From an optimization exercise on the open Yosys and OpenROAD flow, aimed at small area; shortcuts taken in it are not production practice. RTL that was checked went through simulation tests only; none was proved equivalent to the original. Some runs may be left out. An edit can pass the tests and still lose a function that they never use. Only the layout flow was run in runs 4 and 5; the RTL was not checked for function there.

Figure 1. Placement by cell class (run 1).
Fill, decap, tap and diode cells in gray.
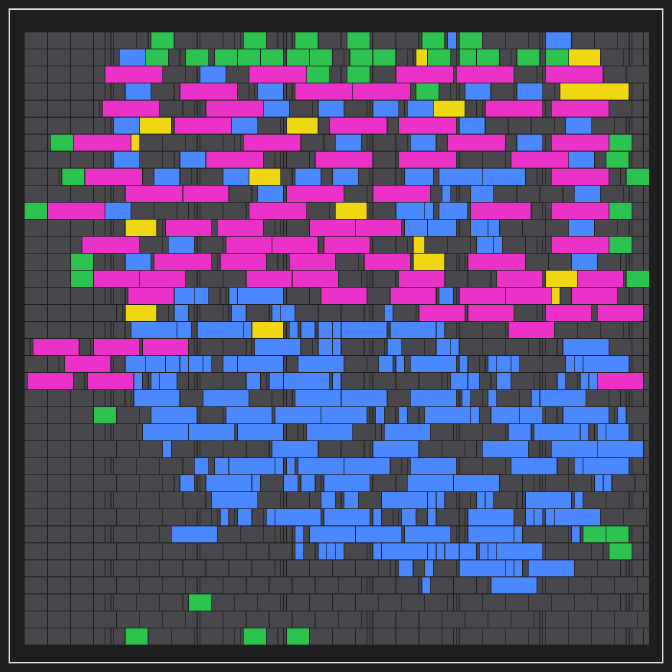
Figure 2. Wiring heat map (run 1).
Bar = 20 µm. The die is cut into 21 by 21 equal tiles; dark purple is low, yellow is high, scaled to the fullest tile. Values are wire area over tile area, all layers added.
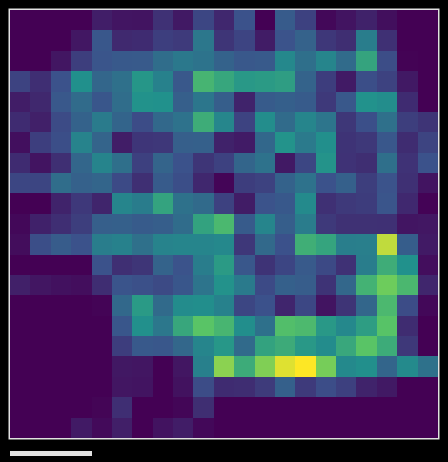
Figure 3. Routing congestion map (run 1).
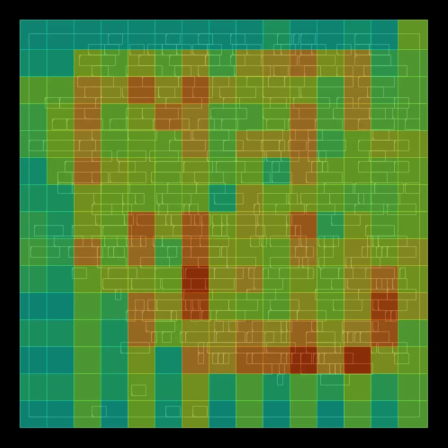
Figure 4. Clock network drawn from the DEF (run 1).
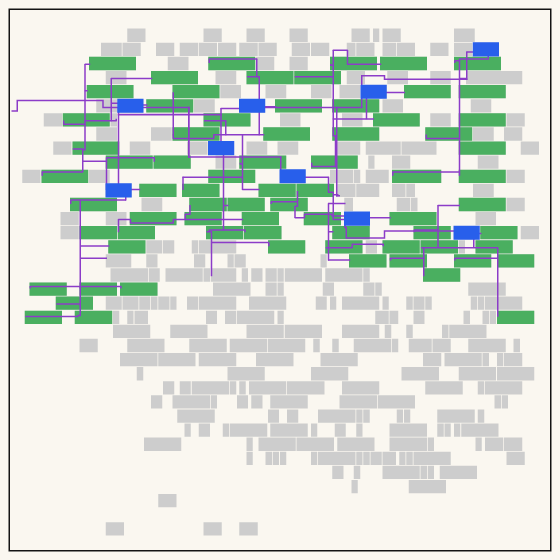
==> flow/constraint.sdc <==
create_clock -name core_clock -period 12.0 [get_ports {clk}]
set_input_delay 2.4000 -clock core_clock [delete_from_list [all_inputs] [get_ports {clk}]]
set_output_delay 2.4000 -clock core_clock [all_outputs]
set_load 0.01 [all_outputs]
==> flow/config.mk <==
export PLATFORM = sky130hd
export DESIGN_NAME = top
export DESIGN_NICKNAME = top
export VERILOG_FILES = /design/flow/design.v
export SDC_FILE = /design/flow/constraint.sdc
export NUM_CORES = 4
export LEC_CHECK = 0
export CAP_MARGIN = 20
export CORE_MARGIN = 2
export CORE_UTILIZATION = 40
export SLEW_MARGIN = 20
export SYNTH_HIERARCHICAL = 1
export SYNTH_MINIMUM_KEEP_SIZE = 0
==> flow/design.v <==
module full_adder(input a, b, cin, output sum, carry);
    assign sum   = a ^ b ^ cin;
    assign carry = (a & b) | (a & cin) | (b & cin);
endmodule
module truncated_adder_8bit (
    input  wire [8:0] t,
    input  wire [7:0] d,
    output wire [7:0] r
);
    wire [9:2] c;
    wire c1 = t[0] | d[0];
    assign c[2] = (t[1] & d[1]) | (t[1] & c1) | (d[1] & c1);
    full_adder fa2 (t[2], d[2], c[2], r[0], c[3]);
    full_adder fa3 (t[3], d[3], c[3], r[1], c[4]);
    full_adder fa4 (t[4], d[4], c[4], r[2], c[5]);
    full_adder fa5 (t[5], d[5], c[5], r[3], c[6]);
    full_adder fa6 (t[6], d[6], c[6], r[4], c[7]);
    full_adder fa7 (t[7], d[7], c[7], r[5], c[8]);
    full_adder fa8 (t[8], d[7], c[8], r[6], c[9]);
    assign r[7] = t[8] ^ d[7] ^ c[9];
endmodule
module truncated_multiplier_8bit (
    input  wire [7:0] a,
    input  wire [7:0] b,
    output wire [8:0] tn
);
    wire p1 = ~(a[0] & b[0]);
    wire p2 = ~(a[0] & b[1]);
    wire p3 = ~(a[0] & b[2]);
    wire p4 = ~(a[0] & b[3]);
    wire p5 = ~(a[0] & b[4]);
    wire p6 = ~(a[0] & b[5]);
    wire p7 = ~(a[0] & b[6]);
    wire p8 = ~(a[1] & b[0]);
    wire p9 = ~(a[1] & b[1]);
    wire p10 = ~(a[1] & b[2]);
    wire p11 = ~(a[1] & b[3]);
    wire p12 = ~(a[1] & b[4]);
    wire p13 = ~(a[1] & b[5]);
    wire p14 = ~(a[1] & b[6]);
    wire p15 = ~(a[2] & b[0]);
    wire p16 = ~(a[2] & b[1]);
    wire p17 = ~(a[2] & b[2]);
    wire p18 = ~(a[2] & b[3]);
    wire p19 = ~(a[2] & b[4]);
    wire p20 = ~(a[2] & b[5]);
    wire p21 = ~(a[2] & b[6]);
    wire p22 = ~(a[3] & b[0]);
    wire p23 = ~(a[3] & b[1]);
    wire p24 = ~(a[3] & b[2]);
    wire p25 = ~(a[3] & b[3]);
    wire p26 = ~(a[3] & b[4]);
    wire p27 = ~(a[3] & b[5]);
    wire p28 = ~(a[3] & b[6]);
    wire p29 = ~(a[4] & b[0]);
    wire p30 = ~(a[4] & b[1]);
    wire p31 = ~(a[4] & b[2]);
    wire p32 = ~(a[4] & b[3]);
    wire p33 = ~(a[4] & b[4]);
    wire p34 = ~(a[4] & b[5]);
    wire p35 = ~(a[4] & b[6]);
    wire p36 = ~(a[5] & b[0]);
    wire p37 = ~(a[5] & b[1]);
    wire p38 = ~(a[5] & b[2]);
    wire p39 = ~(a[5] & b[3]);
    wire p40 = ~(a[5] & b[4]);
    wire p41 = ~(a[5] & b[5]);
    wire p42 = ~(a[5] & b[6]);
    wire p43 = ~(a[6] & b[0]);
    wire p44 = ~(a[6] & b[1]);
    wire p45 = ~(a[6] & b[2]);
    wire p46 = ~(a[6] & b[3]);
    wire p47 = ~(a[6] & b[4]);
    wire p48 = ~(a[6] & b[5]);
    wire p49 = ~(a[6] & b[6]);
    wire p50 = a[0] & b[7];
    wire p51 = a[7] & b[0];
    wire p52 = a[1] & b[7];
    wire p53 = a[7] & b[1];
    wire p54 = a[2] & b[7];
    wire p55 = a[7] & b[2];
    wire p56 = a[3] & b[7];
    wire p57 = a[7] & b[3];
    wire p58 = a[4] & b[7];
    wire p59 = a[7] & b[4];
    wire p60 = a[5] & b[7];
    wire p61 = a[7] & b[5];
    wire p62 = a[6] & b[7];
    wire p63 = a[7] & b[6];
    wire p64 = ~(a[7] & b[7]);
    wire p65 = ~b[7];
    wire h66 = p2 | p8;
    full_adder fa_s67 (p15, p3, p9, s67, c68);
    wire h69 = h66 | s67;
    full_adder fa_s70 (p10, p16, p22, s70, c71);
    full_adder fa_s72 (p4, c68, s70, s72, c73);
    wire h74 = h69 | s72;
    full_adder fa_s75 (p11, p17, p23, s75, c76);
    full_adder fa_s77 (p29, p5, c71, s77, c78);
    full_adder fa_s79 (s75, s77, c73, s79, c80);
    wire h81 = h74 | s79;
    full_adder fa_s82 (p12, p18, p24, s82, c83);
    full_adder fa_s84 (p30, p36, p6, s84, c85);
    full_adder fa_s86 (c76, s82, s84, s86, c87);
    full_adder fa_s88 (c78, s86, c80, s88, c89);
    wire h90 = h81 | s88;
    full_adder fa_s91 (p13, p19, p25, s91, c92);
    full_adder fa_s93 (p31, p37, p43, s93, c94);
    full_adder fa_s95 (p7, c83, c85, s95, c96);
    full_adder fa_s97 (s91, s93, c87, s97, c98);
    full_adder fa_s99 (s95, s97, c89, s99, c100);
    wire h101 = h90 | s99;
    full_adder fa_s102 (p14, p20, p26, s102, c103);
    full_adder fa_s104 (p32, p38, p44, s104, c105);
    full_adder fa_s106 (p50, p51, c92, s106, c107);
    full_adder fa_s108 (c94, s102, s104, s108, c109);
    full_adder fa_s110 (s106, c96, s108, s110, c111);
    full_adder fa_s112 (c98, s110, c100, s112, c113);
    wire h114 = h101 | s112;
    full_adder fa_s115 (p21, p27, p33, s115, c116);
    full_adder fa_s117 (p39, p45, p52, s117, c118);
    full_adder fa_s119 (p53, c103, c105, s119, c120);
    full_adder fa_s121 (s115, s117, c107, s121, c122);
    full_adder fa_s123 (c109, s119, s121, s123, c124);
    full_adder fa_s125 (c111, s123, c113, s125, c126);
    wire s127 = ~(h114 ^ s125);
    wire c128 = h114 | s125;
    full_adder fa_s129 (b[0], b[1], p28, s129, c130);
    full_adder fa_s131 (p34, p40, p46, s131, c132);
    full_adder fa_s133 (p54, p55, s129, s133, c134);
    full_adder fa_s135 (c116, c118, s131, s135, c136);
    full_adder fa_s137 (s133, c120, s135, s137, c138);
    full_adder fa_s139 (c122, s137, c124, s139, c140);
    full_adder fa_s141 (s139, c126, c128, s141, c142);
    full_adder fa_s143 (b[2], p35, p41, s143, c144);
    full_adder fa_s145 (p47, p56, p57, s145, c146);
    full_adder fa_s147 (c130, c132, s143, s147, c148);
    full_adder fa_s149 (s145, c134, c136, s149, c150);
    full_adder fa_s151 (s147, s149, c138, s151, c152);
    full_adder fa_s153 (s151, c140, c142, s153, c154);
    full_adder fa_s155 (b[3], p42, p48, s155, c156);
    full_adder fa_s157 (p58, p59, c144, s157, c158);
    full_adder fa_s159 (c146, s155, s157, s159, c160);
    full_adder fa_s161 (c148, c150, s159, s161, c162);
    full_adder fa_s163 (c152, s161, c154, s163, c164);
    full_adder fa_s165 (b[4], p49, p60, s165, c166);
    full_adder fa_s167 (p61, c156, s165, s167, c168);
    full_adder fa_s169 (c158, s167, c160, s169, c170);
    full_adder fa_s171 (s169, c162, c164, s171, c172);
    full_adder fa_s173 (b[5], p62, p63, s173, c174);
    full_adder fa_s175 (c166, s173, c168, s175, c176);
    full_adder fa_s177 (s175, c170, c172, s177, c178);
    full_adder fa_s179 (b[6], p64, c174, s179, c180);
    full_adder fa_s181 (s179, c176, c178, s181, c182);
    full_adder fa_s183 (p65, c180, c182, s183, c184);
    assign tn[0] = s127;
    assign tn[1] = s141;
    assign tn[2] = s153;
    assign tn[3] = s163;
    assign tn[4] = s171;
    assign tn[5] = s177;
    assign tn[6] = s181;
    assign tn[7] = s183;
    assign tn[8] = ~((c184) ^ 1'b0);
endmodule
module top (
    input  wire        clk,
    input  wire        rst,
    input  wire signed [7:0] din,
    output reg  signed [7:0] f1, f2, f3, f4
);
    reg [1:0] g, j;
    reg [8:0] s0, s1, s2, s3;
    wire [8:0] tn;
    wire [7:0] rn;
    truncated_multiplier_8bit mul (.a(s3[7:0]), .b(din), .tn(tn));
    truncated_adder_8bit      add (.t(s3), .d(din), .r(rn));
    always @(posedge clk or posedge rst) begin
        if (rst) begin
            g <= 2'd2;
            j <= 2'd0;
        end else begin
            j <= j + 2'd1;
            if (j == 2'd3) g <= {~g[1] & g[0], ~(g[1] & g[0])};
        end
    end
    always @(posedge clk) begin
        if (!g[0])     s0 <= {1'b0, din};
        else if (!g[1]) s0 <= ~tn;
        else           s0 <= {1'b0, rn};
        s1 <= s0;
        s2 <= s1;
        s3 <= s2;
    end
    always @(posedge clk or posedge rst) begin
        if (rst) begin
            f1 <= 8'd0; f2 <= 8'd0; f3 <= 8'd0; f4 <= 8'd0;
        end else begin
            if (g == 2'd3 && j == 2'd2) f1 <= s1[7:0];
            if (g == 2'd3 && j == 2'd3) f2 <= s1[7:0];
            if (g == 2'd0 && j == 2'd0) f3 <= s1[7:0];
            if (g == 2'd0 && j == 2'd1) f4 <= s1[7:0];
        end
    end
endmodule
==> flow/run.sh <==
#!/bin/bash
# synth_recipe.tcl (not shown) runs the flow's synth.tcl, then flattens the netlist and writes it again
# the make line also repeats each setting of config.mk as NAME=value (left out here)
make -C /OpenROAD-flow-scripts/flow DESIGN_CONFIG=/design/flow/config.mk WORK_HOME=/design/flow/orfs CLKGATE_MAP_FILE= SYNTH_SCRIPT=/design/flow/synth_recipe.tcl finish
==> run notes, run 1 <==
- Share of synthesized area occupied by flip-flops and latches: 0.404
- Synth warn: around 120
- Top fanout value on the critical path: 11
- Total CTS buffers: 9
- Initial antenna violation count: 0
- Average cell area after synthesis: 13.2 µm²
- Wirelength per Cell: about 15 µm
- Dominant cells by area after synthesis: sky130_fd_sc_hd__fa_1 31%, sky130_fd_sc_hd__dfrtp_1 22%, sky130_fd_sc_hd__dfxtp_1 18%
- Final-report setup violation count: 0
- TritonRoute pass-1 iters: 4
- Final standard cell count with taps included and fillers excluded: between 400 and 500
- Worst slack at placement: 1940 ps
- Result of the run: complete, no violations
- Count of placed standard cells including taps: about 460
- H-tree depth reported by CTS: 3
- Maximum achievable frequency: 103 MHz
- Final weighted congestion in routability-driven placement: around 0.79
- Reg-to-reg endpoint: s0[7]$_DFF_P_
- Hold path cells: 0
- Nature of the critical path startpoint: input pin
- First-pass GRT wire length: 12,800 µm
- GR peak layer: met2
- CTS tree: built
- Placed cell areas: 0.00449 mm²
- GR Util met3: 0.0420
- Leading cell type by number of instances after synthesis: sky130_fd_sc_hd__fa_1
- Fraction of registers with async set or reset after synthesis: 0.500
- Final non-filler cell area: 0.00469 mm²
## Picture notes: Figure 1
| color | class | cells | share of their area |
|---|---|---|---|
| magenta | sequential cells | 72 | 36% |
| blue | remaining logic cells | 217 | 50% |
| green | remaining buffers and delay cells | 42 | 9.2% |
| yellow | clock drivers and dummy loads | 16 | 4.4% |

## Picture notes: Figure 2
tiles over half the peak: 11%
emptiest ninth of the die: lower left
mean over tiles: 0.10
nearly empty tiles: 21%
fullest tile: 0.44
total vias in the final route: 2,307
total detailed-routing wirelength: 7230 µm
gr usage total: 0.149

## Picture notes: Figure 3
final core utilization: 0.479
grt met2 use: 0.245

## Picture notes: Figure 4
[blue] clock-net drivers | count: 9
[green] flip-flops | count: 72
[purple] clock wires | length: 835 µm
routed clock nets: 10
Layout Skew: 8.26 ps
clock network latency to the later pin of the worst-skew pair: 340 ps

## run 1: registers in the layout, summed over array words and instances (netlist names)
name / count
f1: 8
f2: 8
f3: 8
f4: 8
g: 2
j: 2
s0: 9
s1: 9
s2: 9
s3: 9
## run 1: cell type report
cell class                      instances  area (µm²)
Fill cell                             862        5090
Clock inverter                          3        40.0
Timing Repair Buffer                   42         418
Multi-Input combinational cell        208        2250
Tap cell                              133         166
Inverter                                9        33.8
Sequential cell                        72        1620
Clock buffer                           13         159
## run 1: Yosys stat by module, one instance, submodules excluded
module / cells inside / copies in the design / flops+latches
truncated_multiplier_8bit: 80 / 1 / 0
truncated_adder_8bit: 5 / 1 / 0
full_adder: 1 / 62 / 0
top: 158 / 1 / 72
## run 1: kinds of logic after synthesis
family                     count (synthesis)  share of synthesized area
xor gates and xnor gates                   2                    0.00437
buffers and inverters                     25                     0.0359
muxes                                     32                     0.0898
AOI/OAI and AO/OA                         12                     0.0193
adders and majority gates                 67                      0.325
and+or+nand+nor                           95                      0.121
DFF                                       72                      0.404
## run 1: per-layer routing
metal | vias to the layer above | share of wire
met5 | - | 0
met4 | 0 | 0.0036
met3 | 4 | 0.044
met2 | 47 | 0.51
met1 | 1216 | 0.45
li1 | 1040 | -
==> run 2: changes to the inputs <==
==> flow/flow/run.sh (new file) <==
#!/bin/bash
# The standard layout, with buf_1 port buffers and a clock tree without
# dummy loads. Each tool's output goes to a log file in this folder.
set -euo pipefail
bash standard.sh \
  "BUFFER_PORTS_ARGS=-buffer_cell sky130_fd_sc_hd__buf_1" \
  "CTS_ARGS=-sink_clustering_enable -repair_clock_nets -dont_use_dummy_load" \
  finish > flow_standard.log 2>&1
==> flow/standard.sh (new file) <==
#!/bin/bash
# synth_recipe.tcl (not shown) runs the flow's synth.tcl, then flattens the netlist and writes it again
# the make line also repeats each setting of config.mk as NAME=value (left out here)
make -C /OpenROAD-flow-scripts/flow DESIGN_CONFIG=/design/flow/config.mk WORK_HOME=/design/flow/orfs CLKGATE_MAP_FILE= SYNTH_SCRIPT=/design/flow/synth_recipe.tcl "${@:-finish}"
removed: flow/run.sh
Figure 5. Wiring heat map (run 2).
Bar = 20 µm. The die is cut into 21 by 21 equal tiles; dark purple is low, yellow is high, scaled to the fullest tile. Values are wire area over tile area, all layers added.
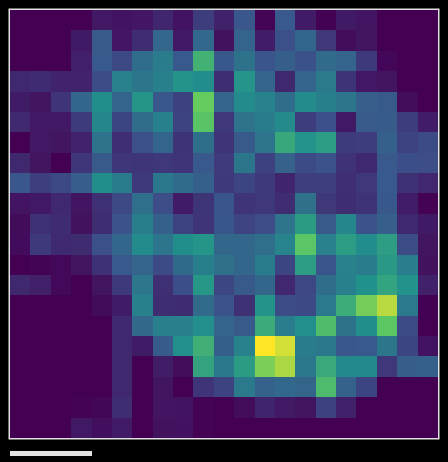
emptiest ninth of the die: lower left
tiles over half the peak: 8.2%
fullest tile: 0.47
nearly empty tiles: 20%
mean over tiles: 0.10

Figure 6. Placement by cell class (run 2).
Fill, decap, tap and diode cells in gray.
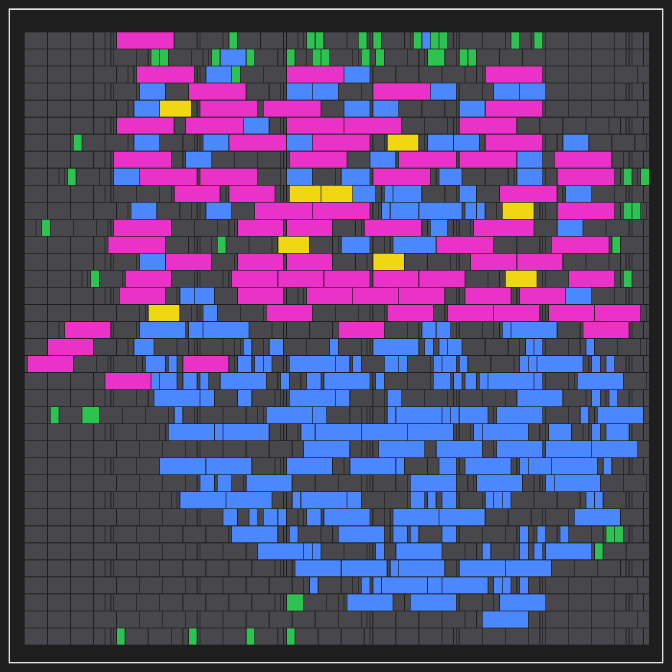
| color | class | cells | share of their area |
|---|---|---|---|
| magenta | sequential cells | 72 | 39% |
| blue | remaining logic cells | 217 | 54% |
| green | remaining buffers and delay cells | 44 | 4.2% |
| yellow | clock-net drivers | 9 | 2.9% |
final core utilization: 0.447
final non-filler cell area: 0.00437 mm²

==> run 2 against run 1 <==
  * Synthesized cell count unchanged
  * Largest cell class unchanged
  * Critical path depth unchanged
  * Core utilization decreased by 3.2 points
  * Critical path type unchanged
  * First-iteration DRC count decreased by 19%
  * Non-clock buffer count increased by 2
  * Maximum frequency increased by 3.4%
==> run notes, run 2 <==
- Nonclk inv count: 9 (unchanged)
- Routed length on met1: 3130 µm (-3.0%)
- Area of combinational cells with multiple inputs: 0.00225 mm² (unchanged)
- Final weighted congestion in routability-driven placement: 0.797 (+1.0%)
- Total vias in the final route: 2,283 (-1.0%)
- Multi-input combinational gate total: 208 (unchanged)
- Non-clock buffer area fraction after layout: 0.0404 (-0.0488)
- Grt met2 use: 0.259 (+0.0146)
- H-tree depth reported by CTS: 3 (unchanged)
- Number of flip-flops and latches: 72 (unchanged)
- Uppermost layer routed: met4
- Wirelength per Cell: 15.1 µm (+0.51%)
- Leading cell type by number of instances after synthesis: sky130_fd_sc_hd__fa_1
- Result of the run: complete, no violations
- Number of clock-tree buffers in the layout: 9 (-4)
- Average cell area after synthesis: 13.2 µm² (unchanged)
- Worst slack at placement: 2250 ps (+306 ps)
- First-pass GRT wire length: 12,700 µm (-0.86%)
- Total CTS buffers: 9 (unchanged)
- Fraction of registers with async set or reset after synthesis: 0.500 (unchanged)
- Placed cell areas: 0.00425 mm² (-5.4%)
- DR WL met3: 291 µm (-9.1%)
- Seq. cell area: 0.00162 mm² (unchanged)
- Initial antenna violation count: 0 (unchanged)
- Total detailed-routing wirelength: 7190 µm (-0.54%)
- Dominant cells by area after synthesis: sky130_fd_sc_hd__fa_1 31%, sky130_fd_sc_hd__dfrtp_1 22%, sky130_fd_sc_hd__dfxtp_1 18%
- Non-clock buffer count: 44 (+4.8%)
- Synth warn: 117 (unchanged)
- Maximum achievable frequency: 107 MHz (+3.4%)
Figure 7. Routing congestion map (run 2).
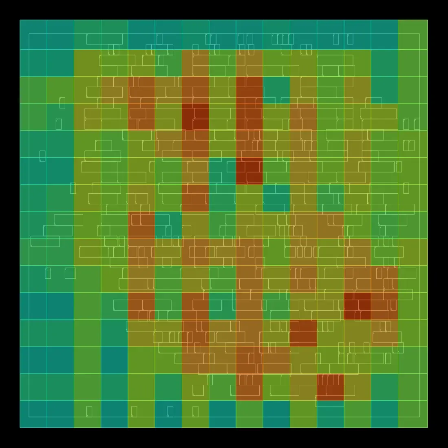
gr usage total: 0.148
GR peak layer: met2

Figure 8. Clock network drawn from the DEF (run 2).
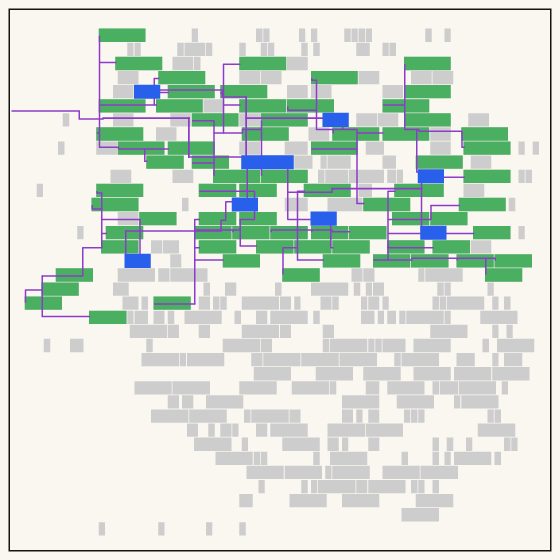
[green] flip-flops | count: 72
[blue] clock-net drivers | count: 9
[purple] clock wires | length: 713 µm
routed clock nets: 10
Layout Skew: 16.8 ps
clock network latency to the later pin of the worst-skew pair: 330 ps

run 2: critical path, delay by kind of cell:
kind,cells,cell delay (ps)
AND/OR/NAND/NOR,4,1120
buffers and inverters,2,490
AO/OA/AOI/OAI,1,150
adder cells (fa/ha/maj),14,5480
run 2: worst max path at each step:
stage                     depth (start not counted)  startpoint  slack [ps]             to
after floorplan                                  21      din[2]        2950  s0[7]$_DFF_P_
after global placement                           21      din[2]        2380  s0[7]$_DFF_P_
after detailed placement                         21      din[2]        2250  s0[7]$_DFF_P_
after CTS                                        21      din[2]        2610  s0[7]$_DFF_P_
after global routing                             21      din[2]        2340  s0[7]$_DFF_P_
final                                            21      din[2]        2640  s0[7]$_DFF_P_
run 2: cell families (layout without fill, tap and decap cells):
kind of cell	Yosys count	after routing	synth area share
DFF	72	72	0.404
buffers and inverters	25	62	0.0359
muxes	32	32	0.0898
adders and majority gates	67	67	0.325
AOI/OAI and AO/OA	12	12	0.0193
xor gates and xnor gates	2	2	0.00437
and+or+nand+nor	95	95	0.121
==> run 3: changes to the inputs <==
--- a/flow/flow/run.sh
+++ b/flow/flow/run.sh
@@ -5,4 +5,4 @@
 bash standard.sh \
   "BUFFER_PORTS_ARGS=-buffer_cell sky130_fd_sc_hd__buf_1" \
-  "CTS_ARGS=-sink_clustering_enable -repair_clock_nets -dont_use_dummy_load" \
+  "CTS_ARGS=-sink_clustering_enable -repair_clock_nets -dont_use_dummy_load -sink_clustering_size 40 -sink_clustering_max_diameter 300 -buf_list {sky130_fd_sc_hd__clkbuf_4 sky130_fd_sc_hd__clkbuf_8} -root_buf sky130_fd_sc_hd__clkbuf_8" \
   finish > flow_standard.log 2>&1
Figure 9. M2 wires (run 3).
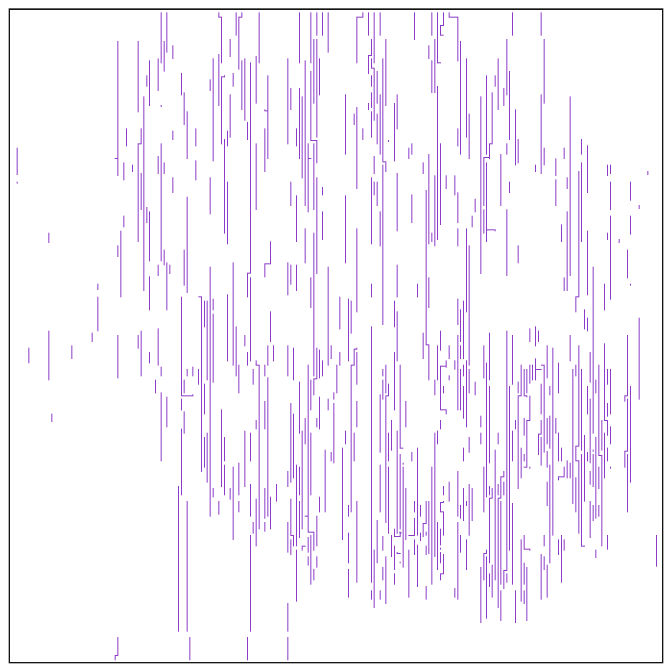
nets with wire on the layer: 368
wire length on this layer: 3,730 µm
grt met2 use: 0.259
total vias in the final route: 2,283

==> run 3 against run 2 <==
  * Still clean on timing, DRC and antenna
  * Critical path depth is the same
  * Via count is the same
  * Critical path type unchanged
  * Largest cell class unchanged
==> run notes, run 3 <==
- Synth warn: 117 (unchanged)
- Worst slack at placement: 2250 ps (unchanged)
- Fraction of registers with async set or reset after synthesis: 0.500 (unchanged)
- Total CTS buffers: 9 (unchanged)
- Nonclk inv count: 9 (unchanged)
- Wirelength per Cell: 15.1 µm (unchanged)
- Dominant cells by area after synthesis: sky130_fd_sc_hd__fa_1 31%, sky130_fd_sc_hd__dfrtp_1 22%, sky130_fd_sc_hd__dfxtp_1 18%
- Average cell area after synthesis: 13.2 µm² (unchanged)
- Area of combinational cells with multiple inputs: 0.00225 mm² (unchanged)
- Setup crit start: din[2]
- Initial antenna violation count: 0 (unchanged)
- Critical Path Sink: s0[7]$_DFF_P_
- Overflow left after global routing: 0
- DR WL met3: 291 µm (unchanged)
- Number of clock-tree buffers in the layout: 9 (unchanged)
- Final weighted congestion in routability-driven placement: 0.797 (unchanged)
- Non-clock buffer area fraction after layout: 0.0404 (unchanged)
- Clock network latency to the later pin of the worst-skew pair: 330 ps (about the same)
- Non-clock buffer count: 44 (unchanged)
- Leading cell type by number of instances after synthesis: sky130_fd_sc_hd__fa_1
- Uppermost layer routed: met4
- Result of the run: complete, no violations
- Maximum achievable frequency: 107 MHz (unchanged)
- Number of flip-flops and latches: 72 (unchanged)
- H-tree depth reported by CTS: 3 (unchanged)
run 3: cell counts in the layout (fill, tap and decap cells not counted):
No cell type changed its count.
run 3: stage by stage:
stage / cell area [µm²] / instances / utilization
finish: 4370 / 475 / 0.447
global route: 4370 / 475 / 0.447
CTS: 4370 / 475 / 0.447
detailed placement: 4250 / 466 / 0.434
global placement: 4250 / 466 / 0.434
floorplan: 4010 / 305 / -
run 3: critical path: cells and delay by family:
family	cells	cell delay, ps
AND/OR/NAND/NOR	4	1120
buffers and inverters	2	490
adder cells (fa/ha/maj)	14	5480
AO/OA/AOI/OAI	1	150
run 3: cells by family (layout without fill, tap and decap cells):
logic type      count (synthesis)  in the layout  share of synthesized area
mux                            32             32                     0.0898
buf+inv                        25             62                     0.0359
flops                          72             72                      0.404
fa+ha+maj                      67             67                      0.325
xor+xnor                        2              2                    0.00437
compound gates                 12             12                     0.0193
simple gates                   95             95                      0.121
==> run 4: a larger rewrite; changed files in full <==
removed: flow/flow/run.sh
removed: flow/standard.sh
==> flow/design.v <==
module full_adder(input a, b, cin, output sum, carry);
    assign sum   = a ^ b ^ cin;
    assign carry = (a & b) | (a & cin) | (b & cin);
endmodule
module truncated_adder_8bit (
    input  wire [8:0] t,
    input  wire [7:0] d,
    output wire [7:0] r
);
    wire [9:2] c;
    wire c1 = t[0] & d[0];
    assign c[2] = (t[1] & d[1]) | (t[1] & c1) | (d[1] & c1);
    full_adder fa2 (t[2], d[2], c[2], r[0], c[3]);
    full_adder fa3 (t[3], d[3], c[3], r[1], c[4]);
    full_adder fa4 (t[4], d[4], c[4], r[2], c[5]);
    full_adder fa5 (t[5], d[5], c[5], r[3], c[6]);
    full_adder fa6 (t[6], d[6], c[6], r[4], c[7]);
    full_adder fa7 (t[7], d[7], c[7], r[5], c[8]);
    full_adder fa8 (t[8], d[7], c[8], r[6], c[9]);
    assign r[7] = t[8] ^ d[7] ^ c[9];
endmodule
module truncated_multiplier_8bit (
    input  wire [7:0] a,
    input  wire [7:0] b,
    output wire [8:0] t
);
    wire h1 = (a[0] & b[1]) & (a[1] & b[0]);
    full_adder fa_s2 ((a[0] & b[2]), (a[1] & b[1]), (a[2] & b[0]), s2, c3);
    wire h4 = h1 & s2;
    full_adder fa_s5 ((a[0] & b[3]), (a[1] & b[2]), (a[2] & b[1]), s5, c6);
    full_adder fa_s7 ((a[3] & b[0]), c3, h4, s7, c8);
    wire h9 = s5 & s7;
    full_adder fa_s10 ((a[0] & b[4]), (a[1] & b[3]), (a[2] & b[2]), s10, c11);
    full_adder fa_s12 ((a[3] & b[1]), (a[4] & b[0]), c6, s12, c13);
    full_adder fa_s14 (c8, h9, s10, s14, c15);
    wire h16 = s12 & s14;
    full_adder fa_s17 ((a[0] & b[5]), (a[1] & b[4]), (a[2] & b[3]), s17, c18);
    full_adder fa_s19 ((a[3] & b[2]), (a[4] & b[1]), (a[5] & b[0]), s19, c20);
    full_adder fa_s21 (c11, c13, c15, s21, c22);
    full_adder fa_s23 (h16, s17, s19, s23, c24);
    wire h25 = s21 & s23;
    full_adder fa_s26 ((a[0] & b[6]), (a[1] & b[5]), (a[2] & b[4]), s26, c27);
    full_adder fa_s28 ((a[3] & b[3]), (a[4] & b[2]), (a[5] & b[1]), s28, c29);
    full_adder fa_s30 ((a[6] & b[0]), c18, c20, s30, c31);
    full_adder fa_s32 (c22, c24, h25, s32, c33);
    full_adder fa_s34 (s26, s28, s30, s34, c35);
    wire h36 = s32 & s34;
    full_adder fa_s37 ((a[1] & b[6]), (a[2] & b[5]), (a[3] & b[4]), s37, c38);
    full_adder fa_s39 ((a[4] & b[3]), (a[5] & b[2]), (a[6] & b[1]), s39, c40);
    full_adder fa_s41 (~(a[0] & b[7]), ~(a[7] & b[0]), c27, s41, c42);
    full_adder fa_s43 (c29, c31, c33, s43, c44);
    full_adder fa_s45 (c35, h36, s37, s45, c46);
    full_adder fa_s47 (s39, s41, s43, s47, c48);
    wire h49 = s45 & s47;
    full_adder fa_s50 ((a[2] & b[6]), (a[3] & b[5]), (a[4] & b[4]), s50, c51);
    full_adder fa_s52 ((a[5] & b[3]), (a[6] & b[2]), ~(a[1] & b[7]), s52, c53);
    full_adder fa_s54 (~(a[7] & b[1]), 1'b1, c38, s54, c55);
    full_adder fa_s56 (c40, c42, c44, s56, c57);
    full_adder fa_s58 (c46, c48, h49, s58, c59);
    full_adder fa_s60 (s50, s52, s54, s60, c61);
    full_adder fa_s62 (s56, s58, s60, s62, c63);
    full_adder fa_s64 ((a[3] & b[6]), (a[4] & b[5]), (a[5] & b[4]), s64, c65);
    full_adder fa_s66 ((a[6] & b[3]), ~(a[2] & b[7]), ~(a[7] & b[2]), s66, c67);
    full_adder fa_s68 (~b[1], ~b[0], c51, s68, c69);
    full_adder fa_s70 (c53, c55, c57, s70, c71);
    full_adder fa_s72 (c59, c61, c63, s72, c73);
    full_adder fa_s74 (s64, s66, s68, s74, c75);
    full_adder fa_s76 (s70, s72, s74, s76, c77);
    full_adder fa_s78 ((a[4] & b[6]), (a[5] & b[5]), (a[6] & b[4]), s78, c79);
    full_adder fa_s80 (~(a[3] & b[7]), ~(a[7] & b[3]), ~b[2], s80, c81);
    full_adder fa_s82 (c65, c67, c69, s82, c83);
    full_adder fa_s84 (c71, c73, c75, s84, c85);
    full_adder fa_s86 (c77, s78, s80, s86, c87);
    full_adder fa_s88 (s82, s84, s86, s88, c89);
    full_adder fa_s90 ((a[5] & b[6]), (a[6] & b[5]), ~(a[4] & b[7]), s90, c91);
    full_adder fa_s92 (~(a[7] & b[4]), ~b[3], c79, s92, c93);
    full_adder fa_s94 (c81, c83, c85, s94, c95);
    full_adder fa_s96 (c87, c89, s90, s96, c97);
    full_adder fa_s98 (s92, s94, s96, s98, c99);
    full_adder fa_s100 ((a[6] & b[6]), ~(a[5] & b[7]), ~(a[7] & b[5]), s100, c101);
    full_adder fa_s102 (~b[4], c91, c93, s102, c103);
    full_adder fa_s104 (c95, c97, c99, s104, c105);
    full_adder fa_s106 (s100, s102, s104, s106, c107);
    full_adder fa_s108 (~(a[6] & b[7]), ~(a[7] & b[6]), ~b[5], s108, c109);
    full_adder fa_s110 (c101, c103, c105, s110, c111);
    full_adder fa_s112 (c107, s108, s110, s112, c113);
    full_adder fa_s114 ((a[7] & b[7]), ~b[6], c109, s114, c115);
    full_adder fa_s116 (c111, c113, s114, s116, c117);
    full_adder fa_s118 (b[7], c115, c117, s118, c119);
    assign t[0] = s62;
    assign t[1] = s76;
    assign t[2] = s88;
    assign t[3] = s98;
    assign t[4] = s106;
    assign t[5] = s112;
    assign t[6] = s116;
    assign t[7] = s118;
    assign t[8] = 1'b1 ^ c119;
endmodule
module top (
    input  wire        clk,
    input  wire        rst,
    input  wire signed [7:0] din,
    output reg  signed [7:0] f1, f2, f3, f4
);
    reg [3:0] ph;
    reg [8:0] s0, s1, s2, s3;
    wire [8:0] tn;
    wire [7:0] rn;
    truncated_multiplier_8bit mul (.a(s3[7:0]), .b(din), .t(tn));
    truncated_adder_8bit      add (.t(s3), .d(din), .r(rn));
    always @(posedge clk or posedge rst) begin
        if (rst) begin
            ph <= 4'd12;
        end else begin
            case (ph)
                4'd11:   ph <= 4'd0;
                4'd13:   ph <= 4'd2;
                default: ph <= ph + 4'd1;
            endcase
        end
    end
    always @(posedge clk) begin
        case (ph[3:2])
            2'b01:   s0 <= tn;
            2'b10:   s0 <= {1'b0, rn};
            default: s0 <= {1'b0, din};
        endcase
        s1 <= s0;
        s2 <= s1;
        s3 <= s2;
    end
    always @(posedge clk or posedge rst) begin
        if (rst) begin
            f1 <= 8'd0; f2 <= 8'd0; f3 <= 8'd0; f4 <= 8'd0;
        end else begin
            if (ph == 4'd10) f1 <= s1[7:0];
            if (ph == 4'd11) f2 <= s1[7:0];
            if (ph == 4'd0)  f3 <= s1[7:0];
            if (ph == 4'd1)  f4 <= s1[7:0];
        end
    end
endmodule
==> flow/run.sh <==
#!/bin/bash
# synth_recipe.tcl (not shown) runs the flow's synth.tcl, then flattens the netlist and writes it again
# the make line also repeats each setting of config.mk as NAME=value (left out here)
make -C /OpenROAD-flow-scripts/flow DESIGN_CONFIG=/design/flow/config.mk WORK_HOME=/design/flow/orfs CLKGATE_MAP_FILE= SYNTH_SCRIPT=/design/flow/synth_recipe.tcl finish
Figure 10. Clock network drawn from the DEF (run 4).
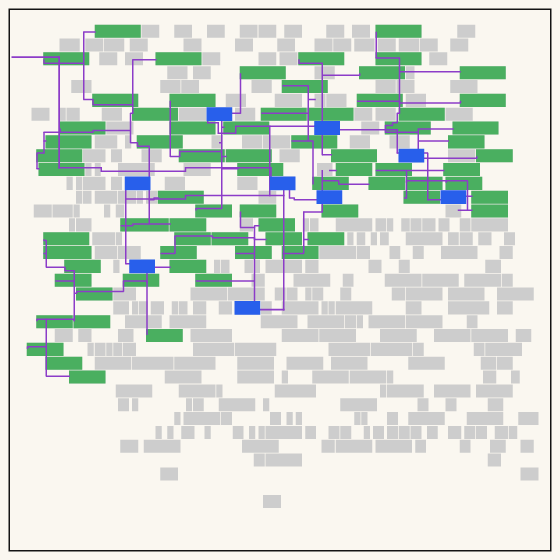
[blue] clock-net drivers | count: 9
[green] flip-flops | count: 72
[purple] clock wires | length: 831 µm
routed clock nets: 10
clock network latency to the later pin of the worst-skew pair: 350 ps
Layout Skew: 17.2 ps

Figure 11. Placement by cell class (run 4).
Fill, decap, tap and diode cells in gray.
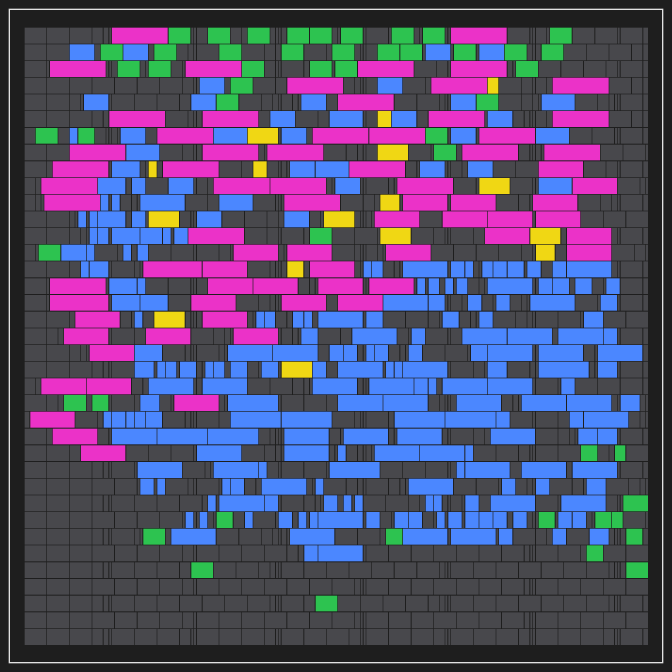
| color | class | cells | share of their area |
|---|---|---|---|
| magenta | sequential cells | 72 | 34% |
| green | remaining buffers and delay cells | 50 | 9.9% |
| yellow | clock drivers and dummy loads | 16 | 3.6% |
| blue | remaining logic cells | 229 | 52% |
FP Rows: 37
final core utilization: 0.482
final non-filler cell area: 0.00493 mm²
sequential share of cell area: 0.329
core footprint: 0.0102 mm²

==> run 4 against run 3 <==
  * Still clean
  * Hold slack got worse by 7.3 ps
  * Final cell count is 5.9% higher
  * Via count up 4.7%
==> run notes, run 4 <==
- Result of the run: complete, no violations
- Fraction of final layout cells sized beyond drive strength 1: 0.234
- Count of placed standard cells including taps: 487 (+4.5%)
- H-tree depth reported by CTS: 3 (unchanged)
- Root Buffer: sky130_fd_sc_hd__clkbuf_8
- Levels on crit path: 29 (+38%)
- Cell with the largest stage delay on the worst path: sky130_fd_sc_hd__fa_1
- Reg-to-reg endpoint: s0[7]$_DFF_P_
- Total vias in the final route: 2,390 (+4.7%)
- Area growth, synth to finish: 18.2%
- Residual DRC: 0
- Number of clock sinks: 72
- Time the final worst path needs with I/O delays and setup: 11,930 ps
- Leading cell type by number of instances after synthesis: sky130_fd_sc_hd__fa_1
- Die H: 106 µm
- CP delay by family, top: adder cells
- Total CTS buffers: 9 (unchanged)
- Startpoint of the worst hold path: s2[1]$_DFF_P_
- Dominant cells by area after synthesis: sky130_fd_sc_hd__fa_1 30%, sky130_fd_sc_hd__dfrtp_1 20%, sky130_fd_sc_hd__dfxtp_1 17%
- Setup crit start: din[1]
- Number of synthesized register bits: 72
- CP Data Arrival Time: 12,140 ps
- Final-report setup violation count: 0
- Number of enable-type register cells in the synthesized netlist: 0
- Final weighted congestion in routability-driven placement: 0.813 (+2.1%)
- Via/cell ratio: roughly 4.8
- Worst slack at placement: -711 ps (-2960 ps)
- Final standard cell count with taps included and fillers excluded: 503 (+5.9%)
- CP Buf/Inv Count: 1 (-1)
- Number of nets at the end of the flow: between 400 and 500
- Synth warn: 119 (+1.7%)
- Share of synthesized area occupied by flip-flops and latches: 0.389
- Average cell area after synthesis: 13.3 µm² (+1.1%)
- Critical Path Sink: s0[7]$_DFF_P_
- MaxCap Viol Count: 0
- Initial antenna violation count: 0 (unchanged)
- Final hold violation count: 0
- Fraction of registers with async set or reset after synthesis: 0.500 (unchanged)
- Worst-case register-to-register setup slack: around 1700 ps
- Highest-count cells in the layout ignoring fill and taps: 54 x sky130_fd_sc_hd__fa_1, 40 x sky130_fd_sc_hd__and2_1, 38 x sky130_fd_sc_hd__clkdlybuf4s50_1
- Min setup slack post-route: 71.6 ps
- DR WL met3: 348 µm (+20%)
- Placed cell areas: 0.00476 mm² (+12%)
- Maximum achievable frequency: 83.8 MHz (-21%)
- Drt first-iter violations: 88
- Overflow left after global routing: 0 (unchanged)
- Uppermost layer routed: met4
- TritonRoute pass-1 iters: 4
- Type of the setup path with the least slack: input pin to flop
Figure 12. Wiring heat map (run 4).
Bar = 20 µm. The die is cut into 21 by 21 equal tiles; dark purple is low, yellow is high, scaled to the fullest tile. Values are wire area over tile area, all layers added.
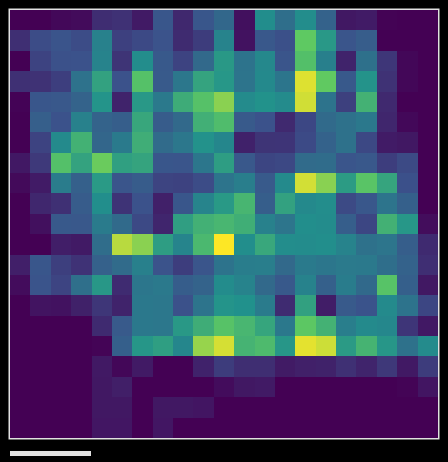
tiles over half the peak: 17%
nearly empty tiles: 21%
densest ninth of the die: center
mean over tiles: 0.11

Figure 13. Routing congestion map (run 4).
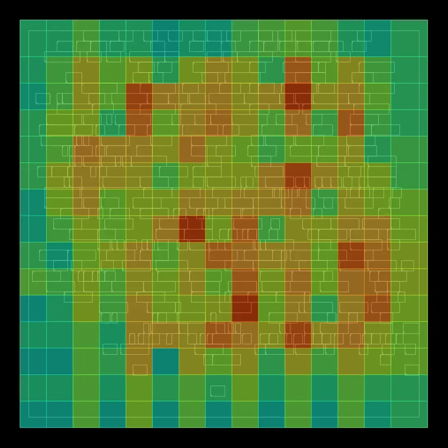
gr usage total: 0.161
grt met2 use: 0.274
Wirelength per Cell: 15.8 µm

[run 4: cell count changes in the layout (fill, tap and decap cells not counted), sizes merged, moves of 6 or more]
cell,previous run,this run
a21oi,0,10
a22oi,0,8
a31oi,7,1
inv,9,16
nand2,55,22
clkdlybuf4s50,0,38
buf,44,12
or2,7,0
and2,14,52
[run 4: cells by family (layout without fill, tap and decap cells)]
group	count (synthesis)	after routing	share of synthesized area
mux	33	33	0.0959
flops	72	72	0.389
other cells	1	1	0.000898
buf+inv	26	79	0.0330
simple gates	89	89	0.121
xor+xnor	3	3	0.00629
fa+ha+maj	71	71	0.326
compound gates	19	19	0.0279
[run 4: what timing repair did]
| action | 4_1_cts | 5_1_grt |
|---|---|---|
| endpoints found under the hold margin | 0 | 0 |
| buffers inserted | 0 | 0 |
| pin swaps | 27 | 5 |
| gates resized for setup | 17 | 0 |
| setup endpoints to repair | 3 | 2 |
[run 4: area by class of cell]
| cell class | instances | area [µm²] |
|---|---|---|
| multi-input cells | 216 | 2450 |
| clock buffers | 10 | 128 |
| well taps | 136 | 170 |
| clock inverters | 6 | 42.5 |
| flip-flops and latches | 72 | 1620 |
| inverters | 13 | 48.8 |
| repair buffers | 50 | 469 |
| fillers | 929 | 5300 |
--- run 5 (changed files replaced; the others as in run 4) ---
==> flow/design.v <==
module full_adder(input a, b, cin, output sum, carry);
    assign sum   = a ^ b ^ cin;
    assign carry = (a & b) | (a & cin) | (b & cin);
endmodule
module full_carry_only(input a, b, cin, output carry);
    assign carry = (a & b) | (a & cin) | (b & cin);
endmodule
module half_carry_only(input a, b, output carry);
    assign carry = a & b;
endmodule
module truncated_adder_8bit (
    input  wire signed [7:0] a,
    input  wire signed [7:0] b,
    input  wire c0,
    output reg  signed [7:0] sum_trunc
);
    reg c1, c2, c3, c4, c5, c6, c7, c8;   
    always @(*) begin
        c1 = (a[0] & b[0]) | (a[0] & c0) | (b[0] & c0);
        sum_trunc[0] = a[1] ^ b[1] ^ c1;
        c2 = (a[1] & b[1]) | (a[1] & c1) | (b[1] & c1);
        sum_trunc[1] = a[2] ^ b[2] ^ c2;
        c3 = (a[2] & b[2]) | (a[2] & c2) | (b[2] & c2);
        sum_trunc[2] = a[3] ^ b[3] ^ c3;
        c4 = (a[3] & b[3]) | (a[3] & c3) | (b[3] & c3);
        sum_trunc[3] = a[4] ^ b[4] ^ c4;
        c5 = (a[4] & b[4]) | (a[4] & c4) | (b[4] & c4);
        sum_trunc[4] = a[5] ^ b[5] ^ c5;
        c6 = (a[5] & b[5]) | (a[5] & c5) | (b[5] & c5);
        sum_trunc[5] = a[6] ^ b[6] ^ c6;
        c7 = (a[6] & b[6]) | (a[6] & c6) | (b[6] & c6);
        sum_trunc[6] = a[7] ^ b[7] ^ c7;
        c8 = (a[7] & b[7]) | (a[7] & c7) | (b[7] & c7);
        sum_trunc[7] = a[7] ^ b[7] ^ c8;
    end
endmodule
module truncated_multiplier_8bit (
    input signed [7:0] A, B,
    output [7:0] c
);
    wire [7:0] p0, p1, p2, p3, p4, p5, p6, p7;
    wire [15:0] p0_ext, p1_ext, p2_ext, p3_ext, p4_ext, p5_ext, p6_ext, p7_ext;
    wire [15:0] extra_add;
    assign p0 = A & {8{B[0]}};
    assign p1 = A & {8{B[1]}};
    assign p2 = A & {8{B[2]}};
    assign p3 = A & {8{B[3]}};
    assign p4 = A & {8{B[4]}};
    assign p5 = A & {8{B[5]}};
    assign p6 = A & {8{B[6]}};
    assign p7 = A & {8{B[7]}};
    assign p0_ext = {{8{p0[7]}}, p0};            
    assign p1_ext = {{7{p1[7]}}, p1, 1'b0};      
    assign p2_ext = {{6{p2[7]}}, p2, 2'b0};      
    assign p3_ext = {{5{p3[7]}}, p3, 3'b0};      
    assign p4_ext = {{4{p4[7]}}, p4, 4'b0};      
    assign p5_ext = {{3{p5[7]}}, p5, 5'b0};      
    assign p6_ext = {{2{p6[7]}}, p6, 6'b0};      
    assign p7_ext = B[7] ? {~p7[7], ~p7, 7'b0} : {p7, 7'b0};  
    assign extra_add = B[7] ? 16'b000000010000000 : 16'b0;  
    wire c1a;
    half_carry_only ha1a(p0_ext[1], p1_ext[1], c1a);
    wire s2a, c2a, c2b;
    full_adder fa2a(p0_ext[2], p1_ext[2], c1a, s2a, c2a);
    half_carry_only fa2b(s2a, p2_ext[2], c2b);
    wire s3a, s3b, c3a, c3b, c3c;
    full_adder fa3a(p0_ext[3], p1_ext[3], c2a, s3a, c3a);
    full_adder fa3b(s3a, p2_ext[3], c2b, s3b, c3b);
    half_carry_only fa3c(s3b, p3_ext[3], c3c);
    wire s4a, s4b, s4c, c4a, c4b, c4c, c4d;
    full_adder fa4a(p0_ext[4], p1_ext[4], c3a, s4a, c4a);
    full_adder fa4b(s4a, p2_ext[4], c3b, s4b, c4b);
    full_adder fa4c(s4b, p3_ext[4], c3c, s4c, c4c);
    half_carry_only fa4d(s4c, p4_ext[4], c4d);
    wire s5a, s5b, s5c, s5d, c5a, c5b, c5c, c5d, c5e;
    full_adder fa5a(p0_ext[5], p1_ext[5], c4a, s5a, c5a);
    full_adder fa5b(s5a, p2_ext[5], c4b, s5b, c5b);
    full_adder fa5c(s5b, p3_ext[5], c4c, s5c, c5c);
    full_adder fa5d(s5c, p4_ext[5], c4d, s5d, c5d);
    half_carry_only fa5e(s5d, p5_ext[5], c5e);
    wire s6a, s6b, s6c, s6d, s6e, c6a, c6b, c6c, c6d, c6e, c6f;
    full_adder fa6a(p0_ext[6], p1_ext[6], c5a, s6a, c6a);
    full_adder fa6b(s6a, p2_ext[6], c5b, s6b, c6b);
    full_adder fa6c(s6b, p3_ext[6], c5c, s6c, c6c);
    full_adder fa6d(s6c, p4_ext[6], c5d, s6d, c6d);
    full_adder fa6e(s6d, p5_ext[6], c5e, s6e, c6e);
    half_carry_only fa6f(s6e, p6_ext[6], c6f);
    wire s7a, s7b, s7c, s7d, s7e, s7f, c7a, c7b, c7c, c7d, c7e, c7f, c7g;
    full_adder fa7a(p0_ext[7], p1_ext[7], c6a, s7a, c7a);
    full_adder fa7b(s7a, p2_ext[7], c6b, s7b, c7b);
    full_adder fa7c(s7b, p3_ext[7], c6c, s7c, c7c);
    full_adder fa7d(s7c, p4_ext[7], c6d, s7d, c7d);
    full_adder fa7e(s7d, p5_ext[7], c6e, s7e, c7e);
    full_adder fa7f(s7e, p6_ext[7], c6f, s7f, c7f);
    full_carry_only fa7g(s7f, p7_ext[7], extra_add[7], c7g);
    wire s8a, s8b, s8c, s8d, s8e, s8f, c8a, c8b, c8c, c8d, c8e, c8f, c8g;
    full_adder fa8a(p0_ext[8], p1_ext[8], c7a, s8a, c8a);
    full_adder fa8b(s8a, p2_ext[8], c7b, s8b, c8b);
    full_adder fa8c(s8b, p3_ext[8], c7c, s8c, c8c);
    full_adder fa8d(s8c, p4_ext[8], c7d, s8d, c8d);
    full_adder fa8e(s8d, p5_ext[8], c7e, s8e, c8e);
    full_adder fa8f(s8e, p6_ext[8], c7f, s8f, c8f);
    full_adder fa8g(s8f, p7_ext[8], c7g, c[0], c8g);
    wire s9a, s9b, s9c, s9d, s9e, s9f, c9a, c9b, c9c, c9d, c9e, c9f, c9g;
    full_adder fa9a(p0_ext[9], p1_ext[9], c8a, s9a, c9a);
    full_adder fa9b(s9a, p2_ext[9], c8b, s9b, c9b);
    full_adder fa9c(s9b, p3_ext[9], c8c, s9c, c9c);
    full_adder fa9d(s9c, p4_ext[9], c8d, s9d, c9d);
    full_adder fa9e(s9d, p5_ext[9], c8e, s9e, c9e);
    full_adder fa9f(s9e, p6_ext[9], c8f, s9f, c9f);
    full_adder fa9g(s9f, p7_ext[9], c8g, c[1], c9g);
    wire s10a, s10b, s10c, s10d, s10e, s10f, c10a, c10b, c10c, c10d, c10e, c10f, c10g;
    full_adder fa10a(p0_ext[10], p1_ext[10], c9a, s10a, c10a);
    full_adder fa10b(s10a, p2_ext[10], c9b, s10b, c10b);
    full_adder fa10c(s10b, p3_ext[10], c9c, s10c, c10c);
    full_adder fa10d(s10c, p4_ext[10], c9d, s10d, c10d);
    full_adder fa10e(s10d, p5_ext[10], c9e, s10e, c10e);
    full_adder fa10f(s10e, p6_ext[10], c9f, s10f, c10f);
    full_adder fa10g(s10f, p7_ext[10], c9g, c[2], c10g);
    wire s11a, s11b, s11c, s11d, s11e, s11f, c11a, c11b, c11c, c11d, c11e, c11f, c11g;
    full_adder fa11a(p0_ext[11], p1_ext[11], c10a, s11a, c11a);
    full_adder fa11b(s11a, p2_ext[11], c10b, s11b, c11b);
    full_adder fa11c(s11b, p3_ext[11], c10c, s11c, c11c);
    full_adder fa11d(s11c, p4_ext[11], c10d, s11d, c11d);
    full_adder fa11e(s11d, p5_ext[11], c10e, s11e, c11e);
    full_adder fa11f(s11e, p6_ext[11], c10f, s11f, c11f);
    full_adder fa11g(s11f, p7_ext[11], c10g, c[3], c11g);
    wire s12a, s12b, s12c, s12d, s12e, s12f, c12a, c12b, c12c, c12d, c12e, c12f, c12g;
    full_adder fa12a(p0_ext[12], p1_ext[12], c11a, s12a, c12a);
    full_adder fa12b(s12a, p2_ext[12], c11b, s12b, c12b);
    full_adder fa12c(s12b, p3_ext[12], c11c, s12c, c12c);
    full_adder fa12d(s12c, p4_ext[12], c11d, s12d, c12d);
    full_adder fa12e(s12d, p5_ext[12], c11e, s12e, c12e);
    full_adder fa12f(s12e, p6_ext[12], c11f, s12f, c12f);
    full_adder fa12g(s12f, p7_ext[12], c11g, c[4], c12g);
    wire s13a, s13b, s13c, s13d, s13e, s13f, c13a, c13b, c13c, c13d, c13e, c13f, c13g;
    full_adder fa13a(p0_ext[13], p1_ext[13], c12a, s13a, c13a);
    full_adder fa13b(s13a, p2_ext[13], c12b, s13b, c13b);
    full_adder fa13c(s13b, p3_ext[13], c12c, s13c, c13c);
    full_adder fa13d(s13c, p4_ext[13], c12d, s13d, c13d);
    full_adder fa13e(s13d, p5_ext[13], c12e, s13e, c13e);
    full_adder fa13f(s13e, p6_ext[13], c12f, s13f, c13f);
    full_adder fa13g(s13f, p7_ext[13], c12g, c[5], c13g);
    wire s14a, s14b, s14c, s14d, s14e, s14f, c14a, c14b, c14c, c14d, c14e, c14f, c14g;
    full_adder fa14a(p0_ext[14], p1_ext[14], c13a, s14a, c14a);
    full_adder fa14b(s14a, p2_ext[14], c13b, s14b, c14b);
    full_adder fa14c(s14b, p3_ext[14], c13c, s14c, c14c);
    full_adder fa14d(s14c, p4_ext[14], c13d, s14d, c14d);
    full_adder fa14e(s14d, p5_ext[14], c13e, s14e, c14e);
    full_adder fa14f(s14e, p6_ext[14], c13f, s14f, c14f);
    full_adder fa14g(s14f, p7_ext[14], c13g, c[6], c14g);
    wire s15a, s15b, s15c, s15d, s15e, s15f, c15a, c15b, c15c, c15d, c15e, c15f, c15g;
    full_adder fa15a(p0_ext[15], p1_ext[15], c14a, s15a, c15a);
    full_adder fa15b(s15a, p2_ext[15], c14b, s15b, c15b);
    full_adder fa15c(s15b, p3_ext[15], c14c, s15c, c15c);
    full_adder fa15d(s15c, p4_ext[15], c14d, s15d, c15d);
    full_adder fa15e(s15d, p5_ext[15], c14e, s15e, c15e);
    full_adder fa15f(s15e, p6_ext[15], c14f, s15f, c15f);
    full_adder fa15g(s15f, p7_ext[15], c14g, c[7], c15g);
endmodule
module controller (
    input  wire clk,
    input  wire rst,
    output reg en_a1, en_a2, en_a3, en_a4,
    output reg en_b1, en_b2, en_b3, en_b4,
    output reg en_f1, en_f2, en_f3, en_f4,
    output reg en_add1_1, en_add1_2, en_add1_3, en_add1_4,
    output reg en_add2_1, en_add2_2, en_add2_3, en_add2_4,
    output reg save_c
);
    parameter S0=4'b0000, S1=4'b0001, S2=4'b0011, S3=4'b0010,
              S4=4'b0110, S5=4'b0111, S6=4'b1111, S7=4'b1110,
              S8=4'b1100, S9=4'b1101, S10=4'b0101, S11=4'b0100;
    reg  [3:0] state;
    always @(posedge clk or posedge rst) begin
        if (rst) begin
            state <= S0;
        end else begin
            case (state)
                S0:  state <= S1;
                S1:  state <= S2;
                S2:  state <= S3;
                S3:  state <= S4;
                S4:  state <= S5;
                S5:  state <= S6;
                S6:  state <= S7;
                S7:  state <= S8;
                S8:  state <= S9;
                S9:  state <= S10;
                S10: state <= S11;
                S11: state <= S0;
                default: state <= S0;
            endcase
        end
    end
    always @(*) begin
        en_a1=0; en_a2=0; en_a3=0; en_a4=0;
        en_b1=0; en_b2=0; en_b3=0; en_b4=0;
        en_f1=0; en_f2=0; en_f3=0; en_f4=0;
        en_add1_1=0; en_add1_2=0; en_add1_3=0; en_add1_4=0;
        en_add2_1=0; en_add2_2=0; en_add2_3=0; en_add2_4=0;
        save_c=0;
        case (state)
            S0:  begin en_a1=1; en_add2_4=1; en_f3=1; end
            S1:  begin en_a2=1; en_f4=1; end
            S2:  begin en_a3=1; end
            S3:  begin en_a4=1; end
            S4:  begin en_b1=1; end
            S5:  begin en_a1=1; save_c=1; en_b2=1; end
            S6:  begin en_a2=1; save_c=1; en_b3=1; end
            S7:  begin en_a3=1; save_c=1; en_b4=1; end
            S8:  begin en_a4=1; save_c=1; en_add1_1=1; end
            S9:  begin en_add1_2=1; en_add2_1=1; end
            S10: begin en_add1_3=1; en_add2_2=1; en_f1=1; end
            S11: begin en_add1_4=1; en_add2_3=1; en_f2=1; end
        endcase
    end
endmodule
module datapath (
    input  wire        clk,
    input  wire        rst,
    input  wire        en_a1, en_a2, en_a3, en_a4,
    input  wire        en_b1, en_b2, en_b3, en_b4,
    input  wire        en_f1, en_f2, en_f3, en_f4,
    input  wire        en_add1_1, en_add1_2, en_add1_3, en_add1_4,
    input  wire        en_add2_1, en_add2_2, en_add2_3, en_add2_4,
    input  wire        save_c,
    input  signed [7:0] din,
    output reg signed  [7:0] f1, f2, f3, f4
);
    reg cin;
    reg signed [7:0]  a1, a2, a3, a4, b1, b2, b3, b4, a_mult, b_mult, a_add1, b_add1, a_add2, b_add2;
    wire signed [7:0] c_mult, c_add1, c_add2;
    truncated_multiplier_8bit uut (.A(a_mult), .B(b_mult), .c(c_mult));
    truncated_adder_8bit add1 (a_add1, b_add1, 1'b0, c_add1);
    truncated_adder_8bit add2 (a_add2, b_add2, cin, c_add2);
    always @(posedge clk or posedge rst) begin
        if (rst) begin
            a1 <= 8'd0; a2 <= 8'd0; a3 <= 8'd0; a4 <= 8'd0;
            b1 <= 8'd0; b2 <= 8'd0; b3 <= 8'd0; b4 <= 8'd0;
            a_mult <= 8'd0; b_mult <= 8'd0;
            a_add1 <= 8'd0; b_add1 <= 8'd0; a_add2 <= 8'd0; b_add2 <= 8'd0;
            cin <= 1'b0;
            f1 <= 8'd0; f2 <= 8'd0; f3 <= 8'd0; f4 <= 8'd0;
        end else begin
            if (en_a1) begin
                if (save_c) a1 <= c_mult;
                else        a1 <= din;
            end
            if (en_a2) begin
                if (save_c) a2 <= c_mult;
                else        a2 <= din;
            end
            if (en_a3) begin
                if (save_c) a3 <= c_mult;
                else        a3 <= din;
            end
            if (en_a4) begin
                if (save_c) a4 <= c_mult;
                else        a4 <= din;
            end
            if (en_b1) begin
                a_mult <= a1;
                b_mult <= din;
                b1 <= din;
            end
            if (en_b2) begin
                a_mult <= a2;
                b_mult <= din;
                b2     <= din;
            end
            if (en_b3) begin
                a_mult <= a3;
                b_mult <= din;
                b3     <= din;
            end
            if (en_b4) begin
                a_mult <= a4;
                b_mult <= din;
                b4     <= din;
            end
            if (en_add1_1) begin
                a_add1 <= a1;  
                b_add1 <= din;  
            end
            if (en_add1_2) begin
                a_add1 <= a2;  
                b_add1 <= din;  
            end
            if (en_add1_3) begin
                a_add1 <= a3;  
                b_add1 <= din;  
            end
            if (en_add1_4) begin
                a_add1 <= a4;  
                b_add1 <= din;  
            end
            if (en_add2_1) begin
                a_add2 <= c_add1;  
                b_add2 <= {~b1[7], ~b1[7:1]};
                cin <= ~b1[0];
            end
            if (en_add2_2) begin
                a_add2 <= c_add1;  
                b_add2 <= {~b2[7], ~b2[7:1]};
                cin <= ~b2[0];
            end
            if (en_add2_3) begin
                a_add2 <= c_add1;  
                b_add2 <= {~b3[7], ~b3[7:1]};
                cin <= ~b3[0];
            end
            if (en_add2_4) begin
                a_add2 <= c_add1;  
                b_add2 <= {~b4[7], ~b4[7:1]};
                cin <= ~b4[0];
            end
            if (en_f1) f1 <= c_add2;  
            if (en_f2) f2 <= c_add2;  
            if (en_f3) f3 <= c_add2;  
            if (en_f4) f4 <= c_add2;  
        end
    end
endmodule
module top (
    input  wire        clk,
    input  wire        rst,
    input  wire signed [7:0] din,
    output wire signed [7:0] f1, f2, f3, f4
);
    wire en_a1, en_a2, en_a3, en_a4;
    wire en_b1, en_b2, en_b3, en_b4;
    wire en_f1, en_f2, en_f3, en_f4;
    wire en_add1_1, en_add1_2, en_add1_3, en_add1_4;
    wire en_add2_1, en_add2_2, en_add2_3, en_add2_4;
    wire save_c;
    controller ctrl_inst (
        .clk(clk),
        .rst(rst),
        .en_a1(en_a1), .en_a2(en_a2), .en_a3(en_a3), .en_a4(en_a4),
        .en_b1(en_b1), .en_b2(en_b2), .en_b3(en_b3), .en_b4(en_b4),
        .en_f1(en_f1), .en_f2(en_f2), .en_f3(en_f3), .en_f4(en_f4),
        .en_add1_1(en_add1_1), .en_add1_2(en_add1_2), .en_add1_3(en_add1_3), .en_add1_4(en_add1_4),
        .en_add2_1(en_add2_1), .en_add2_2(en_add2_2), .en_add2_3(en_add2_3), .en_add2_4(en_add2_4),
        .save_c(save_c)
    );
    datapath dp_inst (
        .clk(clk),
        .rst(rst),
        .en_a1(en_a1), .en_a2(en_a2), .en_a3(en_a3), .en_a4(en_a4),
        .en_b1(en_b1), .en_b2(en_b2), .en_b3(en_b3), .en_b4(en_b4),
        .en_f1(en_f1), .en_f2(en_f2), .en_f3(en_f3), .en_f4(en_f4),
        .en_add1_1(en_add1_1), .en_add1_2(en_add1_2), .en_add1_3(en_add1_3), .en_add1_4(en_add1_4),
        .en_add2_1(en_add2_1), .en_add2_2(en_add2_2), .en_add2_3(en_add2_3), .en_add2_4(en_add2_4),
        .save_c(save_c),
        .din(din),
        .f1(f1), .f2(f2), .f3(f3), .f4(f4)
    );
endmodule
==> flow/config.mk <==
export PLATFORM = sky130hd
export DESIGN_NAME = top
export DESIGN_NICKNAME = top
export VERILOG_FILES = /design/flow/design.v
export SDC_FILE = /design/flow/constraint.sdc
export NUM_CORES = 4
export LEC_CHECK = 0
export CAP_MARGIN = 20
export CORE_MARGIN = 2
export CORE_UTILIZATION = 40
export SLEW_MARGIN = 20
Figure 14. Clock network drawn from the DEF (run 5).
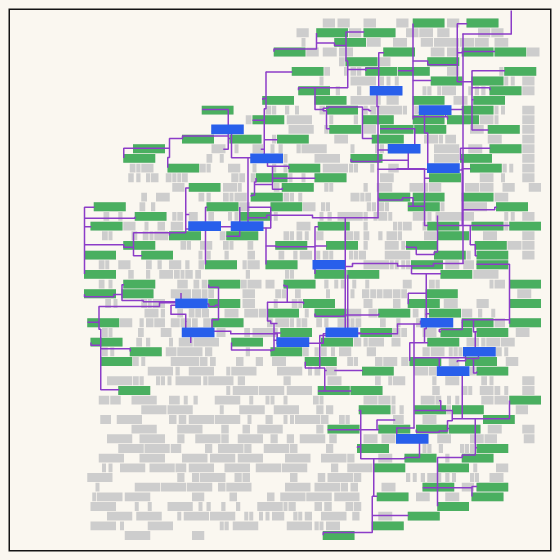
[green] flip-flops | count: 148
[blue] clock-net drivers | count: 17
[purple] clock wires | length: 1,900 µm
routed clock nets: 18

Figure 15. The metal 4 layer (run 5).
Bar = 50 µm. Supply wires on this layer in gray.
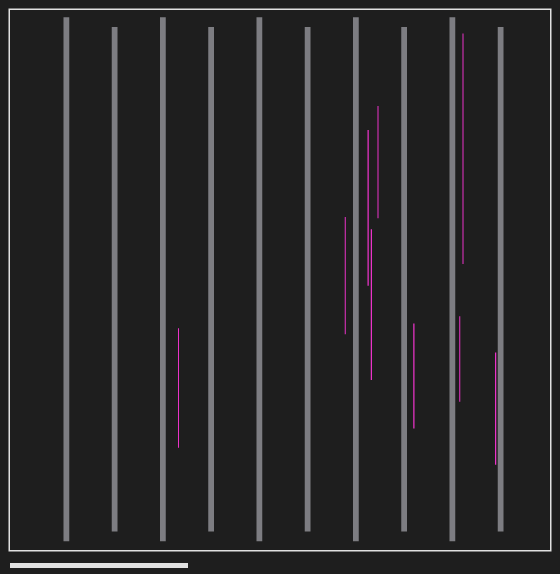
nets with wire on the layer: 7
wire length on this layer: 332 µm
main direction: vertical
total detailed-routing wirelength: 18,600 µm
total vias in the final route: 5,638

==> run 5 against run 4 <==
  * Hold slack better by 130 ps
  * Die area grew 100%
  * Via count up 140%
  * Synthesized cell count rose to 2.5 times the previous value
  * Wire length increased by 130%
  * Sequential share of layout area grew 4.1 points
  * Still clean on timing, DRC and antenna
==> run notes, run 5 <==
- Post CTS Setup Buffer Count: 0 (unchanged)
- Post-Synth Simple-Gate Area: 0.151 (+0.0301)
- Synthesized-area fraction occupied by adder cells: 0.213 (-0.113)
- Post-CTS resize count: 0 (-17)
- Synth warn: 3 (-97%)
- Type of the setup path with the least slack: flop to flop
- Drt first-iter violations: 293 (+230%)
- Number of enable-type register cells in the synthesized netlist: 0 (unchanged)
- Fraction of final layout cells sized beyond drive strength 1: 0.136 (-0.0988)
- Setup crit start: dp_inst.b_mult[1]$_DFFE_PP0P_
- Top fanout value on the critical path: 8
- Residual DRC: 0 (unchanged)
- Highest-count cells in the layout ignoring fill and taps: 183 x sky130_fd_sc_hd__nand2_1, 147 x sky130_fd_sc_hd__dfrtp_1, 92 x sky130_fd_sc_hd__fa_1
- Reg-to-reg endpoint: dp_inst.a3[7]$_DFFE_PP0P_
- Final weighted congestion in routability-driven placement: 0.760 (-6.6%)
- Gr usage total: 0.175 (+0.0147)
- Final-report setup violation count: 0 (unchanged)
- Via/cell ratio: 5.03 (+5.8%)
- Largest family of logic cells by synthesized area: adder cells
- Area share of xor/xnor cells in the synthesized design: 0.0126 (+0.00629)
- Leading cell type by number of instances after synthesis: sky130_fd_sc_hd__nand2_1
- Area fraction in compound gates after synthesis: 0.0540 (+0.0262)
- Layout Skew: 9.88 ps (-7.33 ps)
- Clock network latency to the later pin of the worst-skew pair: 430 ps (+80 ps)
- Critical Path Sink: dp_inst.a3[7]$_DFFE_PP0P_
- Dominant cells by area after synthesis: sky130_fd_sc_hd__dfrtp_1 42%, sky130_fd_sc_hd__fa_1 21%, sky130_fd_sc_hd__mux2_2 8.6%
- Number of nets at the end of the flow: 931 (+110%)
- Average cell area after synthesis: 11.0 µm² (-17%)
- Cell with the largest stage delay on the worst path: sky130_fd_sc_hd__fa_1
- Share of synthesized area occupied by flip-flops and latches: 0.423 (+0.0342)
- Number of clock sinks: 148 (+110%)
- Fraction of registers with async set or reset after synthesis: 1.00 (+0.500)
- Final hold violation count: 0 (unchanged)
- Time the final worst path needs with I/O delays and setup: 10,590 ps (-1340 ps)
- Levels on crit path: 27 (-6.9%)
- MaxCap Viol Count: 0 (unchanged)
- Mux share of post-synthesis cell area: 0.114 (+0.0178)
- Die H: 152 µm (+43%)
- Uppermost layer routed: met4
- Root Buffer: sky130_fd_sc_hd__clkbuf_16
- Initial antenna violation count: 0 (unchanged)
- Number of synthesized register bits: 148 (+110%)
- CP Buf/Inv Count: 1 (unchanged)
- Total CTS buffers: 17 (+8)
- Result of the run: complete, no violations
- Maximum achievable frequency: 94.4 MHz (+13%)
- DR WL met3: 565 µm (+62%)
- Worst-case register-to-register setup slack: 1410 ps (-300 ps)
Figure 16. Routing congestion map (run 5).
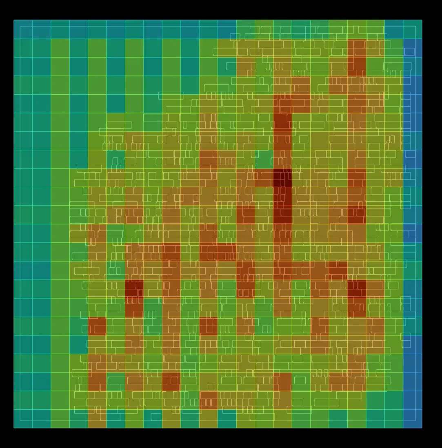
final core utilization: 0.463
grt met2 use: 0.284
Wirelength per Cell: 16.6 µm

Figure 17. Placement by cell class (run 5).
Fill, decap, tap and diode cells in gray.
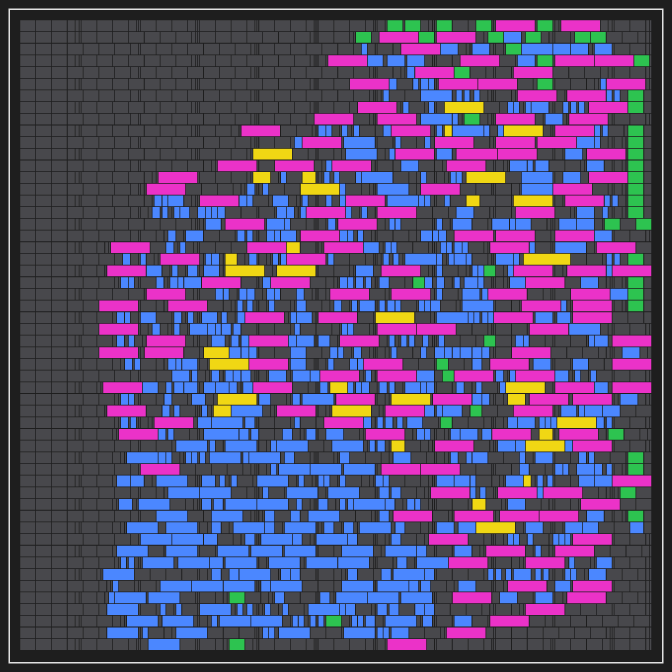
| color | class | cells | share of their area |
|---|---|---|---|
| blue | remaining logic cells | 613 | 51% |
| magenta | sequential cells | 148 | 38% |
| green | remaining buffers and delay cells | 48 | 4.8% |
| yellow | clock drivers and dummy loads | 32 | 6.1% |
final non-filler cell area: 0.0100 mm²
core footprint: 0.0216 mm²
sequential share of cell area: 0.370
FP Rows: 54

## run 5: changes by cell type after synthesis, sizes merged, moves of 23 or more
cell,change
nand2,+161
dfrtp,+114
o21ai,+62
dfxtp,-36
mux2,+35
fa,+29
clkbuf,+23
inv,+23
mux2i,+23
## run 5: per-stage QoR
stage / utilization / cell area [µm²] / cells / setup slack [ps]
after floorplan: - / 8750 / 797 / 1890
after global placement: 0.436 / 9430 / 1089 / 1630
after detailed placement: 0.436 / 9430 / 1089 / 1400
after CTS: 0.463 / 10000 / 1121 / 1330
after global routing: 0.463 / 10000 / 1121 / 984
final: 0.463 / 10000 / 1121 / 1410
## run 5: kinds of logic after synthesis
kind of cell / Yosys count
and+or+nand+nor: 296
DFF: 148
adders and majority gates: 94
muxes: 91
AOI/OAI and AO/OA: 85
buffers and inverters: 72
xor gates and xnor gates: 11
## run 5: cell type report
cell class / count / area, µm²
well taps: 280 / 350
flip-flops and latches: 148 / 3700
fillers: 2037 / 11600
repair buffers: 48 / 463
clock buffers: 17 / 425
multi-input cells: 577 / 4770
clock inverters: 15 / 161
inverters: 36 / 140

==> port drivers added, routing unchanged <==
The results above use ideal ports. As a check the final layouts listed here were re-extracted and re-timed, cells and wires unchanged.
Step 1 assumes that a clkbuf_16 drives the clock port and a buf_2 every other input.
Step 2, shift: input delay + t, output delay - t, t = (earliest + latest rising clock arrival at the registers) / 2. This alone moves slack from input paths to output paths.
Three values: ideal ports, drivers, drivers and shift; two values: the first two.
run	t, ns	slack for setup (ns)	clock arrival spread, ns	worst data-port slew with drivers (ns)	pins driven straight from the clock port
run 1	0.360	2.318 / 2.318 / 1.958	0.009 / 0.008	0.03	1
run 2	0.350	2.636 / 2.633 / 2.284	0.017 / 0.017	0.03	1
run 3	0.350	2.636 / 2.633 / 2.284	0.017 / 0.017	0.03	1
run 4	0.366	0.072 / 0.067 / -0.299	0.019 / 0.019	0.04	1
run 5	0.468	1.407 / 1.407 / 1.407	0.010 / 0.010	0.04	1
With both steps, setup timing fails in run 4, where it was met with ideal ports. For run 4, which loses most, drivers alone change the setup slack by -0.005 ns; drivers and shift together by -0.371 ns.
